Background: an optimization exercise with open tools, aiming at a short achievable clock period and few clock cycles. Do not read the settings as production practice. Function was checked by simulation only, so behaviour that the tests miss may differ from the original. Not every run is shown, and edits may drop behaviour that the tests do not exercise. Power and IR drop assume default switching activity.

==> design.v <==
`timescale 1ns / 1ps
`timescale 1ns / 1ps
 `timescale 1ns / 1ps
module ALU(
    input wire [31:0] op1,
    input wire [31:0] op2,
    input wire [3:0] ALU_func,
    output reg [31:0] ALU_out
    );
    always @ (*)
        begin
            case (ALU_func)
                4'd0:   ALU_out <= op1 << op2[4:0];
                4'd1:   ALU_out <= op1 >> op2[4:0];
                4'd2:   ALU_out <= $signed(op1) >>> op2[4:0];
                4'd3:   ALU_out <= op1 + op2;
                4'd4:   ALU_out <= op1 - op2;
                4'd5:   ALU_out <= op1 ^ op2;
                4'd6:    ALU_out <= op1 | op2;
                4'd7:   ALU_out <= op1 & op2;
                4'd8:   ALU_out <= $signed(op1) < $signed(op2) ? 32'd1 : 32'd0;
                4'd9:  ALU_out <= $unsigned(op1) < $unsigned(op2) ? 32'd1 : 32'd0;
                4'd10:   ALU_out <= {op2[31:12], 12'd0};
                default:    ALU_out <= 32'd0;
            endcase
        end
endmodule
`timescale 1ns / 1ps
 `timescale 1ns / 1ps
module BranchDecision(
    input wire [31:0] reg1, reg2,
    input wire [2:0] br_type,
    output reg br
    );
    always @ (*)
        begin
            case(br_type)
                3'd0:  br <= 1'b0;
                3'd1:       br <= (reg1 == reg2);
                3'd2:       br <= (reg1 != reg2);
                3'd3:       br <= ($signed(reg1) < $signed(reg2));
                3'd4:      br <= ($unsigned(reg1) < $unsigned(reg2));
                3'd5:       br <= ($signed(reg1) >= $signed(reg2));
                3'd6:      br <= ($unsigned(reg1) >= $unsigned(reg2));
                default:    br <= 1'b0;
            endcase
        end
endmodule
`timescale 1ns / 1ps
 `timescale 1ns / 1ps
module ControllerDecoder(
    input wire [31:0] inst,
    output wire jal,
    output wire jalr,
    output wire op2_src,
    output reg [3:0] ALU_func,
    output reg [2:0] br_type,
    output wire load_npc,
    output wire wb_select,
    output reg [2:0] load_type,
    output reg [1:0] src_reg_en,
    output reg reg_write_en,
    output reg [3:0] cache_write_en,
    output wire alu_src1,
    output wire [1:0] alu_src2,
    output reg [2:0] imm_type, 
    output reg csrreg_write_en, 
    output reg [2:0] csrALU_func, 
    output wire csrwb_select
    );
    wire [6:0] Op, Fn7;
    wire [2:0] Fn3;
    wire [4:0] Rs2, Rs1, RD;
    assign {Fn7, Rs2, Rs1, Fn3, RD, Op} = inst;
    localparam ALUR_OP = 7'b011_0011; 
    localparam ALUI_OP = 7'b001_0011; 
    localparam LUI_OP = 7'b011_0111; 
    localparam AUIPC_OP = 7'b001_0111; 
    localparam JALR_OP = 7'b110_0111; 
    localparam JAL_OP = 7'b110_1111; 
    localparam BR_OP = 7'b110_0011; 
    localparam LOAD_OP = 7'b000_0011; 
    localparam STORE_OP = 7'b010_0011; 
    localparam CSR_OP = 7'b111_0011;
    wire SLLI, SRLI, SRAI, SLL;
    assign SLLI = (Op == ALUI_OP) && (Fn3 == 3'b001) && (Fn7 == 7'b000_0000);
    assign SRLI = (Op == ALUI_OP) && (Fn3 == 3'b101) && (Fn7 == 7'b000_0000);
    assign SRAI = (Op == ALUI_OP) && (Fn3 == 3'b101) && (Fn7 == 7'b010_0000);
    assign SLL = (Op == ALUR_OP) && (Fn3 == 3'b001) && (Fn7 == 7'b000_0000);
    assign SRL = (Op == ALUR_OP) && (Fn3 == 3'b101) && (Fn7 == 7'b000_0000);
    assign SRA = (Op == ALUR_OP) && (Fn3 == 3'b101) && (Fn7 == 7'b010_0000);
    wire ADD, SUB, ADDI;
    assign ADD = (Op == ALUR_OP) && (Fn3 == 3'b000) && (Fn7 == 7'b000_0000);
    assign SUB = (Op == ALUR_OP) && (Fn3 == 3'b000) && (Fn7 == 7'b010_0000);
    assign ADDI = (Op == ALUI_OP) && (Fn3 == 3'b000);
    wire SLT, SLTU, SLTI, SLTIU;
    assign SLT = (Op == ALUR_OP) && (Fn3 == 3'b010) && (Fn7 == 7'b000_0000);
    assign SLTU = (Op == ALUR_OP) && (Fn3 == 3'b011) && (Fn7 == 7'b000_0000);
    assign SLTI = (Op == ALUI_OP) && (Fn3 == 3'b010);
    assign SLTIU = (Op == ALUI_OP) && (Fn3 == 3'b011);
    wire XOR, OR, AND, XORI, ORI, ANDI;
    assign XOR = (Op == ALUR_OP) && (Fn3 == 3'b100) && (Fn7 == 7'b000_0000);
    assign OR = (Op == ALUR_OP) && (Fn3 == 3'b110) && (Fn7 == 7'b000_0000);
    assign AND = (Op == ALUR_OP) && (Fn3 == 3'b111) && (Fn7 == 7'b000_0000);
    assign XORI = (Op == ALUI_OP) && (Fn3 == 3'b100);
    assign ORI = (Op == ALUI_OP) && (Fn3 == 3'b110);
    assign ANDI = (Op == ALUI_OP) && (Fn3 == 3'b111);
    wire LUI, AUIPC;
    assign LUI = (Op == LUI_OP);
    assign AUIPC = (Op == AUIPC_OP);
    wire JALR, JAL, BEQ, BNE, BLT, BGE, BLTU, BGEU;
    assign JALR = (Op == JALR_OP);
    assign JAL = (Op == JAL_OP);
    assign BEQ = (Op == BR_OP) && (Fn3 == 3'b000);
    assign BNE = (Op == BR_OP) && (Fn3 == 3'b001);
    assign BLT = (Op == BR_OP) && (Fn3 == 3'b100);
    assign BGE = (Op == BR_OP) && (Fn3 == 3'b101);
    assign BLTU = (Op == BR_OP) && (Fn3 == 3'b110);
    assign BGEU = (Op == BR_OP) && (Fn3 == 3'b111);
    wire LB, LH, LW, LBU, LHU;
    assign LB = (Op == LOAD_OP) && (Fn3 == 3'b000);
    assign LH = (Op == LOAD_OP) && (Fn3 == 3'b001);
    assign LW = (Op == LOAD_OP) && (Fn3 == 3'b010);
    assign LBU = (Op == LOAD_OP) && (Fn3 == 3'b100);
    assign LHU = (Op == LOAD_OP) && (Fn3 == 3'b101);
    wire SB, SH, SW;
    assign SB = (Op == STORE_OP) && (Fn3 == 3'b000);
    assign SH = (Op == STORE_OP) && (Fn3 == 3'b001);
    assign SW = (Op == STORE_OP) && (Fn3 == 3'b010);
    wire CSRW, CSRS, CSRC, CSRWI, CSRSI, CSRCI; 
    assign CSRW = (Op == CSR_OP) && (Fn3 == 3'b001); 
    assign CSRS = (Op == CSR_OP) && (Fn3 == 3'b010); 
    assign CSRC = (Op == CSR_OP) && (Fn3 == 3'b011); 
    assign CSRWI = (Op == CSR_OP) && (Fn3 == 3'b101); 
    assign CSRSI = (Op == CSR_OP) && (Fn3 == 3'b110); 
    assign CSRCI = (Op == CSR_OP) && (Fn3 == 3'b111);
    assign jal = JAL;
    assign jalr = JALR;
    assign op2_src = SLLI || SRLI || SRAI || ADDI || SLTI || SLTIU || XORI || ORI || ANDI || LUI || AUIPC || JALR || JAL || BEQ || BNE || BLT || BGE || BLTU || BGEU || LB || LH || LW || LBU || LHU || SB || SH || SW;
    always @ (*)
        begin
            if (SLL || SLLI)        ALU_func <= 4'd0;
            else if (SRL || SRLI)   ALU_func <= 4'd1;
            else if (SRA || SRAI)   ALU_func <= 4'd2;
            else if (ADD || ADDI || AUIPC || JALR || Op == LOAD_OP || Op == STORE_OP)   
                                    ALU_func <= 4'd3;
            else if (SUB)           ALU_func <= 4'd4;
            else if (XOR || XORI)   ALU_func <= 4'd5;
            else if (OR || ORI)     ALU_func <= 4'd6;
            else if (AND || ANDI)   ALU_func <= 4'd7;
            else if (SLT || SLTI)   ALU_func <= 4'd8;
            else if (SLTU || SLTIU) ALU_func <= 4'd9;
            else if (LUI)           ALU_func <= 4'd10;
            else                    ALU_func <= 4'b1111;
        end
    always @ (*)
        begin
            if (BEQ)        br_type <= 3'd1;
            else if (BNE)   br_type <= 3'd2;
            else if (BLT)   br_type <= 3'd3;
            else if (BLTU)  br_type <= 3'd4;
            else if (BGE)   br_type <= 3'd5;
            else if (BGEU)  br_type <= 3'd6;
            else            br_type <= 3'd0;  
        end
    assign load_npc = JAL || JALR;
    wire RegWD_NL = LUI || AUIPC || (Op == ALUR_OP) || (Op == ALUI_OP) || JAL || JALR;
    wire RegWD_L = LB || LH || LW || LBU || LHU;
    assign wb_select = RegWD_NL ? 1'b0 : (RegWD_L ? 1'b1 : 1'b0);
    always @ (*)
        begin
            if (LB)         load_type <= 3'd1;
            else if (LH)    load_type <= 3'd2;
            else if (LW)    load_type <= 3'd3;
            else if (LBU)   load_type <= 3'd4;
            else if (LHU)   load_type <= 3'd5;
            else            load_type <= 3'b0;
        end
    always @ (*)
        begin
            src_reg_en[0] <= (Op == ALUR_OP) || (Op == BR_OP) || (Op == STORE_OP);
            src_reg_en[1] <= (Op == ALUI_OP) || (Op == ALUR_OP) || (Op == LOAD_OP) || (Op == STORE_OP) || (Op == BR_OP) || JALR;
        end
    always @ (*)
        begin 
            if(RegWD_NL || RegWD_L || CSRW || CSRS || CSRC || CSRWI || CSRSI || CSRCI) reg_write_en <= 1'b1;
            else reg_write_en <= 1'b0; 
        end
    always @ (*)
        begin
            if (SB)         cache_write_en <= 4'b0001;
            else if (SH)    cache_write_en <= 4'b0011;
            else if (SW)    cache_write_en <= 4'b1111;
            else            cache_write_en <= 4'b0000;
        end
    always @ (*)
        begin
            if (Op == ALUR_OP)          imm_type <= 3'd0;
            else if (Op == ALUI_OP || Op == LOAD_OP || JALR)   imm_type <= 3'd1;
            else if (LUI || AUIPC)      imm_type <= 3'd4;
            else if (JAL)               imm_type <= 3'd5;
            else if (Op == BR_OP)       imm_type <= 3'd3;
            else if (Op == STORE_OP)    imm_type <= 3'd2;
            else                        imm_type <= 3'b111;
        end
    assign alu_src1 = AUIPC;
    assign alu_src2 = (SLLI || SRLI || SRAI) ? 2'b01 : ((Op == ALUR_OP || Op == BR_OP) ? 2'b00 : 2'b10);
    always @ (*)
        begin 
            if(CSRW || CSRS || CSRC || CSRWI || CSRCI || CSRSI ) csrreg_write_en <= 1'b1;
            else csrreg_write_en <= 1'b0; 
        end
    always @ (*)
        begin
            if (CSRW)       csrALU_func <= 3'd0;
            else if (CSRS)  csrALU_func <= 3'd1;
            else if (CSRC)  csrALU_func <= 3'd2; 
            else if (CSRWI) csrALU_func <= 3'd3;
            else if (CSRSI) csrALU_func <= 3'd4;
            else if (CSRCI) csrALU_func <= 3'd5;
            else            csrALU_func <= 3'b111;
        end
    assign csrwb_select = (CSRW || CSRS || CSRC || CSRWI || CSRSI || CSRCI) ? 1'b1 : 1'b0;
endmodule
`timescale 1ns / 1ps
 `timescale 1ns / 1ps
module csrALU(
    input wire [31:0] op1,
    input wire [31:0] op2,
    input wire [4:0] op3,
    input wire [2:0] csrALU_func,
    output reg [31:0] ALU_out
    );
    always @ (*)
        begin
            case (csrALU_func)
                3'd0:     ALU_out <= op1 ;
                3'd1:     ALU_out <= op1 | op2;
                3'd2:     ALU_out <= (~op1) & op2;
                3'd3:    ALU_out <= {27'd0, op3};
                3'd4:    ALU_out <= op2 | {27'd0, op3};
                3'd5:    ALU_out <= op2 & ~{27'd0, op3};
                default:    ALU_out <= 32'd0;
            endcase
        end
endmodule
`timescale 1ns / 1ps
module CSRRegisterFile(
    input wire clk, 
    input wire rst, 
    input wire write_en, 
    input wire [11:0] addr, wb_addr, 
    input wire [31:0] wb_data, 
    output wire [31:0] csrreg
);
reg [31:0] csr_reg_file[3:0];
integer i;
    always@(posedge clk) 
    begin 
        if (rst)
            for (i = 0; i < 4; i = i + 1) 
                csr_reg_file[i][31:0] <= 32'b0;
        else if(write_en)
            csr_reg_file[wb_addr[1:0]] <= wb_data;   
    end
    assign csrreg = (write_en && (wb_addr[1:0] == addr[1:0])) ? wb_data : csr_reg_file[addr[1:0]];
endmodule
`timescale 1ns / 1ps
 `timescale 1ns / 1ps
module DataExtend(
    input wire [31:0] data,
    input wire [1:0] addr,
    input wire [2:0] load_type,
    output reg [31:0] dealt_data
    );
    always @ (*)
        begin
            case (load_type)
                3'b0:    dealt_data <= 32'b0;
                3'd1:    
                    begin
                        case(addr)
                            2'b00:  dealt_data <= {{24{data[7]}}, data[7:0]};
                            2'b01:  dealt_data <= {{24{data[15]}}, data[15:8]};
                            2'b10:  dealt_data <= {{24{data[23]}}, data[23:16]};
                            2'b11:  dealt_data <= {{24{data[31]}}, data[31:24]};
                            default:    dealt_data <= 32'b0;
                        endcase
                    end
                3'd2:
                    begin
                        casex(addr)
                            2'b00:  dealt_data <= {{16{data[15]}}, data[15:0]};
                            2'b01:  dealt_data <= {{16{data[23]}}, data[23:8]};
                            2'b10:  dealt_data <= {{16{data[31]}}, data[31:16]};
                            default:    dealt_data <= 32'b0;
                        endcase
                    end
                3'd3:    dealt_data <= data;
                3'd4:   
                    begin
                        case(addr)
                            2'b00:  dealt_data <= {24'b0, data[7:0]};
                            2'b01:  dealt_data <= {24'b0, data[15:8]};
                            2'b10:  dealt_data <= {24'b0, data[23:16]};
                            2'b11:  dealt_data <= {24'b0, data[31:24]};
                            default: dealt_data <= 32'b0;
                        endcase
                    end
                3'd5:
                    begin
                        casex(addr)
                            2'b00:  dealt_data <= {16'b0, data[15:0]};
                            2'b01:  dealt_data <= {16'b0, data[23:8]};
                            2'b10:  dealt_data <= {16'b0, data[31:16]};
                            default:    dealt_data <= 32'b0;
                        endcase
                    end
                default:    dealt_data <= 32'b0;
            endcase
        end
endmodule
`timescale 1ns / 1ps
module RegisterFile(
    input wire clk,
    input wire rst,
    input wire write_en,
    input wire [4:0] addr1, addr2, wb_addr,
    input wire [31:0] wb_data,
    output wire [31:0] reg1, reg2
    );
    reg [31:0] reg_file[31:1];
    integer i;
    always@(posedge clk) 
    begin 
        if (rst)
            for (i = 1; i < 32; i = i + 1) 
                reg_file[i][31:0] <= 32'b0;
        else if(write_en && (wb_addr != 5'h0))
            reg_file[wb_addr] <= wb_data;   
    end
    assign reg1 = (addr1 == 5'b0) ? 32'h0 :
                  (write_en && (wb_addr == addr1)) ? wb_data : reg_file[addr1];
    assign reg2 = (addr2 == 5'b0) ? 32'h0 :
                  (write_en && (wb_addr == addr2)) ? wb_data : reg_file[addr2];
endmodule
`timescale 1ns / 1ps
module HarzardUnit(
    input wire rst,
    input wire [4:0] reg1_srcD, reg2_srcD, reg1_srcE, reg2_srcE, reg_dstE, reg_dstM, reg_dstW,
    input wire br, jalr, jal,
    input wire [1:0] src_reg_en,
    input wire wb_select,
    input wire reg_write_en_EX,
    input wire reg_write_en_MEM,
    input wire reg_write_en_WB,
    input wire cache_write_en_EX,
    input wire alu_src1,
    input wire [1:0] alu_src2,
    output reg flushF, bubbleF, flushD, bubbleD, flushE, bubbleE, flushM, bubbleM, flushW, bubbleW,
    output reg [1:0] op1_sel, op2_sel, reg2_sel
    );
    always @ (*)
        begin
            if(rst)
                begin
                    flushF <= 1'b1; bubbleF <= 1'b0;
                    flushD <= 1'b1; bubbleD <= 1'b0;
                    flushE <= 1'b1; bubbleE <= 1'b0;
                    flushM <= 1'b1; bubbleM <= 1'b0;
                    flushW <= 1'b1; bubbleW <= 1'b0;
                end
            else if (wb_select && ((reg_dstE == reg1_srcD) || (reg_dstE == reg2_srcD) && reg_dstE != 5'b0 ))
                begin
                    flushF <= 1'b0; bubbleF <= 1'b1;
                    flushD <= 1'b0; bubbleD <= 1'b1;
                    flushE <= 1'b1; bubbleE <= 1'b0;
                    flushM <= 1'b0; bubbleM <= 1'b0;
                    flushW <= 1'b0; bubbleW <= 1'b0;
                end
            else if (br || jalr)
                begin
                    flushF <= 1'b0; bubbleF <= 1'b0;
                    flushD <= 1'b1; bubbleD <= 1'b0;
                    flushE <= 1'b1; bubbleE <= 1'b0;
                    flushM <= 1'b0; bubbleM <= 1'b0;
                    flushW <= 1'b0; bubbleW <= 1'b0;                    
                end
            else if (jal)
                begin
                    flushF <= 1'b0; bubbleF <= 1'b0;
                    flushD <= 1'b1; bubbleD <= 1'b0;
                    flushE <= 1'b0; bubbleE <= 1'b0;
                    flushM <= 1'b0; bubbleM <= 1'b0;
                    flushW <= 1'b0; bubbleW <= 1'b0;                    
                end
            else 
                begin
                    flushF <= 1'b0; bubbleF <= 1'b0;
                    flushD <= 1'b0; bubbleD <= 1'b0;
                    flushE <= 1'b0; bubbleE <= 1'b0;
                    flushM <= 1'b0; bubbleM <= 1'b0;
                    flushW <= 1'b0; bubbleW <= 1'b0;                    
                end
        end
    always @ (*)
        begin
            if ((src_reg_en[1] == 1'b1) && (reg_write_en_MEM) && (reg_dstM != 5'b0) && (reg1_srcE == reg_dstM))
                op1_sel <= 2'b00;
            else if ((src_reg_en[1] == 1'b1) && (reg_write_en_WB) && (reg_dstW != 5'b0) && (reg1_srcE == reg_dstW) )
                op1_sel <= 2'b01;
            else if (alu_src1 == 1'b0)
                op1_sel <= 2'b11;
            else
                op1_sel <= 2'b10;
        end
    always @ (*)
        begin
            if ((src_reg_en[0] == 1'b1) && (reg_write_en_MEM) && (reg_dstM != 5'b0) && (reg2_srcE == reg_dstM) && !cache_write_en_EX)
                op2_sel <= 2'b00;
            else if ((src_reg_en[0] == 1'b1) && (reg_write_en_WB) && (reg_dstW != 5'b0) && (reg2_srcE == reg_dstW) && !cache_write_en_EX)
                op2_sel <= 2'b01;
            else if (alu_src2 == 2'b00 || alu_src2 == 2'b10)
                op2_sel <= 2'b11;
            else
                op2_sel <= 2'b10;
        end
    always @ (*)
        begin
            if ((src_reg_en[0] == 1'b1) && (reg_write_en_MEM) && (reg_dstM != 5'b0) && (reg2_srcE == reg_dstM))
                reg2_sel <= 2'b00;
            else if ((src_reg_en[0] == 1'b1) && (reg_write_en_WB) && (reg_dstW != 5'b0) && (reg2_srcE == reg_dstW))
                reg2_sel <= 2'b01;
            else 
                reg2_sel <= 2'b10;
        end
endmodule
`timescale 1ns / 1ps
 `timescale 1ns / 1ps
module ImmExtend(
    input wire [31:7] inst,
    input wire [2:0] imm_type,
    output reg [31:0] imm
    );
    always@(*)
    begin
        case(imm_type)
            3'd1: imm <= {{21{inst[31]}}, inst[30:20]};
            3'd0: imm <= 32'b0;
            3'd2: imm <= {{21{inst[31]}}, inst[30:25], inst[11:7]};
            3'd3: imm <= {{20{inst[31]}}, inst[7], inst[30:25], inst[11:8], 1'b0};
            3'd4: imm <= {inst[31:12], 12'b0};
            3'd5: imm <= {{12{inst[31]}}, inst[19:12], inst[20], inst[30:21], 1'b0};
            default: imm <= 32'h00000000;
        endcase
    end
endmodule
`timescale 1ns / 1ps
module NPC_Generator(
    input wire [31:0] PC, jal_target, jalr_target, br_target,
    input wire jal, jalr, br,
    output reg [31:0] NPC
    );
    always@(*)
        begin
            if(jalr) NPC <= jalr_target;
            else if(br) NPC <= br_target;
            else if(jal) NPC <= jal_target;
            else NPC <= PC;
        end
endmodule
`timescale 1ns / 1ps
module PC_IF(
    input wire clk, bubbleF, flushF,
    input wire [31:0] NPC,
    output reg [31:0] PC
    );
    always@(posedge clk)
        if (!bubbleF) 
        begin
            if (flushF)
                PC <= 0;
            else 
                PC <= NPC;
        end
endmodule
`timescale 1ns / 1ps
module PC_ID(
    input wire clk, bubbleD, flushD,
    input wire [31:0] PC_IF,
    output reg [31:0] PC_ID
    );
    always@(posedge clk)
        if (!bubbleD) 
        begin
            if (flushD)
                PC_ID <= 0;
            else 
                PC_ID <= PC_IF;
        end
endmodule
`timescale 1ns / 1ps
module IR_ID(
    input wire clk, bubbleD, flushD,
    input wire [31:0] inst_ID_raw,
    output wire [31:0] inst_ID
    );
    reg bubble_ff;
    reg flush_ff;
    reg [31:0] inst_ID_old;
    always@(posedge clk)
    begin
        bubble_ff <= bubbleD;
        flush_ff <= flushD;
        inst_ID_old <= inst_ID_raw;
    end
    assign inst_ID = bubble_ff ? inst_ID_old : (flush_ff ? 32'b0 : inst_ID_raw);
endmodule
`timescale 1ns / 1ps
module Addr_EX(
    input wire clk, bubbleE, flushE,
    input wire [4:0] reg1_src_ID, reg2_src_ID, reg_dest_ID,
    output reg [4:0] reg1_src_EX, reg2_src_EX, reg_dest_EX
    );
    always@(posedge clk)
        if (!bubbleE) 
        begin
            if (flushE)
            begin
                reg1_src_EX <= 0;
                reg2_src_EX <= 0;
                reg_dest_EX <= 0;
            end
            else
            begin
                reg1_src_EX <= reg1_src_ID;
                reg2_src_EX <= reg2_src_ID;
                reg_dest_EX <= reg_dest_ID;
            end
        end
endmodule
`timescale 1ns / 1ps
module BR_Target_EX(
    input wire clk, bubbleE, flushE,
    input wire [31:0] address,
    output reg [31:0] address_EX
    );
    always@(posedge clk)
        if (!bubbleE) 
        begin
            if (flushE)
                address_EX <= 0;
            else 
                address_EX <= address;
        end
endmodule
`timescale 1ns / 1ps
module Ctrl_EX(
    input wire clk, bubbleE, flushE,
    input wire jalr_ID,
    input wire [3:0] ALU_func_ID,
    input wire [2:0] br_type_ID,
    input wire load_npc_ID,
    input wire wb_select_ID,
    input wire [2:0] load_type_ID,
    input wire [1:0] src_reg_en_ID,
    input wire reg_write_en_ID,
    input wire [3:0] cache_write_en_ID,
    input wire alu_src1_ID,
    input wire [1:0] alu_src2_ID,
    input wire csrreg_write_en_ID,
    input wire [2:0] csrALU_func_ID, 
    input wire csrwb_select_ID, 
    output reg jalr_EX,
    output reg [3:0] ALU_func_EX,
    output reg [2:0] br_type_EX,
    output reg load_npc_EX,
    output reg wb_select_EX,
    output reg [2:0] load_type_EX,
    output reg [2:0] src_reg_en_EX,
    output reg reg_write_en_EX,
    output reg [3:0] cache_write_en_EX,
    output reg alu_src1_EX,
    output reg [1:0] alu_src2_EX, 
    output reg csrreg_write_en_EX, 
    output reg [2:0] csrALU_func_EX, 
    output reg csrwb_select_EX
    );
    always@(posedge clk)
        if (!bubbleE) 
        begin
            if (flushE)
            begin
                jalr_EX <= 0;
                ALU_func_EX <= 4'h0;
                br_type_EX <= 3'h0;
                load_npc_EX <= 0;
                wb_select_EX <= 0;
                load_type_EX <= 2'h0;
                src_reg_en_EX <= 2'h0;
                reg_write_en_EX <= 0;
                cache_write_en_EX <= 3'h0;
                alu_src1_EX <= 0;
                alu_src2_EX <= 2'b0;
                csrreg_write_en_EX = 0;
                csrALU_func_EX = 3'b0;
                csrwb_select_EX = 0;
            end
            else
            begin
                jalr_EX <= jalr_ID;
                ALU_func_EX <= ALU_func_ID;
                br_type_EX <= br_type_ID;
                load_npc_EX <= load_npc_ID;
                wb_select_EX <= wb_select_ID;
                load_type_EX <= load_type_ID;
                src_reg_en_EX <= src_reg_en_ID;
                reg_write_en_EX <= reg_write_en_ID;
                cache_write_en_EX <= cache_write_en_ID;
                alu_src1_EX <= alu_src1_ID;
                alu_src2_EX <= alu_src2_ID;
                csrreg_write_en_EX <= csrreg_write_en_ID;
                csrALU_func_EX <= csrALU_func_ID;
                csrwb_select_EX <= csrwb_select_ID;
            end
        end
endmodule
`timescale 1ns / 1ps
module Op1_EX(
    input wire clk, bubbleE, flushE,
    input wire [31:0] reg1,
    output reg [31:0] reg1_EX
    );
    always@(posedge clk)
        if (!bubbleE) 
        begin
            if (flushE)
                reg1_EX <= 0;
            else 
                reg1_EX <= reg1;
        end
endmodule
`timescale 1ns / 1ps
module Op2_EX(
    input wire clk, bubbleE, flushE,
    input wire [31:0] op2,
    output reg [31:0] reg_or_imm
    );
    always@(posedge clk)
        if (!bubbleE) 
        begin
            if (flushE)
                reg_or_imm <= 0;
            else 
                reg_or_imm <= op2;
        end
endmodule
`timescale 1ns / 1ps
module PC_EX(
    input wire clk, bubbleE, flushE,
    input wire [31:0] PC_ID,
    output reg [31:0] PC_EX
    );
    always@(posedge clk)
        if (!bubbleE) 
        begin
            if (flushE)
                PC_EX <= 0;
            else 
                PC_EX <= PC_ID;
        end
endmodule
`timescale 1ns / 1ps
module Reg2_EX(
    input wire clk, bubbleE, flushE,
    input wire [31:0] reg2,
    output reg [31:0] reg2_EX
    );
    always@(posedge clk)
        if (!bubbleE) 
        begin
            if (flushE)
                reg2_EX <= 0;
            else 
                reg2_EX <= reg2;
        end
endmodule
`timescale 1ns / 1ps
module csrAddrid(
    input wire clk, bubbleE, flushE, 
    input wire [11:0] csrAid, 
    output reg [11:0] csrAex    
);
always @ (posedge clk)
    if(!bubbleE)
    begin
        if(flushE)
            csrAex <= 0;
        else 
            csrAex <= csrAid;
    end
endmodule
`timescale 1ns / 1ps
module csrDid(
    input wire clk, bubbleE, flushE, 
    input wire [31:0] csrRegid, 
    output reg [31:0] csrRegex    
);
always @ (posedge clk)
    if(!bubbleE)
    begin
        if(flushE)
            csrRegex <= 0;
        else 
            csrRegex <= csrRegid;
    end
endmodule
`timescale 1ns / 1ps
module Addr_MEM(
    input wire clk, bubbleM, flushM,
    input wire [4:0] reg_dest_EX,
    output reg [4:0] reg_dest_MEM
    );
    always@(posedge clk)
        if (!bubbleM) 
        begin
            if (flushM)
                reg_dest_MEM <= 0;
            else 
                reg_dest_MEM <= reg_dest_EX;
        end
endmodule
`timescale 1ns / 1ps
module Ctrl_MEM(
    input wire clk, bubbleM, flushM,
    input wire wb_select_EX,
    input wire [2:0] load_type_EX,
    input wire reg_write_en_EX,
    input wire [3:0] cache_write_en_EX,
    input wire csrwb_select_EX, 
    input wire csrreg_write_en_EX,
    output reg wb_select_MEM,
    output reg [2:0] load_type_MEM,
    output reg reg_write_en_MEM,
    output reg [3:0] cache_write_en_MEM,
    output reg csrwb_select_MEM, 
    output reg csrreg_write_en_MEM
    );
    always@(posedge clk)
        if (!bubbleM) 
        begin
            if (flushM)
            begin
                wb_select_MEM <= 0;
                load_type_MEM <= 2'h0;
                reg_write_en_MEM <= 0;
                cache_write_en_MEM <= 3'h0;
                csrwb_select_MEM = 0;
                csrreg_write_en_MEM = 0;
            end
            else
            begin
                wb_select_MEM <= wb_select_EX;
                load_type_MEM <= load_type_EX;
                reg_write_en_MEM <= reg_write_en_EX;
                cache_write_en_MEM <= cache_write_en_EX;
                csrwb_select_MEM <= csrwb_select_EX; 
                csrreg_write_en_MEM <= csrreg_write_en_EX;
            end
        end
endmodule
`timescale 1ns / 1ps
module Reg2_MEM(
    input wire clk, bubbleM, flushM,
    input wire [31:0] reg2_EX,
    output reg [31:0] reg2_MEM
    );
    always@(posedge clk)
        if (!bubbleM) 
        begin
            if (flushM)
                reg2_MEM <= 0;
            else 
                reg2_MEM <= reg2_EX;
        end
endmodule
`timescale 1ns / 1ps
module Result_MEM(
    input wire clk, bubbleM, flushM,
    input wire [31:0] result,
    output reg [31:0] result_MEM
    );
    always@(posedge clk)
        if (!bubbleM) 
        begin
            if (flushM)
                result_MEM <= 32'h0;
            else 
                result_MEM <= result;
        end
endmodule
`timescale 1ns / 1ps
module csrAddrex(
    input wire clk, bubbleM, flushM,
    input wire [11:0] csrAex,
    output reg [11:0] csrAmem
    );
    always@(posedge clk)
        if (!bubbleM) 
        begin
            if (flushM)
                csrAmem <= 0;
            else 
                csrAmem <= csrAex;
        end
endmodule
`timescale 1ns / 1ps
module csrDex(
    input wire clk, bubbleM, flushM,
    input wire [31:0] csrALU_out,
    output reg [31:0] csrRegmem2
    );
    always@(posedge clk)
        if (!bubbleM) 
        begin
            if (flushM)
                csrRegmem2 <= 0;
            else 
                csrRegmem2 <= csrALU_out;
        end
endmodule
`timescale 1ns / 1ps
module csrex(
    input wire clk, bubbleM, flushM,
    input wire [31:0] csrRegex,
    output reg [31:0] csrRegmem1
    );
    always@(posedge clk)
        if (!bubbleM) 
        begin
            if (flushM)
                csrRegmem1 <= 0;
            else 
                csrRegmem1 <= csrRegex;
        end
endmodule
`timescale 1ns / 1ps
module Addr_WB(
    input wire clk, bubbleW, flushW,
    input wire [4:0] reg_dest_MEM,
    output reg [4:0] reg_dest_WB
    );
    always@(posedge clk)
        if (!bubbleW) 
        begin
            if (flushW)
                reg_dest_WB <= 4'h0;
            else 
                reg_dest_WB <= reg_dest_MEM;
        end
endmodule
`timescale 1ns / 1ps
module Ctrl_WB(
    input wire clk, bubbleW, flushW,
    input wire reg_write_en_MEM,
    input wire csrreg_write_en_MEM,
    output reg reg_write_en_WB,
    output reg csrreg_write_en_WB
    );
    always@(posedge clk)
        if (!bubbleW) 
        begin
            if (flushW)
                begin
                reg_write_en_WB <= 0;
                csrreg_write_en_WB <= 0;
                end
            else
                begin
                reg_write_en_WB <= reg_write_en_MEM;
                csrreg_write_en_WB <= csrreg_write_en_MEM;
                end
        end
endmodule
`timescale 1ns / 1ps
module WB_Data_WB(
    input wire clk, bubbleW, flushW,
    input wire wb_select, csrwb_select,
    input wire [2:0] load_type,
    input  [3:0] write_en,
    input  [31:0] addr,
    input  [31:0] in_data,
    input [31:0] csrRegmem1,
    input wire [31:0] data_raw,
    output wire [3:0] mem_write_en,
    output wire [31:0] mem_in_data,
    output wire [31:0] data_WB
    );
    wire [31:0] data_WB_raw;
    assign mem_write_en = write_en << addr[1:0];
    assign mem_in_data = in_data << (8 * addr[1:0]);
    reg bubble_ff;
    reg flush_ff;
    reg wb_select_old;
    reg csrwb_select_old;
    reg [31:0] data_WB_old;
    reg [31:0] csrRegmem1_old;
    reg [31:0] addr_old;
    reg [2:0] load_type_old;
    DataExtend DataExtend1(
        .data(data_raw),
        .addr(addr_old[1:0]),
        .load_type(load_type_old),
        .dealt_data(data_WB_raw)
    );
    always@(posedge clk)
    begin
        bubble_ff <= bubbleW;
        flush_ff <= flushW;
        data_WB_old <= data_WB;
        addr_old <= addr;
        wb_select_old <= wb_select;
        csrwb_select_old <= csrwb_select;
        load_type_old <= load_type;
        csrRegmem1_old <= csrRegmem1;
    end
    wire [31:0] data_WB_first;
    assign data_WB_first = bubble_ff ? data_WB_old :
                                 (flush_ff ? 32'b0 : 
                                             (wb_select_old ? data_WB_raw :
                                                          addr_old));
    assign data_WB = csrwb_select_old ? csrRegmem1_old : data_WB_first;
endmodule
`timescale 1ns / 1ps
module csrAddrwb(
    input wire clk, bubbleW, flushW,
    input wire [31:0] csrAmem,
    output reg [31:0] csrAwb
    );
    always@(posedge clk)
        if (!bubbleW) 
        begin
            if (flushW)
                csrAwb <= 0;
            else 
                csrAwb <= csrAmem;
        end
endmodule
`timescale 1ns / 1ps
module csrDwb(
    input wire clk, bubbleW, flushW,
    input wire [31:0] csrRegmem2,
    output reg [31:0] csrRegwb
    );
    always@(posedge clk)
        if (!bubbleW) 
        begin
            if (flushW)
                csrRegwb <= 0;
            else 
                csrRegwb <= csrRegmem2;
        end
endmodule
`timescale 1ns / 1ps
module RV32ICore(
    input wire CPU_CLK,
    input wire CPU_RST,
    output wire [31:0] imem_addr,
    input wire [31:0] imem_rdata,
    output wire [31:0] dmem_addr,
    output wire [3:0] dmem_we,
    output wire [31:0] dmem_wdata,
    input wire [31:0] dmem_rdata
    );
    wire bubbleF, flushF, bubbleD, flushD, bubbleE, flushE, bubbleM, flushM, bubbleW, flushW;
    wire [31:0] jal_target, br_target;
    wire jal, br;
    wire jalr_ID, jalr_EX;
    wire [31:0] NPC, PC_IF, PC_4, PC_ID, PC_EX;
    wire [31:0] inst_ID;
    wire reg_write_en_ID, reg_write_en_EX, reg_write_en_MEM, reg_write_en_WB;
    wire [4:0] reg1_src_EX;
    wire [4:0] reg2_src_EX;
    wire [4:0] reg_dest_EX, reg_dest_MEM, reg_dest_WB;
    wire [31:0] data_WB;
    wire [31:0] reg1, reg1_EX;
    wire [31:0] reg2, reg2_EX, reg2_MEM;
    wire [31:0] op2;
    wire [31:0] reg_or_imm;
    wire op2_src;
    wire [3:0] ALU_func_ID, ALU_func_EX;
    wire [2:0] br_type_ID, br_type_EX;
    wire load_npc_ID, load_npc_EX;
    wire wb_select_ID, wb_select_EX, wb_select_MEM;
    wire [2:0] load_type_ID, load_type_EX, load_type_MEM;
    wire [1:0] src_reg_en_ID, src_reg_en_EX;
    wire [3:0] cache_write_en_ID, cache_write_en_EX, cache_write_en_MEM;
    wire alu_src1_ID, alu_src1_EX;
    wire [1:0] alu_src2_ID, alu_src2_EX;
    wire [2:0] imm_type;
    wire [31:0] imm;
    wire [31:0] ALU_op1, ALU_op2, ALU_out;
    wire [31:0] dealt_reg2;
    wire [31:0] result, result_MEM;
    wire [1:0] op1_sel, op2_sel, reg2_sel;
    wire csrreg_write_en_ID, csrreg_write_en_EX, csrreg_write_en_MEM, csrreg_write_en_WB;
    wire [2:0] csrALU_func_ID, csrALU_func_EX;
    wire csrwb_select_ID, csrwb_select_EX, csrwb_select_MEM;
    wire [31:0] csrRegid, csrRegex, csrRegmem1, csrRegmem2, csrRegwb, csrALU_out; 
    wire [11:0] csrAex, csrAmem, csrAwb;
    assign imem_addr = PC_IF;
    assign dmem_addr = result_MEM;
    assign PC_4 = PC_IF + 4;
    assign op2 = op2_src ? imm : reg2;
    assign jal_target = PC_ID + op2 - 4;
    assign ALU_op1 = (op1_sel == 2'h0) ? result_MEM :
                                         ((op1_sel == 2'h1) ? data_WB :
                                                              (op1_sel == 2'h2) ? (PC_EX - 4) :
                                                                                  reg1_EX);
    assign ALU_op2 = (op2_sel == 2'h0) ? result_MEM :
                                         ((op2_sel == 2'h1) ? data_WB :
                                                              ((op2_sel == 2'h2) ? reg2_src_EX :
                                                                                   reg_or_imm));
    assign dealt_reg2 = (reg2_sel == 2'h0) ? result_MEM :
                                            ((reg2_sel == 2'h1) ? data_WB : reg2_EX);
    assign result = load_npc_EX ? PC_EX : ALU_out;
    NPC_Generator NPC_Generator1(
        .PC(PC_4),
        .jal_target(jal_target),
        .jalr_target(ALU_out),
        .br_target(br_target),
        .jal(jal),
        .jalr(jalr_EX),
        .br(br),
        .NPC(NPC)
    );
    PC_IF PC_IF1(
        .clk(CPU_CLK),
        .bubbleF(bubbleF),
        .flushF(flushF),
        .NPC(NPC),
        .PC(PC_IF)
    );
    PC_ID PC_ID1(
        .clk(CPU_CLK),
        .bubbleD(bubbleD),
        .flushD(flushD),
        .PC_IF(PC_4),
        .PC_ID(PC_ID)
    );
    IR_ID IR_ID1(
        .clk(CPU_CLK),
        .bubbleD(bubbleD),
        .flushD(flushD),
        .inst_ID_raw(imem_rdata),
        .inst_ID(inst_ID)
    );
    RegisterFile RegisterFile1(
        .clk(CPU_CLK),
        .rst(CPU_RST),
        .write_en(reg_write_en_WB),
        .addr1(inst_ID[19:15]),
        .addr2(inst_ID[24:20]),
        .wb_addr(reg_dest_WB),
        .wb_data(data_WB),
        .reg1(reg1),
        .reg2(reg2)
    );
    CSRRegisterFile CSRRegisterFile1(
        .clk(CPU_CLK), 
        .rst(CPU_RST), 
        .write_en(csrreg_write_en_WB), 
        .addr(inst_ID[31:20]), 
        .wb_addr(csrAwb),
        .wb_data(csrRegwb), 
        .csrreg(csrRegid) 
    );
    ControllerDecoder ControllerDecoder1(
        .inst(inst_ID),
        .jal(jal),
        .jalr(jalr_ID),
        .op2_src(op2_src),
        .ALU_func(ALU_func_ID),
        .br_type(br_type_ID),
        .load_npc(load_npc_ID),
        .wb_select(wb_select_ID),
        .load_type(load_type_ID),
        .src_reg_en(src_reg_en_ID),
        .reg_write_en(reg_write_en_ID),
        .cache_write_en(cache_write_en_ID),
        .alu_src1(alu_src1_ID),
        .alu_src2(alu_src2_ID),
        .imm_type(imm_type), 
        .csrreg_write_en(csrreg_write_en_ID), 
        .csrALU_func(csrALU_func_ID), 
        .csrwb_select(csrwb_select_ID)
    );
    ImmExtend ImmExtend1(
        .inst(inst_ID[31:7]),
        .imm_type(imm_type),
        .imm(imm)
    );
    PC_EX PC_EX1(
        .clk(CPU_CLK),
        .bubbleE(bubbleE),
        .flushE(flushE),
        .PC_ID(PC_ID),
        .PC_EX(PC_EX)
    );
    BR_Target_EX BR_Target_EX1(
        .clk(CPU_CLK),
        .bubbleE(bubbleE),
        .flushE(flushE),
        .address(jal_target),
        .address_EX(br_target)
    );
    Op1_EX Op1_EX1(
        .clk(CPU_CLK),
        .bubbleE(bubbleE),
        .flushE(flushE),
        .reg1(reg1),
        .reg1_EX(reg1_EX)
    );
    Op2_EX Op2_EX1(
        .clk(CPU_CLK),
        .bubbleE(bubbleE),
        .flushE(flushE),
        .op2(op2),
        .reg_or_imm(reg_or_imm)
    );
    Reg2_EX Reg2_EX1(
        .clk(CPU_CLK),
        .bubbleE(bubbleE),
        .flushE(flushE),
        .reg2(reg2),
        .reg2_EX(reg2_EX)
    );
    Addr_EX Addr_EX1(
        .clk(CPU_CLK),
        .bubbleE(bubbleE),
        .flushE(flushE),
        .reg1_src_ID(inst_ID[19:15]),
        .reg2_src_ID(inst_ID[24:20]),
        .reg_dest_ID(inst_ID[11:7]),
        .reg1_src_EX(reg1_src_EX),
        .reg2_src_EX(reg2_src_EX),
        .reg_dest_EX(reg_dest_EX)
    );
    csrDid csrDid1(
        .clk(CPU_CLK), 
        .bubbleE(bubbleE), 
        .flushE(flushE), 
        .csrRegid(csrRegid), 
        .csrRegex(csrRegex)
    );
    csrAddrid csrAddrid1(
        .clk(CPU_CLK), 
        .bubbleE(bubbleE), 
        .flushE(flushE), 
        .csrAid(inst_ID[31:20]), 
        .csrAex(csrAex)
    );
    Ctrl_EX Ctrl_EX1(
        .clk(CPU_CLK),
        .bubbleE(bubbleE),
        .flushE(flushE),
        .jalr_ID(jalr_ID),
        .ALU_func_ID(ALU_func_ID),
        .br_type_ID(br_type_ID),
        .load_npc_ID(load_npc_ID),
        .wb_select_ID(wb_select_ID),
        .load_type_ID(load_type_ID),
        .src_reg_en_ID(src_reg_en_ID),
        .reg_write_en_ID(reg_write_en_ID),
        .cache_write_en_ID(cache_write_en_ID),
        .alu_src1_ID(alu_src1_ID),
        .alu_src2_ID(alu_src2_ID),
        .csrreg_write_en_ID(csrreg_write_en_ID),
        .csrALU_func_ID(csrALU_func_ID),
        .csrwb_select_ID(csrwb_select_ID),
        .jalr_EX(jalr_EX),
        .ALU_func_EX(ALU_func_EX),
        .br_type_EX(br_type_EX),
        .load_npc_EX(load_npc_EX),
        .wb_select_EX(wb_select_EX),
        .load_type_EX(load_type_EX),
        .src_reg_en_EX(src_reg_en_EX),
        .reg_write_en_EX(reg_write_en_EX),
        .cache_write_en_EX(cache_write_en_EX),
        .alu_src1_EX(alu_src1_EX),
        .alu_src2_EX(alu_src2_EX), 
        .csrreg_write_en_EX(csrreg_write_en_EX),
        .csrALU_func_EX(csrALU_func_EX), 
        .csrwb_select_EX(csrwb_select_EX)
    );
    ALU ALU1(
        .op1(ALU_op1),
        .op2(ALU_op2),
        .ALU_func(ALU_func_EX),
        .ALU_out(ALU_out)
    );
    csrALU csrALU1(
        .op1(reg1_EX), 
        .op2(csrRegex), 
        .op3(reg1_src_EX), 
        .csrALU_func(csrALU_func_EX), 
        .ALU_out(csrALU_out)
    );
    BranchDecision BranchDecision1(
        .reg1(ALU_op1),
        .reg2(dealt_reg2),
        .br_type(br_type_EX),
        .br(br)
    );
    Result_MEM Result_MEM1(
        .clk(CPU_CLK),
        .bubbleM(bubbleM),
        .flushM(flushM),
        .result(result),
        .result_MEM(result_MEM)
    );
    Reg2_MEM Reg2_MEM1(
        .clk(CPU_CLK),
        .bubbleM(bubbleM),
        .flushM(flushM),
        .reg2_EX(dealt_reg2),
        .reg2_MEM(reg2_MEM)
    );
    Addr_MEM Addr_MEM1(
        .clk(CPU_CLK),
        .bubbleM(bubbleM),
        .flushM(flushM),
        .reg_dest_EX(reg_dest_EX),
        .reg_dest_MEM(reg_dest_MEM)
    );
    csrex csrex1(
        .clk(CPU_CLK), 
        .bubbleM(bubbleM), 
        .flushM(flushM), 
        .csrRegex(csrRegex), 
        .csrRegmem1(csrRegmem1)
    );
    csrDex csrDex1(
        .clk(CPU_CLK), 
        .bubbleM(bubbleM), 
        .flushM(flushM), 
        .csrALU_out(csrALU_out),
        .csrRegmem2(csrRegmem2) 
    );
    csrAddrex csrAddrex1(
        .clk(CPU_CLK), 
        .bubbleM(bubbleM), 
        .flushM(flushM), 
        .csrAex(csrAex), 
        .csrAmem(csrAmem)
    );
    Ctrl_MEM Ctrl_MEM1(
        .clk(CPU_CLK),
        .bubbleM(bubbleM),
        .flushM(flushM),
        .wb_select_EX(wb_select_EX),
        .load_type_EX(load_type_EX),
        .reg_write_en_EX(reg_write_en_EX),
        .cache_write_en_EX(cache_write_en_EX),
        .csrwb_select_EX(csrwb_select_EX), 
        .csrreg_write_en_EX(csrreg_write_en_EX),
        .wb_select_MEM(wb_select_MEM),
        .load_type_MEM(load_type_MEM),
        .reg_write_en_MEM(reg_write_en_MEM),
        .cache_write_en_MEM(cache_write_en_MEM),
        .csrwb_select_MEM(csrwb_select_MEM),
        .csrreg_write_en_MEM(csrreg_write_en_MEM)
    );
    WB_Data_WB WB_Data_WB1(
        .clk(CPU_CLK),
        .bubbleW(bubbleW),
        .flushW(flushW),
        .wb_select(wb_select_MEM),
        .csrwb_select(csrwb_select_MEM),
        .load_type(load_type_MEM),
        .write_en(cache_write_en_MEM),
        .addr(result_MEM),
        .in_data(reg2_MEM),
        .csrRegmem1(csrRegmem1),
        .data_raw(dmem_rdata),
        .mem_write_en(dmem_we),
        .mem_in_data(dmem_wdata),
        .data_WB(data_WB)
    );
    Addr_WB Addr_WB1(
        .clk(CPU_CLK),
        .bubbleW(bubbleW),
        .flushW(flushW),
        .reg_dest_MEM(reg_dest_MEM),
        .reg_dest_WB(reg_dest_WB)
    );
    csrDwb csrDwb1(
        .clk(CPU_CLK), 
        .bubbleW(bubbleW), 
        .flushW(flushW), 
        .csrRegmem2(csrRegmem2), 
        .csrRegwb(csrRegwb)
    );
    csrAddrwb csrAddrwb1(
        .clk(CPU_CLK), 
        .bubbleW(bubbleW), 
        .flushW(flushW), 
        .csrAmem(csrAmem),
        .csrAwb(csrAwb)
    );
    Ctrl_WB Ctrl_WB1(
        .clk(CPU_CLK),
        .bubbleW(bubbleW),
        .flushW(flushW),
        .reg_write_en_MEM(reg_write_en_MEM),
        .csrreg_write_en_MEM(csrreg_write_en_MEM),
        .reg_write_en_WB(reg_write_en_WB),
        .csrreg_write_en_WB(csrreg_write_en_WB)
    );
    HarzardUnit HarzardUnit1(
        .rst(CPU_RST),
        .reg1_srcD(inst_ID[19:15]),
        .reg2_srcD(inst_ID[24:20]),
        .reg1_srcE(reg1_src_EX),
        .reg2_srcE(reg2_src_EX),
        .reg_dstE(reg_dest_EX),
        .reg_dstM(reg_dest_MEM),
        .reg_dstW(reg_dest_WB),
        .br(br),
        .jalr(jalr_EX),
        .jal(jal),
        .src_reg_en(src_reg_en_EX),
        .wb_select(wb_select_EX),
        .reg_write_en_EX(reg_write_en_EX),
        .reg_write_en_MEM(reg_write_en_MEM),
        .reg_write_en_WB(reg_write_en_WB),
        .cache_write_en_EX(cache_write_en_EX),
        .alu_src1(alu_src1_EX),
        .alu_src2(alu_src2_EX),
        .flushF(flushF),
        .bubbleF(bubbleF),
        .flushD(flushD),
        .bubbleD(bubbleD),
        .flushE(flushE),
        .bubbleE(bubbleE),
        .flushM(flushM),
        .bubbleM(bubbleM),
        .flushW(flushW),
        .bubbleW(bubbleW),
        .op1_sel(op1_sel),
        .op2_sel(op2_sel),
        .reg2_sel(reg2_sel)
    );  
endmodule
==> run.sh <==
#!/bin/bash
# synth_recipe.tcl (not shown) runs the flow's synth.tcl, then flattens the netlist and writes it again
# the make line also repeats each setting of config.mk as NAME=value (left out here)
make -C /OpenROAD-flow-scripts/flow DESIGN_CONFIG=/design/flow/config.mk WORK_HOME=/design/flow/orfs CLKGATE_MAP_FILE= SYNTH_SCRIPT=/design/flow/synth_recipe.tcl finish
==> config.mk <==
export PLATFORM = sky130hd
export DESIGN_NAME = RV32ICore
export DESIGN_NICKNAME = RV32ICore
export VERILOG_FILES = /design/flow/design.v
export SDC_FILE = /design/flow/constraint.sdc
export NUM_CORES = 4
export LEC_CHECK = 0
export CAP_MARGIN = 20
export CORE_MARGIN = 2
export CORE_UTILIZATION = 40
export SLEW_MARGIN = 20
==> constraint.sdc <==
create_clock -name core_clock -period 10.0 [get_ports {CPU_CLK}]
set_input_delay 2.0000 -clock core_clock [delete_from_list [all_inputs] [get_ports {CPU_CLK}]]
set_output_delay 2.0000 -clock core_clock [all_outputs]
set_load 0.01 [all_outputs]
==> impl_metrics.csv, run 1 <==
group,metric,value,unit
run_status,status,"no timing/DRC/antenna violations",
routing,met1_length,169300,um
clocking,cts_resized,0,
clocking,cts_buffer_depth,3,
sta,finalCritPeriodShare,87.97,%
setup_path,critPathMaxFanout,33,
sta,rsz0062_at_grt,"no",
sta,fmax,0.1137,GHz
global_route,grt_pass1_wl,635000,um
power,finalPower,19.16,mW
routing,drt_iter0_drc,13510,
sta,hold_viol_final,0,
floorplanning,ios,166,
clocking,worstSkewPairLatency,0.88,ns
global_route,grt_max_degree,132,
synth,ys.flop_type,"edfxtp_1",
setup_path,crit_path_start,"dmem_rdata[23]",
routing,dr_wl_met3,53160,um
cells_and_area,regArea,0.04699,sq mm
synth,synth_top_cell_area_share,37.20,%
setup_path,cp-start-kind,"input pin",
placement,place_congestion,1.056,
power,power.density,173.4,mW/mm^2
placement,dp_hpwl,299900,um
routing,first_pass_iters,7,
synth,yosysUniqueCellTypes,115,
synth,synth_cells,11430,
routing,post_drt_via_cell_ratio,6.366,
routing,via_count,92910,
clocking,cts_hold_buf,0,
clocking,clkSlewWorstSetupHoldPaths,0.06,ns
synth,synth_area_per_cell,8.590,sq um
global_route,grt.overflow.total,0,
sta,worst_slew_pin_slew,1.316,ns
cells_and_area,multi_input_area,0.04709,sq mm
cells_and_area,final_cells,14590,
global_route,grt_use_total,34.66,%
placement,port_buffers,165,
cells_and_area,final_common_cell,"nand2_1",
floorplanning,die-area,0.2494,sq mm
clocking,cts_tree,"done",
setup_path,critPathCaptureType,"flop",
routing,routed_wl,448600,um
clocking,postCtsSetupRepairBufs,0,
cells_and_area,largest_register_ffs,1024,
setup_path,ff2ff_path_depth,20,
power,p_leak,40.80,nW
sta,skew,0.06989,ns
sta,final-setup-viol-count,0,
worst_hold_path,hold_class,"reg -> reg",
cells_and_area,fillCellCount,23250,
routing,dr.max_layer_used,"met5",
synth,async_reset_ff_share,0,%
sta,finalSetupTns,0,ns
worst_hold_path,hold_end,"WB_Data_WB1.csrRegmem1_old[19]$_DFF_P_",
floorplanning,die_w,499.4,um
synth,syn_area,0.09815,sq mm
job,cap_viol_max_count,0,
global_route,grt_pass1_vias,87190,
power,peakVddDrop,157.8,uV
routing,wl_met2,195000,um
sta,slew_headroom,11.73,%
sta,whs,0.3265,ns
clocking,root_buffer,"clkbuf_16",
routing,ant_nets,0,
setup_path,r2r-end,"PC_IF1.PC[12]$_SDFFCE_PP0N_",
synth,ys_seq_elements,1739,
cells_and_area,top_register,"RegisterFile1.reg_file",
routing,drc,0,
synth,synth.yosys.seq_area_share,47.87,%
sta,report.final.slew_viol_count,0,
clocking,h-tree-depth,4,
cells_and_area,nets,11480,
synth,synth_top_cell_by_area,"edfxtp_1",
clocking,clock_sinks,1739,
global_route,antenna_found_initial,15,
sta,min_period,8.797,ns
setup_path,crit_type,"in -> reg",
placement,dp_cells,14230,
floorplanning,die_y,499.4,um
synth,synth-edff-count,1216,
cells_and_area,syn_to_final_growth,12.57,%
cells_and_area,drive_gt1_share,8.445,%
worst_hold_path,worstHoldStart,"csrex1.csrRegmem1[19]$_SDFF_PP0_",
cells_and_area,reg_top3,"RegisterFile1.reg_file x1024, CSRRegisterFile1.csr_reg_file x128",
routing,wl_per_cell,30.74,um
setup_path,critPathArrivalTime,9.60,ns
setup_path,crit_required,10.81,ns
synth,ys_top_cells_by_area,"edfxtp_1 37%, dfxtp_1 11%, nand2_1 9.7%, nor2_1 6.0%, nand3_1 3.2%",
worst_hold_path,whs_path_depth,0,
setup_path,r2r_slack,1.39,ns
cells_and_area,layout_common_cells,"2524 x nand2_1, 1560 x nor2_1, 1216 x edfxtp_1, 637 x nand3_1, 519 x dfxtp_1",
setup_path,r2r_start,"Addr_WB1.reg_dest_WB[2]$_SDFF_PP0_",
synth,yosys_warnings,40,
Testbench counts for the RTL of run 1, summed over its fixed seeds: cycles 134,879.
[run 1: how the worst max path moves through the flow]
stage                                                     endpoint  slack (ns)
after floorplan                        PC_IF1.PC[28]$_SDFFCE_PP0N_        1.94
after global placement                 PC_IF1.PC[30]$_SDFFCE_PP0N_        0.72
after detailed placement               PC_IF1.PC[30]$_SDFFCE_PP0N_        0.70
after CTS                              PC_IF1.PC[30]$_SDFFCE_PP0N_        1.58
after global routing                   PC_IF1.PC[30]$_SDFFCE_PP0N_        1.08
final                     Ctrl_EX1.cache_write_en_EX[2]$_SDFF_PP0_        1.20
[run 1: power by group]
| part | switching (mW) | internal, mW | total [mW] |
|---|---|---|---|
| Clock | 3.13 | 4.01 | 7.14 |
| Sequential | 0.298 | 8.02 | 8.32 |
| Combinational | 2.51 | 1.18 | 3.70 |
| Total | 5.95 | 13.2 | 19.2 |
[run 1: per-layer routing]
metal	vias up	GRT usage (%)
met5	-	0
met4	4	20.73
met3	1308	7.692
met2	6795	53.06
met1	44820	44.81
li1	39980	-
[run 1: critical path, stage by stage]
cell and delay (ns):
clkdlybuf4s50_1 0.60, mux4_2 0.28, or3b_1 0.41, nor2_1 0.43, a221o_1 0.34, a221oi_4 0.10
buf_4 0.30, a211oi_1 0.65, a21oi_1 0.25, ha_1 0.40, a211oi_1 0.23, o21ai_0 0.12
a211oi_1 0.29, o211ai_1 0.33, or4b_2 0.69, a21oi_1 0.20, a2111oi_2 0.10, buf_12 0.19
a211oi_4 0.37, buf_4 0.24, nand2_1 0.11, nor4_1 0.72, buf_4 0.24
[run 1: kinds of logic (layout without fill, tap and decap cells)]
logic type / count (synthesis) / count (layout) / share of synthesized area (%)
simple gates: 5755 / 5755 / 25.47
compound gates: 2080 / 2080 / 15.13
flops: 1739 / 1739 / 47.87
buf+inv: 1264 / 1187 / 4.963
mux: 280 / 280 / 3.057
fa+ha+maj: 195 / 195 / 2.509
xor+xnor: 112 / 112 / 0.9994
other cells: 1 / 44 / 0.003821
[run 1: metrics by stage]
stage	setup WS, ns	instance area, sq um
after CTS	1.581	110400
after global routing	1.076	110500
final	1.203	110500
after global placement	0.7162	104200
after detailed placement	0.7008	104200
after floorplan	1.936	98270
[run 1: synthesized netlist by cell type (23+ instances only)]
cell,number
nand2_1,2530
nor2_1,1573
edfxtp_1,1216
clkbuf_1,819
nand3_1,637
dfxtp_1,523
a21oi_1,361
and3_1,282
a31oi_1,281
inv_1,257
a311oi_1,255
a211oi_1,234
mux2i_1,212
and2_1,207
ha_1,192
o21ai_0,175
nor2b_1,129
nor3_1,119
buf_1,109
o211ai_1,101
a22oi_1,94
nand2b_1,68
xnor2_1,66
mux2_2,58
buf_2,57
o22ai_1,52
a221oi_1,46
xor2_1,46
a21o_1,45
nor4_1,44
a311o_1,35
a22o_1,32
nand4_1,32
o21a_1,31
a211o_1,29
o31ai_1,29
or2_2,23
[run 1: cell type report]
class	instances	area share [%]
inverter	268	0.9128
clock buffer	245	4.684
timing repair buffer	571	4.642
antenna	12	0.02718
sequential	1739	42.53
tap	3202	3.626
clock inverter	103	0.9558
multi-input combinational	8454	42.62
run_1/class_map.png
Scale: 1 px per um.
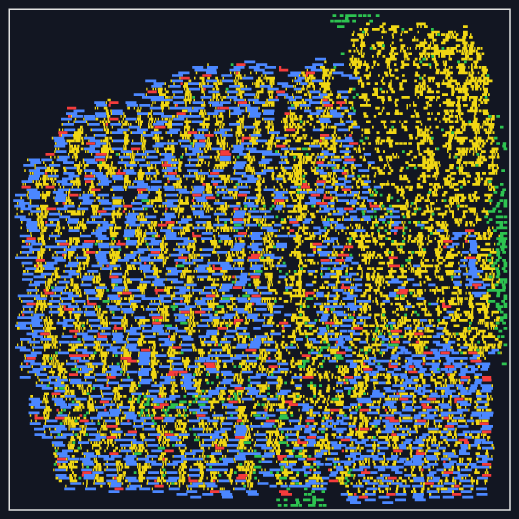
Blue stands for registers, cells 1739. Red stands for clock drivers and dummy loads, cells 348. Yellow stands for remaining logic cells, cells 8722. Green stands for remaining buffers and delay cells, cells 571.
fin area: 0.1105 sq mm
Final Util: 45.34%
Core ar.: 0.2437 sq mm
FP Rows: 181
Seq area share: 42.53%

run_1/closeup.png
Window x 362 to 387, y 112 to 137 um. Cells in gray, sequential cells in the stronger gray; small squares are vias.
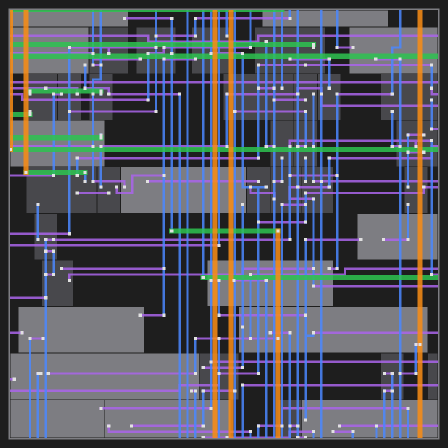
Blue stands for M2. Purple stands for M1. Orange stands for M4. Green stands for M3.
Most frequent: dfxtp_1 (9), nor2_1 (7), nand2_1 (6). Netlist names of flops here include CSRRegisterFile1.csr_reg_file (3), Op1_EX1.reg1_EX (2), csrDex1.csrRegmem2 (2). Sequential cells in the window: 12. 38 logic cells have their middle in the window.

run_1/util_map.png
The die is cut into 25 by 25 equal tiles; black is low, pale yellow is high, 0 to 100% covered.
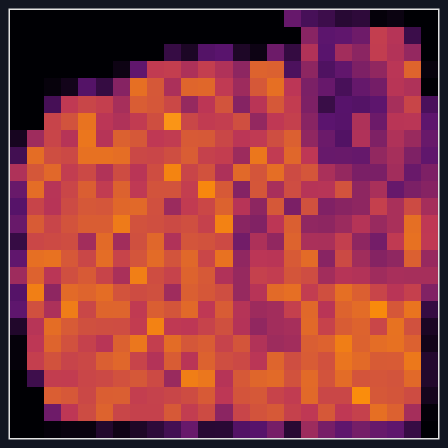
The mean over all tiles is 43%. 0.30% of the tiles are over 75% full. The fullest tile reaches 77%. The emptiest ninth of the die: north-west.
Starting Density: 40.28%

run_1/clock_nets.png
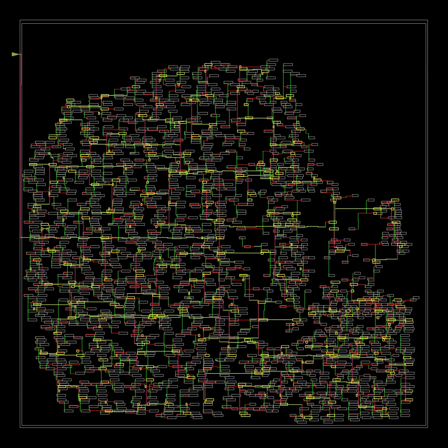
total CTS buffers: 187
Power Clock: 7.14 mW

run_1/layers.png
Scale: 1 px per um. Two of the layers only.
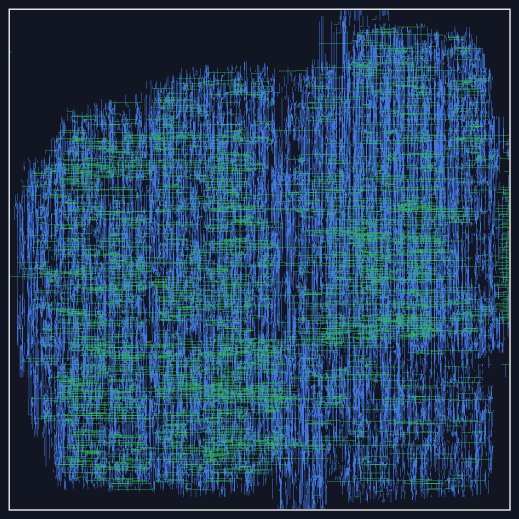

--- run 2 (changed files replaced; the others as in run 1) ---
==> design.v <==
`timescale 1ns / 1ps
module RV32ICore(
    input wire CPU_CLK,
    input wire CPU_RST,
    output wire [31:0] imem_addr,
    input wire [31:0] imem_rdata,
    output wire [31:0] dmem_addr,
    output wire [3:0] dmem_we,
    output wire [31:0] dmem_wdata,
    input wire [31:0] dmem_rdata
    );
    localparam BTB_BITS = 5;
    localparam BTB_N = 1 << BTB_BITS;
    localparam TAG_LO = BTB_BITS + 2;
    localparam TAG_HI = 13;
    localparam OP_LUI = 7'b0110111, OP_AUIPC = 7'b0010111, OP_JAL = 7'b1101111,
               OP_JALR = 7'b1100111, OP_BR = 7'b1100011, OP_LOAD = 7'b0000011,
               OP_STORE = 7'b0100011, OP_IMM = 7'b0010011, OP_REG = 7'b0110011,
               OP_SYS = 7'b1110011;
    localparam A_ADD = 4'd0, A_SUB = 4'd1, A_SLL = 4'd2, A_SLT = 4'd3, A_SLTU = 4'd4,
               A_XOR = 4'd5, A_SRL = 4'd6, A_SRA = 4'd7, A_OR = 4'd8, A_AND = 4'd9,
               A_LINK = 4'd10, A_CSR = 4'd11;
    wire rst = CPU_RST;
    wire clk = CPU_CLK;
    reg [31:0] pc_f;
    reg        d_valid, d_use_hold;
    reg [31:0] d_pc, d_hold, d_pred_tgt, d_btb_tgt;
    reg        d_pred_taken, d_hit;
    reg [1:0]  d_ctr;
    reg        r_valid;
    reg [31:0] r_pc, r_inst, r_pred_tgt, r_btb_tgt;
    reg        r_pred_taken, r_hit;
    reg [1:0]  r_ctr;
    reg        e_valid;
    reg [31:0] e_pc, e_pc4, e_av, e_bv, e_sd, e_br_target, e_jcmp, e_pred_tgt, e_btb_tgt;
    reg        e_pred_taken, e_hit;
    reg [1:0]  e_ctr;
    reg [2:0]  e_fa, e_fb, e_fs;        
    reg [3:0]  e_alu;
    reg        e_rwe, e_load, e_store, e_br, e_jal, e_jalr, e_csr;
    reg [4:0]  e_rd, e_zimm;
    reg [2:0]  e_f3;
    reg [1:0]  e_csr_idx;
    reg [31:0] m_result, m_wdata;
    reg [3:0]  m_we;
    reg        m_rwe, m_load;
    reg [4:0]  m_rd;
    reg [2:0]  m_f3;
    reg [31:0] w_result;
    reg        w_rwe, w_load;
    reg [4:0]  w_rd;
    reg [2:0]  w_f3;
    reg [31:0] x_value;
    reg        x_rwe;
    reg [4:0]  x_rd;
    reg [31:0] rf [1:31];
    reg [31:0] csr [0:3];
    reg              btb_v   [0:BTB_N-1];
    reg              btb_unc [0:BTB_N-1];
    reg [1:0]        btb_ctr [0:BTB_N-1];
    reg [TAG_HI:TAG_LO] btb_tag [0:BTB_N-1];
    reg [31:0]       btb_tgt [0:BTB_N-1];
    reg        u_en, u_v, u_unc;
    reg [1:0]  u_ctr;
    reg [BTB_BITS-1:0] u_idx;
    reg [TAG_HI:TAG_LO] u_tag;
    reg [31:0] u_tgt;
    assign imem_addr = pc_f;
    assign dmem_addr = m_result;
    assign dmem_we = m_we;
    assign dmem_wdata = m_wdata;
    wire [BTB_BITS-1:0] f_idx = pc_f[BTB_BITS+1:2];
    wire        f_hit = btb_v[f_idx] && (btb_tag[f_idx] == pc_f[TAG_HI:TAG_LO]);
    wire [1:0]  f_ctr = btb_ctr[f_idx];
    wire [31:0] f_tgt = btb_tgt[f_idx];
    wire        f_pred = f_hit && (btb_unc[f_idx] || f_ctr[1]);
    wire [31:0] f_npc = f_pred ? f_tgt : (pc_f + 32'd4);
    wire [31:0] d_inst = d_use_hold ? d_hold : imem_rdata;
    wire [6:0] r_op = r_inst[6:0];
    wire [2:0] r_f3 = r_inst[14:12];
    wire [4:0] r_rd = r_inst[11:7];
    wire [4:0] r_rs1 = r_inst[19:15];
    wire [4:0] r_rs2 = r_inst[24:20];
    wire r_lui = r_op == OP_LUI;
    wire r_auipc = r_op == OP_AUIPC;
    wire r_jal = r_op == OP_JAL;
    wire r_jalr = r_op == OP_JALR;
    wire r_brn = r_op == OP_BR;
    wire r_load = r_op == OP_LOAD;
    wire r_store = r_op == OP_STORE;
    wire r_opimm = r_op == OP_IMM;
    wire r_opreg = r_op == OP_REG;
    wire r_csr = (r_op == OP_SYS) && (r_f3[1:0] != 2'b00);
    wire r_use1 = r_jalr | r_brn | r_load | r_store | r_opimm | r_opreg | (r_csr & ~r_f3[2]);
    wire r_use2 = r_brn | r_store | r_opreg;
    wire r_wr = (r_lui | r_auipc | r_jal | r_jalr | r_load | r_opimm | r_opreg | r_csr) && (r_rd != 5'd0);
    wire [31:0] r_imm_i = {{20{r_inst[31]}}, r_inst[31:20]};
    wire [31:0] r_imm_s = {{20{r_inst[31]}}, r_inst[31:25], r_inst[11:7]};
    wire [31:0] r_imm_u = {r_inst[31:12], 12'b0};
    wire [31:0] r_imm_b = {{20{r_inst[31]}}, r_inst[7], r_inst[30:25], r_inst[11:8], 1'b0};
    wire [31:0] r_imm_j = {{12{r_inst[31]}}, r_inst[19:12], r_inst[20], r_inst[30:21], 1'b0};
    wire [31:0] r_imm = r_store ? r_imm_s : ((r_lui | r_auipc) ? r_imm_u : r_imm_i);
    reg [3:0] r_alu;
    always @(*) begin
        if (r_jal | r_jalr) r_alu = A_LINK;
        else if (r_csr) r_alu = A_CSR;
        else if (r_opimm | r_opreg)
            case (r_f3)
                3'd0: r_alu = (r_opreg & r_inst[30]) ? A_SUB : A_ADD;
                3'd1: r_alu = A_SLL;
                3'd2: r_alu = A_SLT;
                3'd3: r_alu = A_SLTU;
                3'd4: r_alu = A_XOR;
                3'd5: r_alu = r_inst[30] ? A_SRA : A_SRL;
                3'd6: r_alu = A_OR;
                default: r_alu = A_AND;
            endcase
        else r_alu = A_ADD;
    end
    wire [31:0] r_rv1 = (r_rs1 == 5'd0) ? 32'd0 :
                        (x_rwe && x_rd == r_rs1) ? x_value : rf[r_rs1];
    wire [31:0] r_rv2 = (r_rs2 == 5'd0) ? 32'd0 :
                        (x_rwe && x_rd == r_rs2) ? x_value : rf[r_rs2];
    wire h1e = e_valid && e_rwe && e_rd == r_rs1;
    wire h1m = m_rwe && m_rd == r_rs1;
    wire h1w = w_rwe && w_rd == r_rs1;
    wire h2e = e_valid && e_rwe && e_rd == r_rs2;
    wire h2m = m_rwe && m_rd == r_rs2;
    wire h2w = w_rwe && w_rd == r_rs2;
    wire [2:0] fsel1 = h1e ? 3'b001 : h1m ? 3'b010 : h1w ? 3'b100 : 3'b000;
    wire [2:0] fsel2 = h2e ? 3'b001 : h2m ? 3'b010 : h2w ? 3'b100 : 3'b000;
    wire stall = r_valid && ((r_use1 && ((h1e && e_load) || (!h1e && h1m && m_load))) ||
                             (r_use2 && ((h2e && e_load) || (!h2e && h2m && m_load))));
    wire [31:0] a = e_fa[0] ? m_result : e_fa[1] ? w_result : e_fa[2] ? x_value : e_av;
    wire [31:0] b = e_fb[0] ? m_result : e_fb[1] ? w_result : e_fb[2] ? x_value : e_bv;
    wire [31:0] sd = e_fs[0] ? m_result : e_fs[1] ? w_result : e_fs[2] ? x_value : e_sd;
    wire [31:0] sum = a + b;
    wire [31:0] diff = a - b;
    wire lt = $signed(a) < $signed(b);
    wire ltu = a < b;
    wire eq = a == b;
    wire [31:0] csr_old = csr[e_csr_idx];
    wire [31:0] csr_src = e_f3[2] ? {27'd0, e_zimm} : a;
    reg  [31:0] csr_new;
    always @(*) begin
        case (e_f3[1:0])
            2'b01: csr_new = csr_src;
            2'b10: csr_new = csr_old | csr_src;
            default: csr_new = csr_old & ~csr_src;
        endcase
    end
    reg [31:0] e_res;
    always @(*) begin
        case (e_alu)
            A_ADD:  e_res = sum;
            A_SUB:  e_res = diff;
            A_SLL:  e_res = a << b[4:0];
            A_SLT:  e_res = {31'd0, lt};
            A_SLTU: e_res = {31'd0, ltu};
            A_XOR:  e_res = a ^ b;
            A_SRL:  e_res = a >> b[4:0];
            A_SRA:  e_res = $signed(a) >>> b[4:0];
            A_OR:   e_res = a | b;
            A_AND:  e_res = a & b;
            A_LINK: e_res = e_pc4;
            default: e_res = csr_old;
        endcase
    end
    reg cond;
    always @(*) begin
        case (e_f3)
            3'b000: cond = eq;
            3'b001: cond = ~eq;
            3'b100: cond = lt;
            3'b101: cond = ~lt;
            3'b110: cond = ltu;
            3'b111: cond = ~ltu;
            default: cond = 1'b0;
        endcase
    end
    wire taken = e_jal | e_jalr | (e_br & cond);
    wire tgt_ok = e_jalr ? (a == e_jcmp) : (e_pred_tgt == e_br_target);
    wire redir = e_valid && (taken ? !(e_pred_taken && tgt_ok) : e_pred_taken);
    wire [31:0] act_tgt = e_jalr ? sum : e_br_target;
    wire [31:0] redir_tgt = taken ? act_tgt : e_pc4;
    wire [1:0] lo = sum[1:0];
    reg [3:0] be;
    always @(*) begin
        case (e_f3[1:0])
            2'b00: be = 4'b0001 << lo;
            2'b01: be = lo[1] ? 4'b1100 : 4'b0011;
            default: be = 4'b1111;
        endcase
    end
    wire [31:0] wdata = (e_f3[1:0] == 2'b00) ? {4{sd[7:0]}} :
                        (e_f3[1:0] == 2'b01) ? {2{sd[15:0]}} : sd;
    wire [1:0] w_lo = w_result[1:0];
    wire [7:0] ld_b = w_lo[1] ? (w_lo[0] ? dmem_rdata[31:24] : dmem_rdata[23:16])
                              : (w_lo[0] ? dmem_rdata[15:8] : dmem_rdata[7:0]);
    wire [15:0] ld_h = w_lo[1] ? dmem_rdata[31:16] : dmem_rdata[15:0];
    reg [31:0] ld_val;
    always @(*) begin
        case (w_f3)
            3'b000: ld_val = {{24{ld_b[7]}}, ld_b};
            3'b001: ld_val = {{16{ld_h[15]}}, ld_h};
            3'b100: ld_val = {24'd0, ld_b};
            3'b101: ld_val = {16'd0, ld_h};
            default: ld_val = dmem_rdata;
        endcase
    end
    integer i;
    always @(posedge clk) begin
        if (rst) pc_f <= 32'd0;
        else if (redir) pc_f <= redir_tgt;
        else if (!stall) pc_f <= f_npc;
        if (rst || redir) begin
            d_valid <= 1'b0;
            d_use_hold <= 1'b0;
        end else if (stall) begin
            d_use_hold <= 1'b1;
            d_hold <= d_inst;
        end else begin
            d_valid <= 1'b1;
            d_use_hold <= 1'b0;
            d_pc <= pc_f;
            d_pred_taken <= f_pred;
            d_pred_tgt <= f_npc;
            d_hit <= f_hit;
            d_ctr <= f_ctr;
            d_btb_tgt <= f_tgt;
        end
        if (rst || redir) r_valid <= 1'b0;
        else if (!stall) begin
            r_valid <= d_valid;
            r_inst <= d_inst;
            r_pc <= d_pc;
            r_pred_taken <= d_pred_taken;
            r_pred_tgt <= d_pred_tgt;
            r_hit <= d_hit;
            r_ctr <= d_ctr;
            r_btb_tgt <= d_btb_tgt;
        end
        if (rst || redir || stall || !r_valid) begin
            e_valid <= 1'b0;
            e_rwe <= 1'b0;
            e_load <= 1'b0;
            e_store <= 1'b0;
            e_br <= 1'b0;
            e_jal <= 1'b0;
            e_jalr <= 1'b0;
            e_csr <= 1'b0;
            e_pred_taken <= 1'b0;
            e_hit <= 1'b0;
        end else begin
            e_valid <= 1'b1;
            e_rwe <= r_wr;
            e_load <= r_load;
            e_store <= r_store;
            e_br <= r_brn;
            e_jal <= r_jal;
            e_jalr <= r_jalr;
            e_csr <= r_csr;
            e_pred_taken <= r_pred_taken;
            e_hit <= r_hit;
        end
        e_pc <= r_pc;
        e_pc4 <= r_pc + 32'd4;
        e_br_target <= r_pc + (r_jal ? r_imm_j : r_imm_b);
        e_jcmp <= r_pred_tgt - r_imm_i;
        e_pred_tgt <= r_pred_tgt;
        e_btb_tgt <= r_btb_tgt;
        e_ctr <= r_ctr;
        e_alu <= r_alu;
        e_rd <= r_rd;
        e_zimm <= r_rs1;
        e_f3 <= r_f3;
        e_csr_idx <= r_inst[21:20];
        e_av <= r_lui ? 32'd0 : (r_auipc ? r_pc : r_rv1);
        e_bv <= (r_opreg | r_brn) ? r_rv2 : r_imm;
        e_sd <= r_rv2;
        e_fa <= (r_lui | r_auipc) ? 3'b000 : fsel1;
        e_fb <= (r_opreg | r_brn) ? fsel2 : 3'b000;
        e_fs <= fsel2;
        m_result <= e_res;
        m_wdata <= wdata;
        if (rst) begin
            m_we <= 4'd0;
            m_rwe <= 1'b0;
            m_load <= 1'b0;
        end else begin
            m_we <= e_store ? be : 4'd0;
            m_rwe <= e_rwe;
            m_load <= e_load;
        end
        m_rd <= e_rd;
        m_f3 <= e_f3;
        w_result <= m_result;
        w_rwe <= rst ? 1'b0 : m_rwe;
        w_load <= m_load;
        w_rd <= m_rd;
        w_f3 <= m_f3;
        x_value <= w_load ? ld_val : w_result;
        x_rwe <= rst ? 1'b0 : w_rwe;
        x_rd <= w_rd;
        if (rst) begin
            for (i = 1; i < 32; i = i + 1) rf[i] <= 32'd0;
        end else if (x_rwe) begin
            rf[x_rd] <= x_value;
        end
        if (rst) begin
            for (i = 0; i < 4; i = i + 1) csr[i] <= 32'd0;
        end else if (e_csr) begin
            csr[e_csr_idx] <= csr_new;
        end
        if (rst) u_en <= 1'b0;
        else u_en <= e_valid && ((e_br && (taken || e_hit)) || e_jal || e_jalr || (e_hit && !(e_br || e_jal || e_jalr)));
        u_v <= e_br | e_jal | e_jalr;
        u_unc <= e_jal | e_jalr;
        u_idx <= e_pc[BTB_BITS+1:2];
        u_tag <= e_pc[TAG_HI:TAG_LO];
        u_tgt <= taken ? act_tgt : e_btb_tgt;
        u_ctr <= !e_hit ? 2'b11 :
                 taken ? ((e_ctr == 2'b11) ? 2'b11 : e_ctr + 2'b01)
                       : ((e_ctr == 2'b00) ? 2'b00 : e_ctr - 2'b01);
        if (rst) begin
            for (i = 0; i < BTB_N; i = i + 1) btb_v[i] <= 1'b0;
        end else if (u_en) begin
            btb_v[u_idx] <= u_v;
            btb_unc[u_idx] <= u_unc;
            btb_ctr[u_idx] <= u_ctr;
            btb_tag[u_idx] <= u_tag;
            btb_tgt[u_idx] <= u_tgt;
        end
    end
endmodule
run_2/layers.png
Scale: 1 px per um. Two of the layers only.
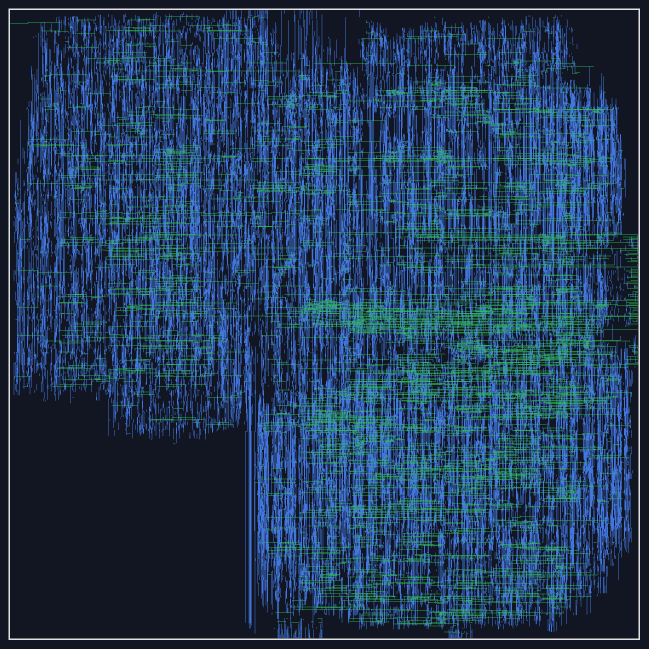
Blue stands for M2, wire length 265 mm. Green stands for M3, wire length 59.7 mm.
Total GRT Usage: 29.49%
via count: 99250

run_2/util_map.png
Scale: 0.5 px per um. The die is cut into 31 by 31 equal tiles; black is low, pale yellow is high, 0 to 100% covered.
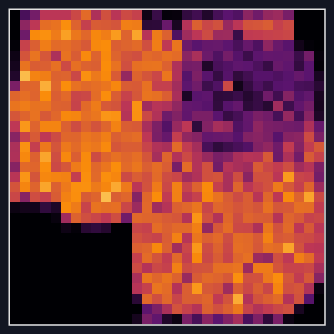
The emptiest ninth of the die: south-west. The fullest tile reaches 86%. 15% of the tiles are nearly empty. The mean over all tiles is 43%. 4.1% of the tiles are over 75% full.
Starting Density: 40.13%
Final Util: 45.22%
Core ar.: 0.3888 sq mm

==> impl_metrics.csv, run 2 <==
group,metric,value,unit
run_status,status,"no timing/DRC/antenna violations",
job,cap_viol_max_count,0,
cells_and_area,drive_gt1_share,21.01,%
synth,synth-edff-count,2792,
power,finalPower,36.16,mW
setup_path,cp-start-kind,"flop",
placement,placed_area,0.1640,sq mm
clocking,postCtsSetupRepairBufs,0,
setup_path,critPathCaptureType,"flop",
synth,yosysUniqueCellTypes,98,
placement,dp_cells,15330,
sta,final-setup-viol-count,0,
synth,ys_top_cells_by_area,"edfxtp_1 54%, mux4_2 15%, dfxtp_1 7.2%, and2_1 4.2%, mux2i_1 2.1%",
setup_path,crit_required,10.59,ns
sta,finalSetupTns,0,ns
setup_path,critPathArrivalTime,7.95,ns
clocking,clock_sinks,3356,
placement,dp_hpwl,383900,um
synth,async_reset_ff_share,0,%
global_route,grt.overflow.total,0,
routing,post_drt_via_cell_ratio,6.194,
clocking,cts_hold_buf,0,
global_route,grt_max_degree,139,
sta,rsz0062_at_grt,"no",
sta,slew_headroom,8.807,%
clocking,root_buffer,"clkbuf_16",
synth,ys_seq_elements,3356,
synth,synth.yosys.seq_area_share,60.97,%
clocking,clkSlewWorstSetupHoldPaths,0.06,ns
synth,syn_area,0.1560,sq mm
clocking,worstSkewPairLatency,1.00,ns
power,peakVddDrop,161.7,uV
global_route,grt_pass1_vias,98050,
routing,drc,0,
routing,wl_per_cell,37.05,um
sta,worst_slew_pin_slew,1.368,ns
cells_and_area,nets,10730,
synth,synth_top_cell_by_area,"edfxtp_1",
cells_and_area,layout_common_cells,"2792 x edfxtp_1, 1069 x mux4_2, 1046 x and2_1, 615 x nor2_1, 510 x dfxtp_1",
routing,routed_wl,593700,um
sta,report.final.slew_viol_count,0,
sta,min_period,7.351,ns
power,p_leak,60.54,nW
synth,synth_common_cells,"2792 x edfxtp_1, 1069 x mux4_2, 1048 x and2_1",
routing,ant_nets,0,
floorplanning,die_w,628.6,um
cells_and_area,fillCellCount,33990,
synth,synth_top_cell_area_share,53.74,%
synth,yosysMostFrequentCell,"edfxtp_1",
clocking,h-tree-depth,5,
cells_and_area,final_cells,16020,
clocking,cts_tree,"done",
worst_hold_path,worstHoldStart,"m_f3[0]$_DFF_P_",
synth,synth_cells,10480,
setup_path,crit_type,"reg -> reg",
clocking,numCtsBuffers,362,
routing,first_pass_iters,25,
floorplanning,die_y,628.6,um
cells_and_area,reg_top3,"btb_tgt x1024, rf x1024, btb_tag x224",
placement,port_buffers,165,
floorplanning,die-area,0.3951,sq mm
synth,yosys_warnings,1,
floorplanning,ios,166,
clocking,cts_resized,0,
power,power.density,205.7,mW/mm^2
global_route,grt_pass1_wl,809000,um
clocking,cts_buffer_depth,4,
cells_and_area,syn_to_final_growth,12.68,%
synth,ys.flop_type,"edfxtp_1",
setup_path,critPathMaxFanout,88,
setup_path,crit_path_start,"e_fa[1]$_SDFF_PP0_",
setup_path,r2r_start,"e_fa[1]$_SDFF_PP0_",
worst_hold_path,hold_class,"reg -> reg",
cells_and_area,final_common_cell,"edfxtp_1",
cells_and_area,multi_input_area,0.05732,sq mm
synth,synth_area_per_cell,14.89,sq um
sta,hold_viol_final,0,
sta,fmax,0.1360,GHz
routing,drt_iter0_drc,14690,
placement,place_congestion,0.9994,
sta,skew,0.09146,ns
sta,finalCritPeriodShare,73.51,%
global_route,antenna_found_initial,65,
cells_and_area,regArea,0.09523,sq mm
Testbench counts for the RTL of run 2, summed over its fixed seeds: cycles 115,342.
run_2/class_map.png
Scale: 1 px per um.
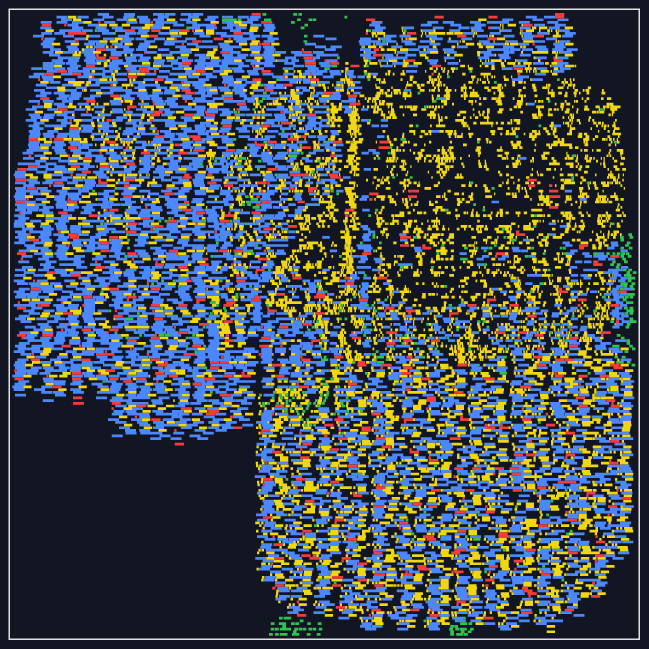
Green stands for remaining buffers and delay cells, cells 480. Red stands for clock drivers and dummy loads, cells 665. Blue stands for registers, cells 3356. Yellow stands for remaining logic cells, cells 6299.
FP Rows: 229
fin area: 0.1758 sq mm
Seq area share: 54.16%

run 2: logic make-up (layout without fill, tap and decap cells):
kind of cell / after synthesis / count (layout) / share of synthesized area, %
AOI/OAI and AO/OA: 1392 / 1392 / 5.849
xor gates and xnor gates: 261 / 261 / 1.465
adders and majority gates: 168 / 168 / 1.366
buffers and inverters: 1043 / 1363 / 2.705
DFF: 3356 / 3356 / 60.97
muxes: 1510 / 1510 / 18.35
other: 0 / 26 / 0
and+or+nand+nor: 2750 / 2750 / 9.297
run 2: per-layer routing:
metal	vias to the layer above	part of all wire, %	track usage, %
met5	-	0.020	0
met2	5959	45	44.76
met4	20	6.3	15.95
met1	51800	39	39.99
met3	1182	10	5.930
li1	40280	-	-
run 2: final cells by class:
| class | count | share of cell area (%) |
|---|---|---|
| timing repair buffer | 480 | 2.354 |
| clock buffer | 487 | 5.754 |
| inverter | 218 | 0.4683 |
| clock inverter | 178 | 0.9230 |
| antenna | 26 | 0.03701 |
| tap | 5197 | 3.698 |
| multi-input combinational | 6081 | 32.60 |
| sequential | 3356 | 54.16 |
run 2: critical path, stage by stage, from the launching register on:
cell and delay [ns]:
dfxtp_1 0.30, buf_4 0.23, inv_1 0.68, buf_4 0.40, a211oi_1 0.12, a21oi_1 0.65
ha_1 0.53, or4_4 0.59, nor4b_4 0.41, nand3_1 0.15, mux2i_1 0.40, a21boi_0 0.37
a21o_4 0.60, a21oi_4 0.25, and2_4 0.73, buf_12 0.48
run 2: power by group:
group	leakage [nW]	internal, mW	switching [mW]
Sequential	31.7	15.8	1.05
Clock	5.76	7.67	5.73
Combinational	23.1	2.04	3.86
Total	60.5	25.5	10.6
run 2: metrics by stage:
stage	hold WS (ns)	setup WS [ns]	util, %
2_1_floorplan	0.3096	3.296	-
3_3_place_gp	0.3144	2.688	42.17
3_5_place_dp	0.3121	2.662	42.17
4_1_cts	0.3222	2.701	45.19
5_1_grt	0.3327	2.392	45.21
6_report	0.3246	2.649	45.22
run 2: final timing paths:
| kind | slack [ns] | to | cells after the start |
|---|---|---|---|
| setup / recovery | 2.65 | d_pc[25]$_DFFE_PP_ | 15 |
| hold / removal | 0.32 | w_f3[0]$_DFF_P_ | 0 |
| setup reg to reg | 2.65 | d_pc[25]$_DFFE_PP_ | 15 |
| hold reg to reg | 0.32 | w_f3[0]$_DFF_P_ | 0 |
run_2/top_view.png
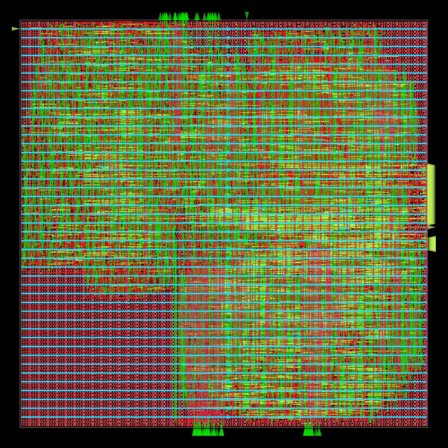

--- run 3 (changed files replaced; the others as in run 2) ---
removed: run.sh
==> design.v <==
`timescale 1ns / 1ps
module RV32ICore(
    input wire CPU_CLK,
    input wire CPU_RST,
    output wire [31:0] imem_addr,
    input wire [31:0] imem_rdata,
    output wire [31:0] dmem_addr,
    output wire [3:0] dmem_we,
    output wire [31:0] dmem_wdata,
    input wire [31:0] dmem_rdata
    );
    localparam BTB_BITS = 5;
    localparam BTB_N = 1 << BTB_BITS;
    localparam TAG_LO = BTB_BITS + 2;
    localparam TAG_HI = 13;
    localparam OP_LUI = 7'b0110111, OP_AUIPC = 7'b0010111, OP_JAL = 7'b1101111,
               OP_JALR = 7'b1100111, OP_BR = 7'b1100011, OP_LOAD = 7'b0000011,
               OP_STORE = 7'b0100011, OP_IMM = 7'b0010011, OP_REG = 7'b0110011,
               OP_SYS = 7'b1110011;
    localparam A_ADD = 4'd0, A_SUB = 4'd1, A_SLL = 4'd2, A_SLT = 4'd3, A_SLTU = 4'd4,
               A_XOR = 4'd5, A_SRL = 4'd6, A_SRA = 4'd7, A_OR = 4'd8, A_AND = 4'd9,
               A_LINK = 4'd10, A_CSR = 4'd11;
    wire rst = CPU_RST;
    wire clk = CPU_CLK;
    reg [31:0] pc_f;
    reg        redir_r;      
    reg        d_valid, d_use_hold;
    reg [31:0] d_pc, d_hold, d_pred_tgt;
    reg [13:2] d_btb_tgt;
    reg        d_pred_taken, d_hit;
    reg [1:0]  d_ctr;
    reg        r_valid;
    reg [31:0] r_pc, r_inst, r_pred_tgt;
    reg [13:2] r_btb_tgt;
    reg        r_pred_taken, r_hit;
    reg [1:0]  r_ctr;
    reg        e_valid;
    reg [31:0] e_pc, e_pc4, e_av, e_bv, e_sd, e_br_target, e_jcmp, e_pred_tgt;
    reg [13:2] e_btb_tgt;
    reg        e_pred_taken, e_hit;
    reg [1:0]  e_ctr;
    reg        e_fa, e_fb, e_fs;        
    reg [11:0] e_alu;       
    reg        e_rwe, e_load, e_store, e_br, e_jal, e_jalr, e_csr;
    reg [4:0]  e_rd, e_zimm;
    reg [2:0]  e_f3;
    reg [1:0]  e_csr_idx;
    reg [31:0] m_result, m_wdata;
    reg [3:0]  m_we;
    reg        m_rwe, m_load;
    reg [4:0]  m_rd;
    reg [2:0]  m_f3;
    reg [31:0] w_result;
    reg        w_rwe, w_load;
    reg [4:0]  w_rd;
    reg [2:0]  w_f3;
    reg [31:0] x_value;
    reg        x_rwe;
    reg [4:0]  x_rd;
    reg [31:0] rf [1:31];
    reg [31:0] csr [0:3];
    reg              btb_v   [0:BTB_N-1];
    reg              btb_unc [0:BTB_N-1];
    reg [1:0]        btb_ctr [0:BTB_N-1];
    reg [TAG_HI:TAG_LO] btb_tag [0:BTB_N-1];
    reg [13:2]       btb_tgt [0:BTB_N-1];
    reg        u_en, u_v, u_unc;
    reg [1:0]  u_ctr;
    reg [BTB_BITS-1:0] u_idx;
    reg [TAG_HI:TAG_LO] u_tag;
    reg [13:2] u_tgt;
    assign imem_addr = pc_f;
    assign dmem_addr = m_result;
    assign dmem_we = m_we;
    assign dmem_wdata = m_wdata;
    wire [BTB_BITS-1:0] f_idx = pc_f[BTB_BITS+1:2];
    wire        f_hit = btb_v[f_idx] && (btb_tag[f_idx] == pc_f[TAG_HI:TAG_LO]);
    wire [1:0]  f_ctr = btb_ctr[f_idx];
    wire [13:2] f_tgt = btb_tgt[f_idx];
    wire        f_pred = f_hit && (btb_unc[f_idx] || f_ctr[1]);
    wire [31:0] f_npc = f_pred ? {pc_f[31:14], f_tgt, 2'b00} : (pc_f + 32'd4);
    wire [31:0] d_inst = d_use_hold ? d_hold : imem_rdata;
    wire [1:0] w_lo = w_result[1:0];
    wire [7:0] ld_b = w_lo[1] ? (w_lo[0] ? dmem_rdata[31:24] : dmem_rdata[23:16])
                              : (w_lo[0] ? dmem_rdata[15:8] : dmem_rdata[7:0]);
    wire [15:0] ld_h = w_lo[1] ? dmem_rdata[31:16] : dmem_rdata[15:0];
    reg [31:0] ld_val;
    always @(*) begin
        case (w_f3)
            3'b000: ld_val = {{24{ld_b[7]}}, ld_b};
            3'b001: ld_val = {{16{ld_h[15]}}, ld_h};
            3'b100: ld_val = {24'd0, ld_b};
            3'b101: ld_val = {16'd0, ld_h};
            default: ld_val = dmem_rdata;
        endcase
    end
    wire [6:0] r_op = r_inst[6:0];
    wire [2:0] r_f3 = r_inst[14:12];
    wire [4:0] r_rd = r_inst[11:7];
    wire [4:0] r_rs1 = r_inst[19:15];
    wire [4:0] r_rs2 = r_inst[24:20];
    wire r_lui = r_op == OP_LUI;
    wire r_auipc = r_op == OP_AUIPC;
    wire r_jal = r_op == OP_JAL;
    wire r_jalr = r_op == OP_JALR;
    wire r_brn = r_op == OP_BR;
    wire r_load = r_op == OP_LOAD;
    wire r_store = r_op == OP_STORE;
    wire r_opimm = r_op == OP_IMM;
    wire r_opreg = r_op == OP_REG;
    wire r_csr = (r_op == OP_SYS) && (r_f3[1:0] != 2'b00);
    wire r_use1 = r_jalr | r_brn | r_load | r_store | r_opimm | r_opreg | (r_csr & ~r_f3[2]);
    wire r_use2 = r_brn | r_store | r_opreg;
    wire r_wr = (r_lui | r_auipc | r_jal | r_jalr | r_load | r_opimm | r_opreg | r_csr) && (r_rd != 5'd0);
    wire [31:0] r_imm_i = {{20{r_inst[31]}}, r_inst[31:20]};
    wire [31:0] r_imm_s = {{20{r_inst[31]}}, r_inst[31:25], r_inst[11:7]};
    wire [31:0] r_imm_u = {r_inst[31:12], 12'b0};
    wire [31:0] r_imm_b = {{20{r_inst[31]}}, r_inst[7], r_inst[30:25], r_inst[11:8], 1'b0};
    wire [31:0] r_imm_j = {{12{r_inst[31]}}, r_inst[19:12], r_inst[20], r_inst[30:21], 1'b0};
    wire [31:0] r_imm = r_store ? r_imm_s : ((r_lui | r_auipc) ? r_imm_u : r_imm_i);
    reg [3:0] r_alu;
    wire [11:0] r_alu_oh = 12'd1 << r_alu;
    always @(*) begin
        if (r_jal | r_jalr) r_alu = A_LINK;
        else if (r_csr) r_alu = A_CSR;
        else if (r_opimm | r_opreg)
            case (r_f3)
                3'd0: r_alu = (r_opreg & r_inst[30]) ? A_SUB : A_ADD;
                3'd1: r_alu = A_SLL;
                3'd2: r_alu = A_SLT;
                3'd3: r_alu = A_SLTU;
                3'd4: r_alu = A_XOR;
                3'd5: r_alu = r_inst[30] ? A_SRA : A_SRL;
                3'd6: r_alu = A_OR;
                default: r_alu = A_AND;
            endcase
        else r_alu = A_ADD;
    end
    wire h1e = e_valid && e_rwe && e_rd == r_rs1;
    wire h1m = m_rwe && m_rd == r_rs1;
    wire h1w = w_rwe && w_rd == r_rs1;
    wire h1x = x_rwe && x_rd == r_rs1;
    wire h2e = e_valid && e_rwe && e_rd == r_rs2;
    wire h2m = m_rwe && m_rd == r_rs2;
    wire h2w = w_rwe && w_rd == r_rs2;
    wire h2x = x_rwe && x_rd == r_rs2;
    wire [31:0] w_value = w_load ? ld_val : w_result;
    wire [31:0] r_rv1 = (r_rs1 == 5'd0) ? 32'd0 : h1m ? m_result : h1w ? w_value :
                        h1x ? x_value : rf[r_rs1];
    wire [31:0] r_rv2 = (r_rs2 == 5'd0) ? 32'd0 : h2m ? m_result : h2w ? w_value :
                        h2x ? x_value : rf[r_rs2];
    wire stall = r_valid && !redir_r && ((r_use1 && ((h1e && e_load) || (!h1e && h1m && m_load))) ||
                             (r_use2 && ((h2e && e_load) || (!h2e && h2m && m_load))));
    wire [31:0] a = e_fa ? m_result : e_av;
    wire [31:0] b = e_fb ? m_result : e_bv;
    wire [31:0] sd = e_fs ? m_result : e_sd;
    wire [31:0] sum = a + b;
    wire [31:0] diff = a - b;
    wire lt = $signed(a) < $signed(b);
    wire ltu = a < b;
    wire eq = a == b;
    wire [31:0] csr_old = csr[e_csr_idx];
    wire [31:0] csr_src = e_f3[2] ? {27'd0, e_zimm} : a;
    reg  [31:0] csr_new;
    always @(*) begin
        case (e_f3[1:0])
            2'b01: csr_new = csr_src;
            2'b10: csr_new = csr_old | csr_src;
            default: csr_new = csr_old & ~csr_src;
        endcase
    end
    wire [31:0] sra_v = $signed(a) >>> b[4:0];
    wire [31:0] srl_v = a >> b[4:0];
    wire [31:0] shr = e_alu[A_SRA] ? sra_v : srl_v;
    wire [31:0] e_other = ({32{e_alu[A_SLL]}} & (a << b[4:0])) |
                        ({32{e_alu[A_SLT]}} & {31'd0, lt}) |
                        ({32{e_alu[A_SLTU]}} & {31'd0, ltu}) |
                        ({32{e_alu[A_XOR]}} & (a ^ b)) |
                        ({32{e_alu[A_SRL] | e_alu[A_SRA]}} & shr) |
                        ({32{e_alu[A_OR]}} & (a | b)) |
                        ({32{e_alu[A_AND]}} & (a & b)) |
                        ({32{e_alu[A_LINK]}} & e_pc4) |
                        ({32{e_alu[A_CSR]}} & csr_old);
    wire [31:0] e_res = e_alu[A_ADD] ? sum : e_alu[A_SUB] ? diff : e_other;
    reg cond;
    always @(*) begin
        case (e_f3)
            3'b000: cond = eq;
            3'b001: cond = ~eq;
            3'b100: cond = lt;
            3'b101: cond = ~lt;
            3'b110: cond = ltu;
            3'b111: cond = ~ltu;
            default: cond = 1'b0;
        endcase
    end
    wire taken = e_jal | e_jalr | (e_br & cond);
    wire tgt_ok = e_jalr ? (a == e_jcmp) : (e_pred_tgt == e_br_target);
    wire e_live = e_valid && !redir_r;    
    wire redir = e_live && (taken ? !(e_pred_taken && tgt_ok) : e_pred_taken);
    wire [31:0] act_tgt = e_jalr ? sum : e_br_target;
    wire [31:0] redir_tgt = taken ? act_tgt : e_pc4;
    wire [1:0] lo = sum[1:0];
    reg [3:0] be;
    always @(*) begin
        case (e_f3[1:0])
            2'b00: be = 4'b0001 << lo;
            2'b01: be = lo[1] ? 4'b1100 : 4'b0011;
            default: be = 4'b1111;
        endcase
    end
    wire [31:0] wdata = (e_f3[1:0] == 2'b00) ? {4{sd[7:0]}} :
                        (e_f3[1:0] == 2'b01) ? {2{sd[15:0]}} : sd;
    reg rst_r;
    integer i;
    always @(posedge clk) begin
        rst_r <= rst;
        if (rst) pc_f <= 32'd0;
        else if (redir) pc_f <= redir_tgt;
        else if (!stall) pc_f <= f_npc;
        if (rst) d_valid <= 1'b0;
        else if (!stall) d_valid <= 1'b1;
        d_use_hold <= stall;
        if (stall) d_hold <= d_inst;
        if (!stall) begin
            d_pc <= pc_f;
            d_pred_taken <= f_pred;
            d_pred_tgt <= f_npc;
            d_hit <= f_hit;
            d_ctr <= f_ctr;
            d_btb_tgt <= f_tgt;
        end
        if (rst) r_valid <= 1'b0;
        else if (!stall) r_valid <= d_valid && !redir_r;
        if (!stall) begin
            r_inst <= d_inst;
            r_pc <= d_pc;
            r_pred_taken <= d_pred_taken;
            r_pred_tgt <= d_pred_tgt;
            r_hit <= d_hit;
            r_ctr <= d_ctr;
            r_btb_tgt <= d_btb_tgt;
        end
        redir_r <= !rst && redir;
        if (rst || redir_r || stall || !r_valid) begin
            e_valid <= 1'b0;
            e_rwe <= 1'b0;
            e_load <= 1'b0;
            e_store <= 1'b0;
            e_br <= 1'b0;
            e_jal <= 1'b0;
            e_jalr <= 1'b0;
            e_csr <= 1'b0;
            e_pred_taken <= 1'b0;
            e_hit <= 1'b0;
        end else begin
            e_valid <= 1'b1;
            e_rwe <= r_wr;
            e_load <= r_load;
            e_store <= r_store;
            e_br <= r_brn;
            e_jal <= r_jal;
            e_jalr <= r_jalr;
            e_csr <= r_csr;
            e_pred_taken <= r_pred_taken;
            e_hit <= r_hit;
        end
        e_pc <= r_pc;
        e_pc4 <= r_pc + 32'd4;
        e_br_target <= r_pc + (r_jal ? r_imm_j : r_imm_b);
        e_jcmp <= r_pred_tgt - r_imm_i;
        e_pred_tgt <= r_pred_tgt;
        e_btb_tgt <= r_btb_tgt;
        e_ctr <= r_ctr;
        e_alu <= r_alu_oh;
        e_rd <= r_rd;
        e_zimm <= r_rs1;
        e_f3 <= r_f3;
        e_csr_idx <= r_inst[21:20];
        e_av <= r_lui ? 32'd0 : (r_auipc ? r_pc : r_rv1);
        e_bv <= (r_opreg | r_brn) ? r_rv2 : r_imm;
        e_sd <= r_rv2;
        e_fa <= h1e && !(r_lui | r_auipc);
        e_fb <= h2e && (r_opreg | r_brn);
        e_fs <= h2e;
        m_result <= e_res;
        m_wdata <= wdata;
        if (rst) begin
            m_we <= 4'd0;
            m_rwe <= 1'b0;
            m_load <= 1'b0;
        end else begin
            m_we <= (e_store && !redir_r) ? be : 4'd0;
            m_rwe <= e_rwe && !redir_r;
            m_load <= e_load && !redir_r;
        end
        m_rd <= e_rd;
        m_f3 <= e_f3;
        w_result <= m_result;
        w_rwe <= rst ? 1'b0 : m_rwe;
        w_load <= m_load;
        w_rd <= m_rd;
        w_f3 <= m_f3;
        x_value <= w_load ? ld_val : w_result;
        x_rwe <= rst ? 1'b0 : w_rwe;
        x_rd <= w_rd;
        if (rst_r) begin
            for (i = 1; i < 32; i = i + 1) rf[i] <= 32'd0;
        end else if (x_rwe) begin
            rf[x_rd] <= x_value;
        end
        if (rst_r) begin
            for (i = 0; i < 4; i = i + 1) csr[i] <= 32'd0;
        end else if (e_csr && !redir_r) begin
            csr[e_csr_idx] <= csr_new;
        end
        if (rst) u_en <= 1'b0;
        else u_en <= e_live && ((e_br && (taken || e_hit)) || e_jal || e_jalr || (e_hit && !(e_br || e_jal || e_jalr)));
        u_v <= e_br | e_jal | e_jalr;
        u_unc <= e_jal | e_jalr;
        u_idx <= e_pc[BTB_BITS+1:2];
        u_tag <= e_pc[TAG_HI:TAG_LO];
        u_tgt <= taken ? act_tgt[13:2] : e_btb_tgt;
        u_ctr <= !e_hit ? 2'b11 :
                 taken ? ((e_ctr == 2'b11) ? 2'b11 : e_ctr + 2'b01)
                       : ((e_ctr == 2'b00) ? 2'b00 : e_ctr - 2'b01);
        if (rst_r) begin
            for (i = 0; i < BTB_N; i = i + 1) btb_v[i] <= 1'b0;
        end else if (u_en) begin
            btb_v[u_idx] <= u_v;
        end
        if (u_en) begin
            btb_unc[u_idx] <= u_unc;
            btb_ctr[u_idx] <= u_ctr;
            btb_tag[u_idx] <= u_tag;
            btb_tgt[u_idx] <= u_tgt;
        end
    end
endmodule
==> flow/run.sh <==
#!/bin/bash
set -euo pipefail
bash standard.sh SETUP_SLACK_MARGIN=7 finish > standard.log 2>&1
==> standard.sh <==
#!/bin/bash
# synth_recipe.tcl (not shown) runs the flow's synth.tcl, then flattens the netlist and writes it again
# the make line also repeats each setting of config.mk as NAME=value (left out here)
make -C /OpenROAD-flow-scripts/flow DESIGN_CONFIG=/design/flow/config.mk WORK_HOME=/design/flow/orfs CLKGATE_MAP_FILE= SYNTH_SCRIPT=/design/flow/synth_recipe.tcl "${@:-finish}"
==> config.mk <==
export PLATFORM = sky130hd
export DESIGN_NAME = RV32ICore
export DESIGN_NICKNAME = RV32ICore
export VERILOG_FILES = /design/flow/design.v
export SDC_FILE = /design/flow/constraint.sdc
export NUM_CORES = 4
export LEC_CHECK = 0
export ABC_CLOCK_PERIOD_IN_PS = 2500
export CAP_MARGIN = 20
export CORE_MARGIN = 2
export CORE_UTILIZATION = 40
export SETUP_SLACK_MARGIN = 5
export SLEW_MARGIN = 20
run_3/top_view.png
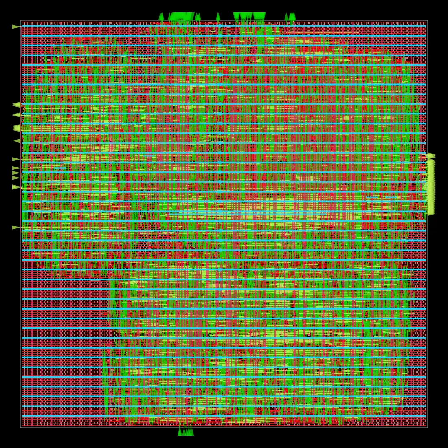
final wirelength: 540300 um
Final Util: 50.76%
Die Wd: 568.2 um
io pins: 166
FP Rows: 207

run_3/closeup.png
Window x 414 to 439, y 130 to 155 um. Cells in gray, sequential cells in the stronger gray; small squares are vias.
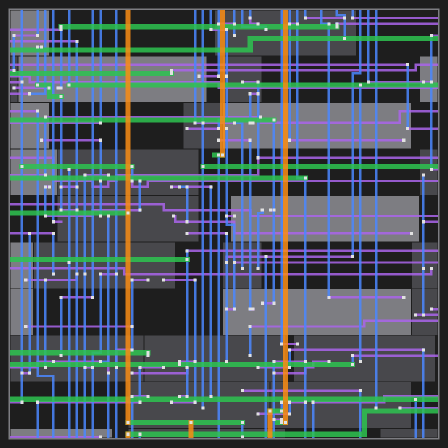
Green stands for M3. Blue stands for M2. Orange stands for M4. Purple stands for M1.
18 logic cells have their middle in the window. Most frequent: mux4_2 (7), and2_1 (5), edfxtp_1 (4). Netlist names of flops here include rf (4). Sequential cells in the window: 4.

run_3/layers.png
Scale: 1 px per um. Two of the layers only.
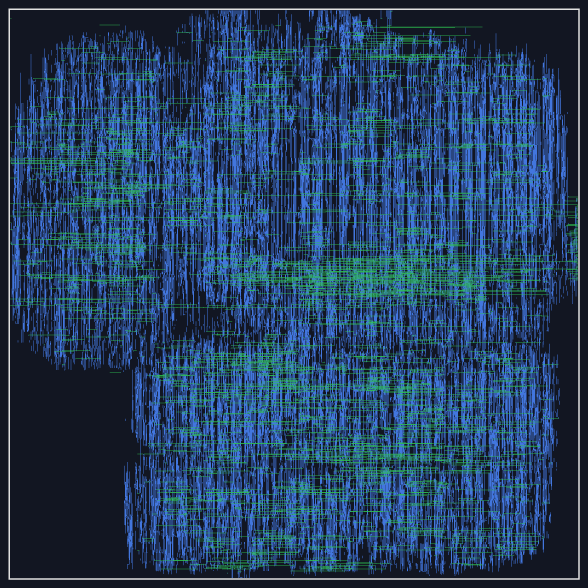
Blue stands for M2, wire length 241 mm. Green stands for M3, wire length 51.9 mm.
via count: 89160
Avg WL per Cell: 37.77 um
Total GRT Usage: 32.49%

==> impl_metrics.csv, run 3 <==
group,metric,value,unit
run_status,status,"no timing/DRC/antenna violations",
synth,synth_cells,9118,
routing,first_pass_iters,6,
global_route,grt.overflow.total,0,
setup_path,critPathCaptureType,"flop",
setup_path,ff2ff_path_depth,20,
power,swShare,29.53,%
clocking,worstSkewPairLatency,0.96,ns
power,power.density,182.7,mW/mm^2
power,p_seq_share,44.9,%
setup_path,cp-start-kind,"flop",
global_route,antenna_found_initial,48,
synth,yosysMostFrequentCell,"edfxtp_1",
synth,synth-edff-count,2112,
cells_and_area,drive_gt1_share,36.49,%
cells_and_area,top_register,"rf",
setup_path,cp_top_family,"compound AO/OA/AOI/OAI gates",
clocking,cts_buffer_depth,4,
sta,fmax,0.2148,GHz
floorplanning,core,0.3173,sq mm
setup_path,worst-path-buf-inv,7,
clocking,clock_sinks,2640,
setup_path,critPathArrivalTime,5.46,ns
synth,synth_top_cell_by_area,"edfxtp_1",
global_route,grt_pass1_vias,85910,
synth,ys_seq_elements,2640,
synth,syn_area,0.1273,sq mm
setup_path,r2r_slack,5.34,ns
synth,synth_top_cell_area_share,49.82,%
power,p_sw,8.686,mW
setup_path,cpPeakStageDelay,0.52,ns
cells_and_area,nets,10100,
power,clock_power_share,36.9,%
global_route,grt_max_degree,70,
sta,rsz0062_at_grt,"yes",
setup_path,crit_required,10.80,ns
sta,report.final.slew_viol_count,0,
synth,async_reset_ff_share,0,%
worst_hold_path,whs_path_depth,0,
clocking,clkSlewWorstSetupHoldPaths,0.06,ns
synth,synth_area_per_cell,13.96,sq um
synth,yosysUniqueCellTypes,91,
sta,finalSetupTns,0,ns
synth,ys.flop_type,"edfxtp_1",
floorplanning,start_util,40.13,%
clocking,h-tree-depth,5,
setup_path,crit_type,"reg -> reg",
setup_path,cp_common_cell,"buf_6",
sta,finalCritPeriodShare,46.55,%
synth,synth.yosys.seq_area_share,58.12,%
sta,final-setup-viol-count,0,
sta,slew_headroom,6.718,%
setup_path,crit_path_start,"e_fa$_DFF_P_",
synth,synth_common_cells,"2112 x edfxtp_1, 1015 x and2_1, 871 x mux4_2",
power,p_leak,57.24,nW
setup_path,path_cells,"buf_12 -> buf_6 -> buf_6 -> mux2i_4 -> ha_4 -> or2_4 -> or3_4 -> o221ai_4 -> a2111oi_4 -> buf_6 -> nor3_4 -> nor4_4 -> mux2i_4 -> buf_6 -> a31o_4 -> a2111o_2 -> buf_12 -> buf_12 -> a211oi_2 -> a211oi_1",
cells_and_area,fillCellCount,26250,
sta,skew,0.1206,ns
cells_and_area,layout_common_cells,"2112 x edfxtp_1, 1008 x and2_1, 871 x mux4_2, 549 x buf_4, 526 x nor2_1",
clocking,cts_tree,"done",
power,power_frac_comb,18.2,%
worst_hold_path,hold_class,"reg -> reg",
cells_and_area,syn_to_final_growth,26.50,%
routing,ant_nets,0,
synth,yosys_warnings,1,
routing,drt_iter0_drc,12500,
job,cap_viol_max_count,0,
placement,dp_cells,13000,
sta,worst_slew_pin_slew,1.396,ns
setup_path,worstSetupPathDepth,20,
floorplanning,die-area,0.3228,sq mm
routing,drc,0,
worst_hold_path,worstHoldStart,"m_f3[1]$_DFF_P_",
sta,hold_viol_final,0,
clocking,numCtsBuffers,300,
power,p_int,20.73,mW
placement,dp_hpwl,341800,um
cells_and_area,largest_register_ffs,1024,
power,finalPower,29.42,mW
placement,place_congestion,1.002,
synth,ys_top_cells_by_area,"edfxtp_1 50%, mux4_2 15%, dfxtp_1 8.3%, and2_1 5.0%, mux2i_1 2.0%",
cells_and_area,reg_top3,"rf x1024, btb_tgt x384, btb_tag x224",
power,peakVddDrop,181.4,uV
routing,post_drt_via_cell_ratio,6.233,
setup_path,critPathMaxFanout,14,
clocking,root_buffer,"clkbuf_16",
cells_and_area,final_cells,14310,
sta,min_period,4.655,ns
placement,port_buffers,165,
setup_path,r2r_start,"e_fa$_DFF_P_",
global_route,grt_pass1_wl,724100,um
cells_and_area,final_common_cell,"edfxtp_1",
setup_path,cpMaxStageDelayCell,"a2111o_2",
Testbench counts for the RTL of run 3, summed over its fixed seeds: cycles 115,342.
-- run 3: power by group through the flow --
| stage | Sequential [mW] | Combinational, mW | Clock (mW) |
|---|---|---|---|
| final | 13.2 | 5.35 | 10.9 |
| after floorplan | 12.9 | 2.30 | 0 |
| after CTS | 13.2 | 4.75 | 10.9 |
| after global placement | 13.5 | 3.74 | 0 |
| after global routing | 13.3 | 5.46 | 11.4 |
| after detailed placement | 13.5 | 3.71 | 0 |
-- run 3: path summary, 6_finish.rpt --
| kind | endpoint |
|---|---|
| hold reg to reg | w_f3[1]$_DFF_P_ |
| hold / removal | w_f3[1]$_DFF_P_ |
| setup / recovery | pc_f[18]$_SDFFE_PP0N_ |
| setup reg to reg | pc_f[18]$_SDFFE_PP0N_ |
-- run 3: area by class of cell --
class	instances	area (sq um)	share of cell area [%]
inverters	216	910.9	0.5656
clock buffers	396	8205	5.095
diodes	14	35.03	0.02175
clock inverters	150	1414	0.8779
well taps	4180	5230	3.248
flip-flops and latches	2640	74360	46.17
repair buffers	1157	14000	8.691
multi-input cells	5552	56890	35.33
-- run 3: worst register-to-register path, stage by stage, from the launching register on --
cell and delay, ns:
dfxtp_4 0.46, buf_12 0.18, buf_6 0.10, buf_6 0.09
mux2i_4 0.29, ha_4 0.25, or2_4 0.25, or3_4 0.37
o221ai_4 0.29, a2111oi_4 0.13, buf_6 0.16, nor3_4 0.19
nor4_4 0.08, mux2i_4 0.23, buf_6 0.14, a31o_4 0.28
a2111o_2 0.52, buf_12 0.17, buf_12 0.14, a211oi_2 0.18
a211oi_1 0.07
-- run 3: kinds of logic after synthesis --
family / after synthesis / share of synthesized area (%)
adders and majority gates: 168 / 1.675
xor gates and xnor gates: 260 / 1.789
buffers and inverters: 933 / 2.845
and+or+nand+nor: 2598 / 10.60
AOI/OAI and AO/OA: 1303 / 6.762
DFF: 2640 / 58.12
muxes: 1216 / 18.22
-- run 3: what timing repair did --
| action | 4_1_cts | 5_1_grt |
|---|---|---|
| endpoints found under the setup margin | 1382 | 704 |
| resized for setup | 1846 | 647 |
| pin swaps | 212 | 285 |
| cloned | 73 | 24 |
| setup buffers | 389 | 262 |
| hold buffers | 0 | 0 |
-- run 3: per-stage QoR --
| step | utilization, % | hold slack [ns] | worst slack, ns | area, sq um |
|---|---|---|---|---|
| 4_1_cts | 48.99 | 0.2590 | 5.317 | 155400 |
| 6_report | 50.76 | 0.2615 | 5.345 | 161000 |
| 3_5_place_dp | 42.58 | 0.3121 | 3.335 | 135100 |
| 5_1_grt | 50.75 | 0.2751 | 5.266 | 161000 |
| 2_1_floorplan | - | 0.3096 | 5.848 | 128900 |
| 3_3_place_gp | 42.57 | 0.3149 | 3.377 | 135100 |
-- run 3: routing by layer --
| metal | routed length [um] | GRT usage [%] | up-vias |
|---|---|---|---|
| li1 | - | - | 36310 |
| met1 | 211700 | 44.38 | 46630 |
| met2 | 241300 | 49.36 | 5216 |
| met3 | 51880 | 6.070 | 993 |
| met4 | 35150 | 17.11 | 10 |
| met5 | 273 | 0 | - |
run_3/class_map.png
Scale: 1 px per um.
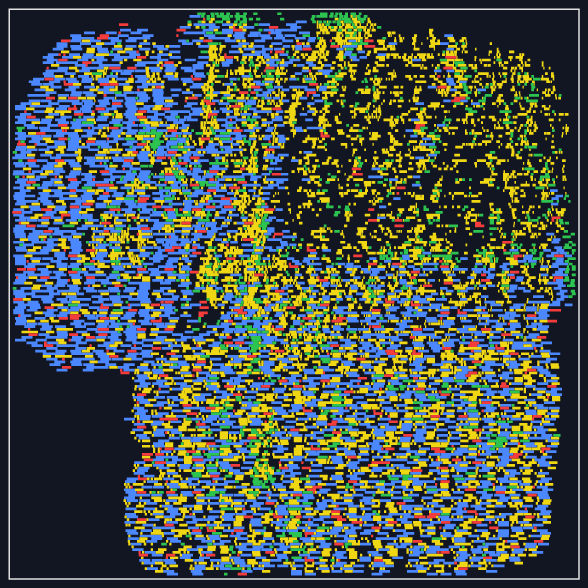

==> run 4: too many edits to list; what changed since run 3 <==
design.v: 339 -> 389 lines; modules unchanged: 0
  RV32ICore: edited, 338 -> 388 lines
--- a/config.mk
+++ b/config.mk
@@ -9,5 +9,5 @@
 export CAP_MARGIN = 20
 export CORE_MARGIN = 2
-export CORE_UTILIZATION = 40
+export CORE_UTILIZATION = 45
 export SETUP_SLACK_MARGIN = 5
 export SLEW_MARGIN = 20
run_4/class_map.png
Scale: 1 px per um.
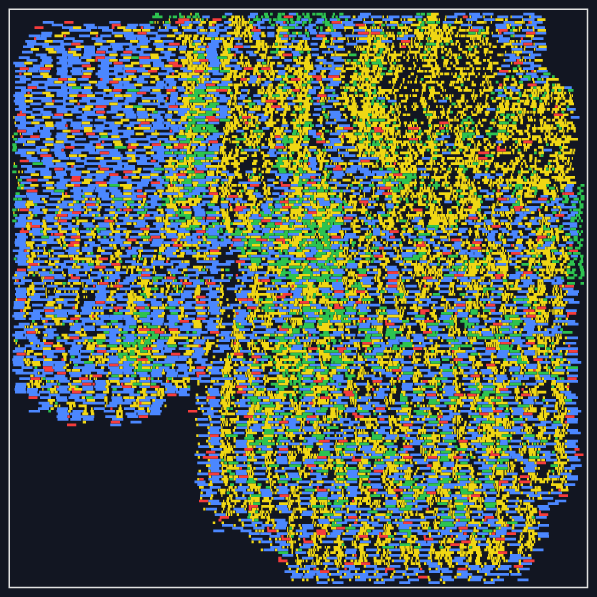
Blue stands for registers, cells 2885. Green stands for remaining buffers and delay cells, cells 1831. Red stands for clock drivers and dummy loads, cells 591. Yellow stands for remaining logic cells, cells 10519.
Seq area share: 41.22%
Final Util: 60.12%

run_4/layers.png
Scale: 1 px per um. Two of the layers only.
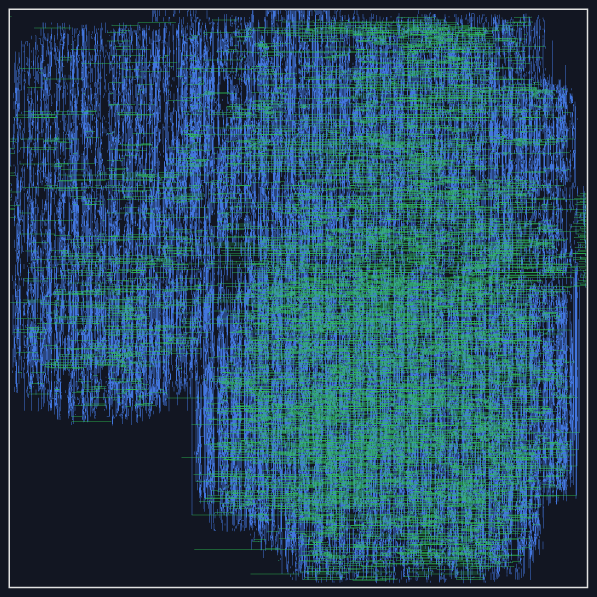
Green stands for M3, wire length 115 mm. Blue stands for M2, wire length 286 mm.
final wirelength: 709600 um
via count: 133000

==> impl_metrics.csv, run 4 <==
group,metric,value,unit
synth,synth_top_cell_area_share,46.55,%
sta,slew_headroom,17.90,%
clocking,h-tree-depth,5,
clocking,clkSlewWorstSetupHoldPaths,0.06,ns
synth,yosys_warnings,1,
sta,report.final.slew_viol_count,0,
worst_hold_path,hold_class,"reg -> reg",
routing,drt_iter0_drc,23890,
power,peakVddDrop,167.6,uV
cells_and_area,drive_gt1_share,28.12,%
sta,finalCritPeriodShare,45.84,%
setup_path,cp_common_cell,"buf_12",
setup_path,crit_path_start,"imem_rdata[20]",
run_status,status,"no timing/DRC/antenna violations",
cells_and_area,multi_input_area,0.07299,sq mm
global_route,antenna_found_initial,67,
setup_path,path_cells,"buf_12 -> mux2i_4 -> buf_12 -> buf_16 -> buf_12 -> buf_12 -> nand2_2 -> and3_4 -> a311oi_4 -> a311oi_2 -> a311oi_4 -> a31oi_4 -> a21oi_4 -> a21oi_2 -> nor2_1 -> a21oi_2 -> o31ai_1",
synth,synth.yosys.seq_area_share,54.65,%
sta,final-setup-viol-count,0,
setup_path,cp-start-kind,"input pin",
sta,hold_viol_final,0,
sta,fmax,0.2182,GHz
cells_and_area,fillCellCount,25630,
clocking,cts_buffer_depth,4,
routing,post_drt_via_cell_ratio,6.582,
clocking,clock_sinks,2885,
cells_and_area,reg_top3,"rf x1024, btb_tgt x384",
sta,skew,0.08061,ns
routing,ant_nets,0,
power,p_leak,73.36,nW
setup_path,cpPeakStageDelay,0.66,ns
synth,ys_top_cells_by_area,"edfxtp_1 47%, dfxtp_1 8.1%, nand2_1 6.5%, nand3_1 4.4%, and2_1 4.3%",
setup_path,critPathMaxFanout,6,
synth,synth_top_cell_by_area,"edfxtp_1",
sta,worst_slew_pin_slew,1.230,ns
synth,synth_cells,14380,
sta,finalSetupTns,0,ns
worst_hold_path,worstHoldStart,"d_ctr[1]$_DFFE_PN_",
placement,port_buffers,165,
clocking,cts_tree,"done",
synth,synth_area_per_cell,10.26,sq um
global_route,grt.overflow.total,0,
setup_path,r2r-end,"ia_n[6]$_DFF_P_",
cells_and_area,layout_common_cells,"2433 x nand2_1, 2288 x edfxtp_1, 1191 x nand3_1, 1010 x and2_1, 826 x buf_4",
global_route,grt_use_total,40.64,%
clocking,numCtsBuffers,321,
setup_path,r2r_start,"e_bv[27]$_DFF_P_",
synth,yosysUniqueCellTypes,98,
cells_and_area,syn_to_final_growth,33.14,%
synth,yosysMostFrequentCell,"nand2_1",
synth,async_reset_ff_share,0,%
global_route,grt_pass1_vias,121600,
setup_path,cpMaxStageDelayCell,"a311oi_4",
power,power.density,178.1,mW/mm^2
global_route,grt_pass1_wl,951100,um
setup_path,ff2ff_path_depth,19,
placement,place_congestion,1.027,
setup_path,critPathArrivalTime,5.44,ns
floorplanning,ios,166,
synth,ys_seq_elements,2885,
floorplanning,start_util,45.15,%
floorplanning,fp-row-count,210,
setup_path,crit_type,"in -> reg",
placement,dp_hpwl,376400,um
cells_and_area,final_common_cell,"nand2_1",
synth,ys.flop_type,"edfxtp_1",
cells_and_area,largest_register_ffs,1024,
cells_and_area,nets,15900,
job,cap_viol_max_count,0,
routing,drc,0,
clocking,root_buffer,"clkbuf_16",
worst_hold_path,hold_end,"e_ctr[1]$_DFF_P_",
synth,synth-edff-count,2288,
routing,first_pass_iters,13,
clocking,worstSkewPairLatency,0.98,ns
clocking,cts_hold_buf,0,
power,finalPower,35.00,mW
sta,rsz0062_at_grt,"yes",
worst_hold_path,whs_path_depth,0,
setup_path,crit_required,10.86,ns
sta,min_period,4.584,ns
synth,syn_area,0.1476,sq mm
setup_path,critPathCaptureType,"flop",
setup_path,r2r_slack,5.66,ns
routing,wl_per_cell,35.11,um
floorplanning,core,0.3269,sq mm
cells_and_area,regArea,0.08099,sq mm
synth,synth_common_cells,"2557 x nand2_1, 2288 x edfxtp_1, 1312 x nand3_1",
cells_and_area,top_register,"rf",
Testbench counts for the RTL of run 4, summed over its fixed seeds: cycles 110,003.
run_4/top_view.png
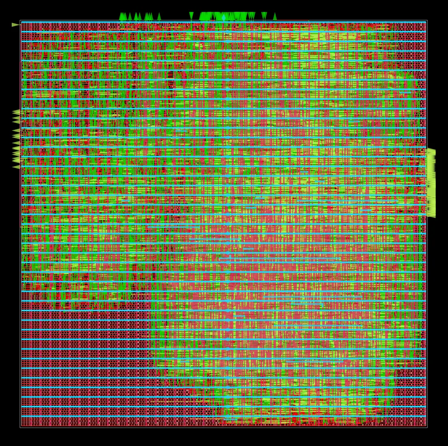
die area: 0.3326 sq mm
Die Wd: 576.7 um
Finished Layout Cells: 20210

-- run 4: cell types whose count changed in the layout (fill, tap and decap cells not counted), sizes merged, moves of 221 or more --
cell / change
mux4: -657
nand2: +2136
inv: +258
nand3: +1221
buf: +634
xnor2: +245
a21oi: +285
a311oi: +221
-- run 4: per-stage QoR --
step                util (%)  hold WS, ns  setup WS, ns  area [sq um]  cells
finish                 60.12       0.3169         5.416        196500  20210
global placement       47.65       0.3107         2.450        155800  18210
global route           60.10       0.3069         5.379        196400  20180
floorplan                  -       0.3096         4.957        150300  14380
detailed placement     47.68       0.3121         2.884        155800  18210
CTS                    57.92       0.3094         5.786        189300  19830
-- run 4: cell type report --
type / instances / share of cell area [%]
well taps: 4346 / 2.767
flip-flops and latches: 2885 / 41.22
clock inverters: 152 / 0.7940
clock buffers: 439 / 4.569
multi-input cells: 10020 / 37.15
repair buffers: 1831 / 12.20
diodes: 39 / 0.04967
inverters: 470 / 1.028
repair inverters: 27 / 0.2280
-- run 4: cell families (layout without fill, tap and decap cells) --
logic type                 after synthesis  count (layout)  share of synthesized area (%)
and+or+nand+nor                       6326            6342                          20.02
DFF                                   2885            2885                          54.65
AOI/OAI and AO/OA                     2255            2255                          9.984
buffers and inverters                 1490            2919                          3.879
xor gates and xnor gates               665             665                          3.946
muxes                                  487             488                          5.176
adders and majority gates              272             272                          2.342
other                                    0              39                              0
-- run 4: worst max path at each step --
stage,slack (ns),to
after floorplan,4.96,e_jcmp[30]$_DFF_P_
after global placement,2.45,e_bv[16]$_DFF_P_
after detailed placement,2.88,pc_f[21]$_DFF_P_
after CTS,5.79,e_jcmp[30]$_DFF_P_
after global routing,5.38,pc_f[2]$_DFF_P_
final,5.42,e_bv[16]$_DFF_P_
-- run 4: worst max-delay path: cells and delay by family --
family,cells,cell delay (ns)
multiplexers,1,0.16
AND/OR/NAND/NOR,3,0.36
buffers and inverters,5,0.68
AO/OA/AOI/OAI,8,2.18
-- run 4: routing by layer --
metal	vias to the layer above	wire, um	global-route usage [%]
li1	54080	-	-
met1	64380	244200	50.71
met2	11350	286200	56.62
met3	3164	114600	16.72
met4	43	63610	28.97
met5	-	1009	1.033
-- run 4: report_power, final --
part / internal, mW / switching [mW] / leakage, nW / total [mW]
registers: 13.6 / 0.703 / 26.7 / 14.3
logic: 3.26 / 5.32 / 41.5 / 8.58
clock network: 6.94 / 5.22 / 5.15 / 12.2
total: 23.8 / 11.2 / 73.4 / 35.0
-- run 4: repair_timing --
action	in CTS	in global routing
cloned	226	35
pin swaps	710	495
setup endpoints to repair	2060	1507
resized for setup	2784	864
buffers inserted	803	302
run_4/closeup.png
Window x 420 to 445, y 132 to 157 um. Cells in gray, sequential cells in the stronger gray; small squares are vias.
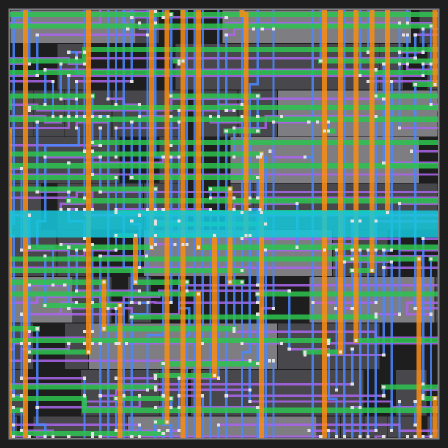

==> run 5, diff against run 4 <==
--- a/config.mk
+++ b/config.mk
@@ -8,6 +8,6 @@
 export ABC_CLOCK_PERIOD_IN_PS = 2500
 export CAP_MARGIN = 20
 export CORE_MARGIN = 2
-export CORE_UTILIZATION = 45
+export CORE_UTILIZATION = 40
 export SETUP_SLACK_MARGIN = 5
 export SLEW_MARGIN = 20
run_5/closeup.png
Window x 446 to 471, y 140 to 165 um. Cells in gray, sequential cells in the stronger gray; small squares are vias.
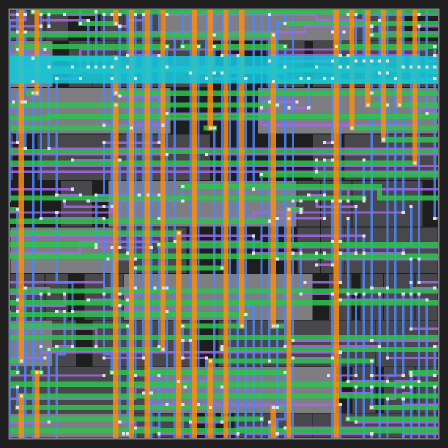
Cyan stands for M5. Purple stands for M1. Orange stands for M4. Blue stands for M2. Green stands for M3.
Sequential cells in the window: 8. Most frequent: nand2_1 (13), edfxtp_1 (8), nand3_1 (7). Netlist names of flops here include rf (8). 51 logic cells have their middle in the window.

run_5/clock_nets.png
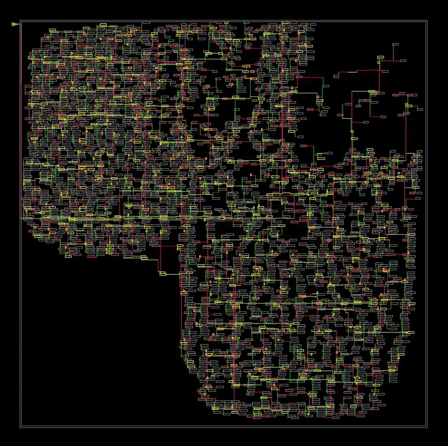
Power Clock: 12.2 mW
worst skew pair latency: 1.02 ns

run_5/top_view.png
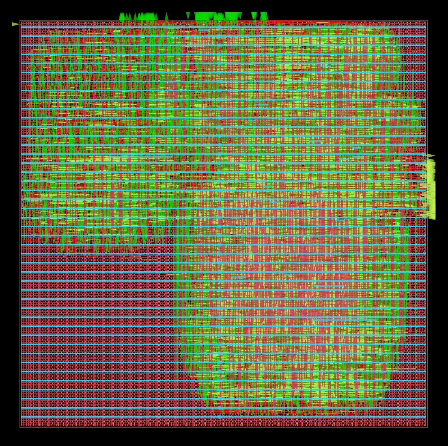
Die Y: 611.4 um
Die Wd: 611.4 um
Finished Layout Cells: 20580
die area: 0.3738 sq mm

==> impl_metrics.csv, run 5 <==
group,metric,value,unit
sta,rsz0062_at_grt,"yes",
power,finalPower,34.88,mW
routing,wl_per_cell,33.76,um
setup_path,cp-start-kind,"input pin",
sta,slew_headroom,14.63,%
worst_hold_path,hold_end,"c_btb_tgt[13]$_DFF_P_",
routing,drc,0,
synth,yosys_warnings,1,
setup_path,critPathArrivalTime,5.33,ns
clocking,clock_sinks,2885,
setup_path,crit_required,10.84,ns
worst_hold_path,worstHoldStart,"e_btb_tgt[13]$_DFF_P_",
synth,ys_top_cells_by_area,"edfxtp_1 47%, dfxtp_1 8.1%, nand2_1 6.5%, nand3_1 4.4%, and2_1 4.3%",
worst_hold_path,hold_class,"reg -> reg",
power,power.density,178.7,mW/mm^2
synth,synth-edff-count,2288,
job,cap_viol_max_count,0,
clocking,cts_tree,"done",
cells_and_area,final_common_cell,"nand2_1",
floorplanning,fp-row-count,223,
cells_and_area,nets,15770,
setup_path,path_cells,"buf_12 -> mux2i_4 -> buf_12 -> buf_6 -> buf_12 -> buf_16 -> buf_6 -> nand2_1 -> and3_1 -> a311oi_2 -> a311oi_2 -> a311oi_2 -> a31oi_4 -> a21oi_2 -> a21oi_2 -> nor2_1 -> a21oi_2 -> o31ai_1",
sta,hold_viol_final,0,
setup_path,r2r_start,"e_av[17]$_SDFF_PN0_",
synth,yosysMostFrequentCell,"nand2_1",
routing,drt_iter0_drc,24030,
cells_and_area,fillCellCount,30500,
worst_hold_path,whs_path_depth,0,
clocking,numCtsBuffers,322,
global_route,grt.overflow.total,0,
setup_path,critPathCaptureType,"flop",
placement,port_buffers,165,
clocking,clkSlewWorstSetupHoldPaths,0.06,ns
synth,synth_cells,14380,
routing,via_count,131600,
global_route,grt_use_total,35.44,%
global_route,antenna_found_initial,70,
sta,worst_slew_pin_slew,1.279,ns
floorplanning,start_util,40.10,%
synth,synth_common_cells,"2557 x nand2_1, 2288 x edfxtp_1, 1312 x nand3_1",
floorplanning,ios,166,
sta,report.final.slew_viol_count,0,
cells_and_area,drive_gt1_share,27.30,%
setup_path,critPathMaxFanout,5,
sta,finalSetupTns,0,ns
setup_path,r2r_slack,5.61,ns
routing,first_pass_iters,10,
synth,async_reset_ff_share,0,%
routing,post_drt_via_cell_ratio,6.396,
clocking,h-tree-depth,5,
sta,skew,0.1019,ns
synth,synth_top_cell_area_share,46.55,%
placement,place_congestion,1.024,
floorplanning,core,0.3680,sq mm
run_status,status,"no timing/DRC/antenna violations",
synth,syn_area,0.1476,sq mm
sta,final-setup-viol-count,0,
setup_path,cpMaxStageDelayCell,"a311oi_2",
synth,synth_area_per_cell,10.26,sq um
synth,yosysUniqueCellTypes,98,
cells_and_area,regArea,0.08097,sq mm
clocking,root_buffer,"clkbuf_16",
placement,dp_hpwl,374700,um
cells_and_area,largest_register_ffs,1024,
setup_path,crit_type,"in -> reg",
synth,ys_seq_elements,2885,
clocking,cts_buffer_depth,4,
setup_path,cpPeakStageDelay,0.57,ns
sta,finalCritPeriodShare,44.89,%
power,peakVddDrop,142.9,uV
synth,ys.flop_type,"edfxtp_1",
global_route,grt_pass1_wl,936700,um
## run 5: changes by cell type in the layout (fill, tap and decap cells not counted), moves of 16 or more
cell      change
nand2_2      -16
o21ai_2      +16
buf_16       -17
a21oi_1      +17
a21oi_4      -25
buf_4        -58
a31oi_2      -19
a211oi_2     +16
## run 5: stage by stage
step,setup WS [ns],util (%),instance area [sq um],hold slack (ns),instances
after floorplan,4.957,-,150300,0.3096,14380
after global placement,2.682,42.51,156400,0.3101,18710
after detailed placement,2.657,42.52,156500,0.3121,18720
after CTS,5.808,51.07,187900,0.3258,20220
after global routing,5.516,53.01,195100,0.3291,20550
final,5.511,53.03,195200,0.3255,20580
## run 5: what timing repair did
action | 4_1_cts | 5_1_grt
setup buffers | 704 | 304
pin swaps | 565 | 555
gates cloned | 205 | 17
gates resized for setup | 2646 | 914
hold buffers | 0 | 0
setup endpoints to repair | 2197 | 1138
## run 5: critical path: cells and delay by family
| kind | cells | cell delay, ns |
|---|---|---|
| and+or+nand+nor | 3 | 0.36 |
| muxes | 1 | 0.18 |
| AOI/OAI and AO/OA | 8 | 1.83 |
| buffers and inverters | 6 | 0.89 |
## run 5: layout make-up
type / instances / area share (%)
Multi-Input combinational cell: 10020 / 37.25
Sequential cell: 2885 / 41.49
Antenna cell: 37 / 0.04744
Clock buffer: 437 / 4.586
Timing Repair Buffer: 1713 / 11.39
Tap cell: 4837 / 3.101
Inverter: 470 / 1.033
Timing Repair inverter: 27 / 0.2622
Clock inverter: 154 / 0.8436
## run 5: per-layer routing
metal	GRT usage [%]	vias up	wire [um]
li1	-	53730	-
met1	44.02	63820	242700
met2	50.20	11000	283900
met3	14.03	3020	107500
met4	24.72	32	60200
met5	0.2196	-	403
## run 5: where the power goes
part | switching, mW | total [mW] | internal, mW
clock | 5.19 | 12.2 | 7.04
combinational | 5.45 | 8.58 | 3.13
sequential | 0.504 | 14.1 | 13.6
## run 5: cells by family (layout without fill, tap and decap cells)
family	Yosys count	count (layout)	share of synthesized area (%)
AOI/OAI and AO/OA	2255	2256	9.984
xor gates and xnor gates	665	665	3.946
adders and majority gates	272	272	2.342
buffers and inverters	1490	2801	3.879
DFF	2885	2885	54.65
muxes	487	488	5.176
other	0	37	0
and+or+nand+nor	6326	6334	20.02
## run 5: worst max path at each step
| stage | end | from | slack (ns) |
|---|---|---|---|
| after global routing | e_bv[24]$_DFF_P_ | imem_rdata[20] | 5.52 |
| after floorplan | e_jcmp[30]$_DFF_P_ | imem_rdata[20] | 4.96 |
| final | e_bv[22]$_DFF_P_ | imem_rdata[20] | 5.51 |
| after CTS | e_jcmp[28]$_DFF_P_ | imem_rdata[20] | 5.81 |
| after detailed placement | e_av[24]$_SDFF_PN0_ | imem_rdata[16] | 2.66 |
| after global placement | ia_n[14]$_DFF_P_ | imem_rdata[17] | 2.68 |

re-timing with driven ports:
No port has a modelled driver above. Below, the same layouts with a new extraction and two added sets of constraints.
Step 1 sets driving cells, clkbuf_16 on the clock port and buf_2 on the other inputs (assumed; they add their load-dependent delay and slew).
Step 2 times the ports against the registers' clock, not the clock port: input delays grow and output delays shrink by t, the midpoint of the rising clock arrivals with the driver on.
Three values: ideal ports, drivers, drivers and shift; two values: the first two.
| run | shift t [ns] | setup slack, ns | worst setup path at the end | clock arrival spread, ns | slew at the worst register clock pin (ns) |
|---|---|---|---|---|---|
| run 1 | 0.939 | 1.203 / 1.265 / 0.326 | input to register | 0.070 / 0.070 | 0.07 / 0.07 |
| run 2 | 1.084 | 2.649 / 2.649 / 2.649 | register to register | 0.091 / 0.092 | 0.07 / 0.07 |
| run 3 | 1.003 | 5.345 / 5.345 / 5.345 | register to register | 0.123 / 0.122 | 0.08 / 0.08 |
| run 4 | 1.049 | 5.416 / 5.470 / 4.421 | input to register | 0.085 / 0.084 | 0.07 / 0.07 |
| run 5 | 1.067 | 5.511 / 5.540 / 4.473 | input to register | 0.111 / 0.111 | 0.07 / 0.07 |
After both steps every run listed still meets setup and hold. For run 5, which loses most, drivers alone change the setup slack by +0.029 ns; drivers and shift together by -1.038 ns.
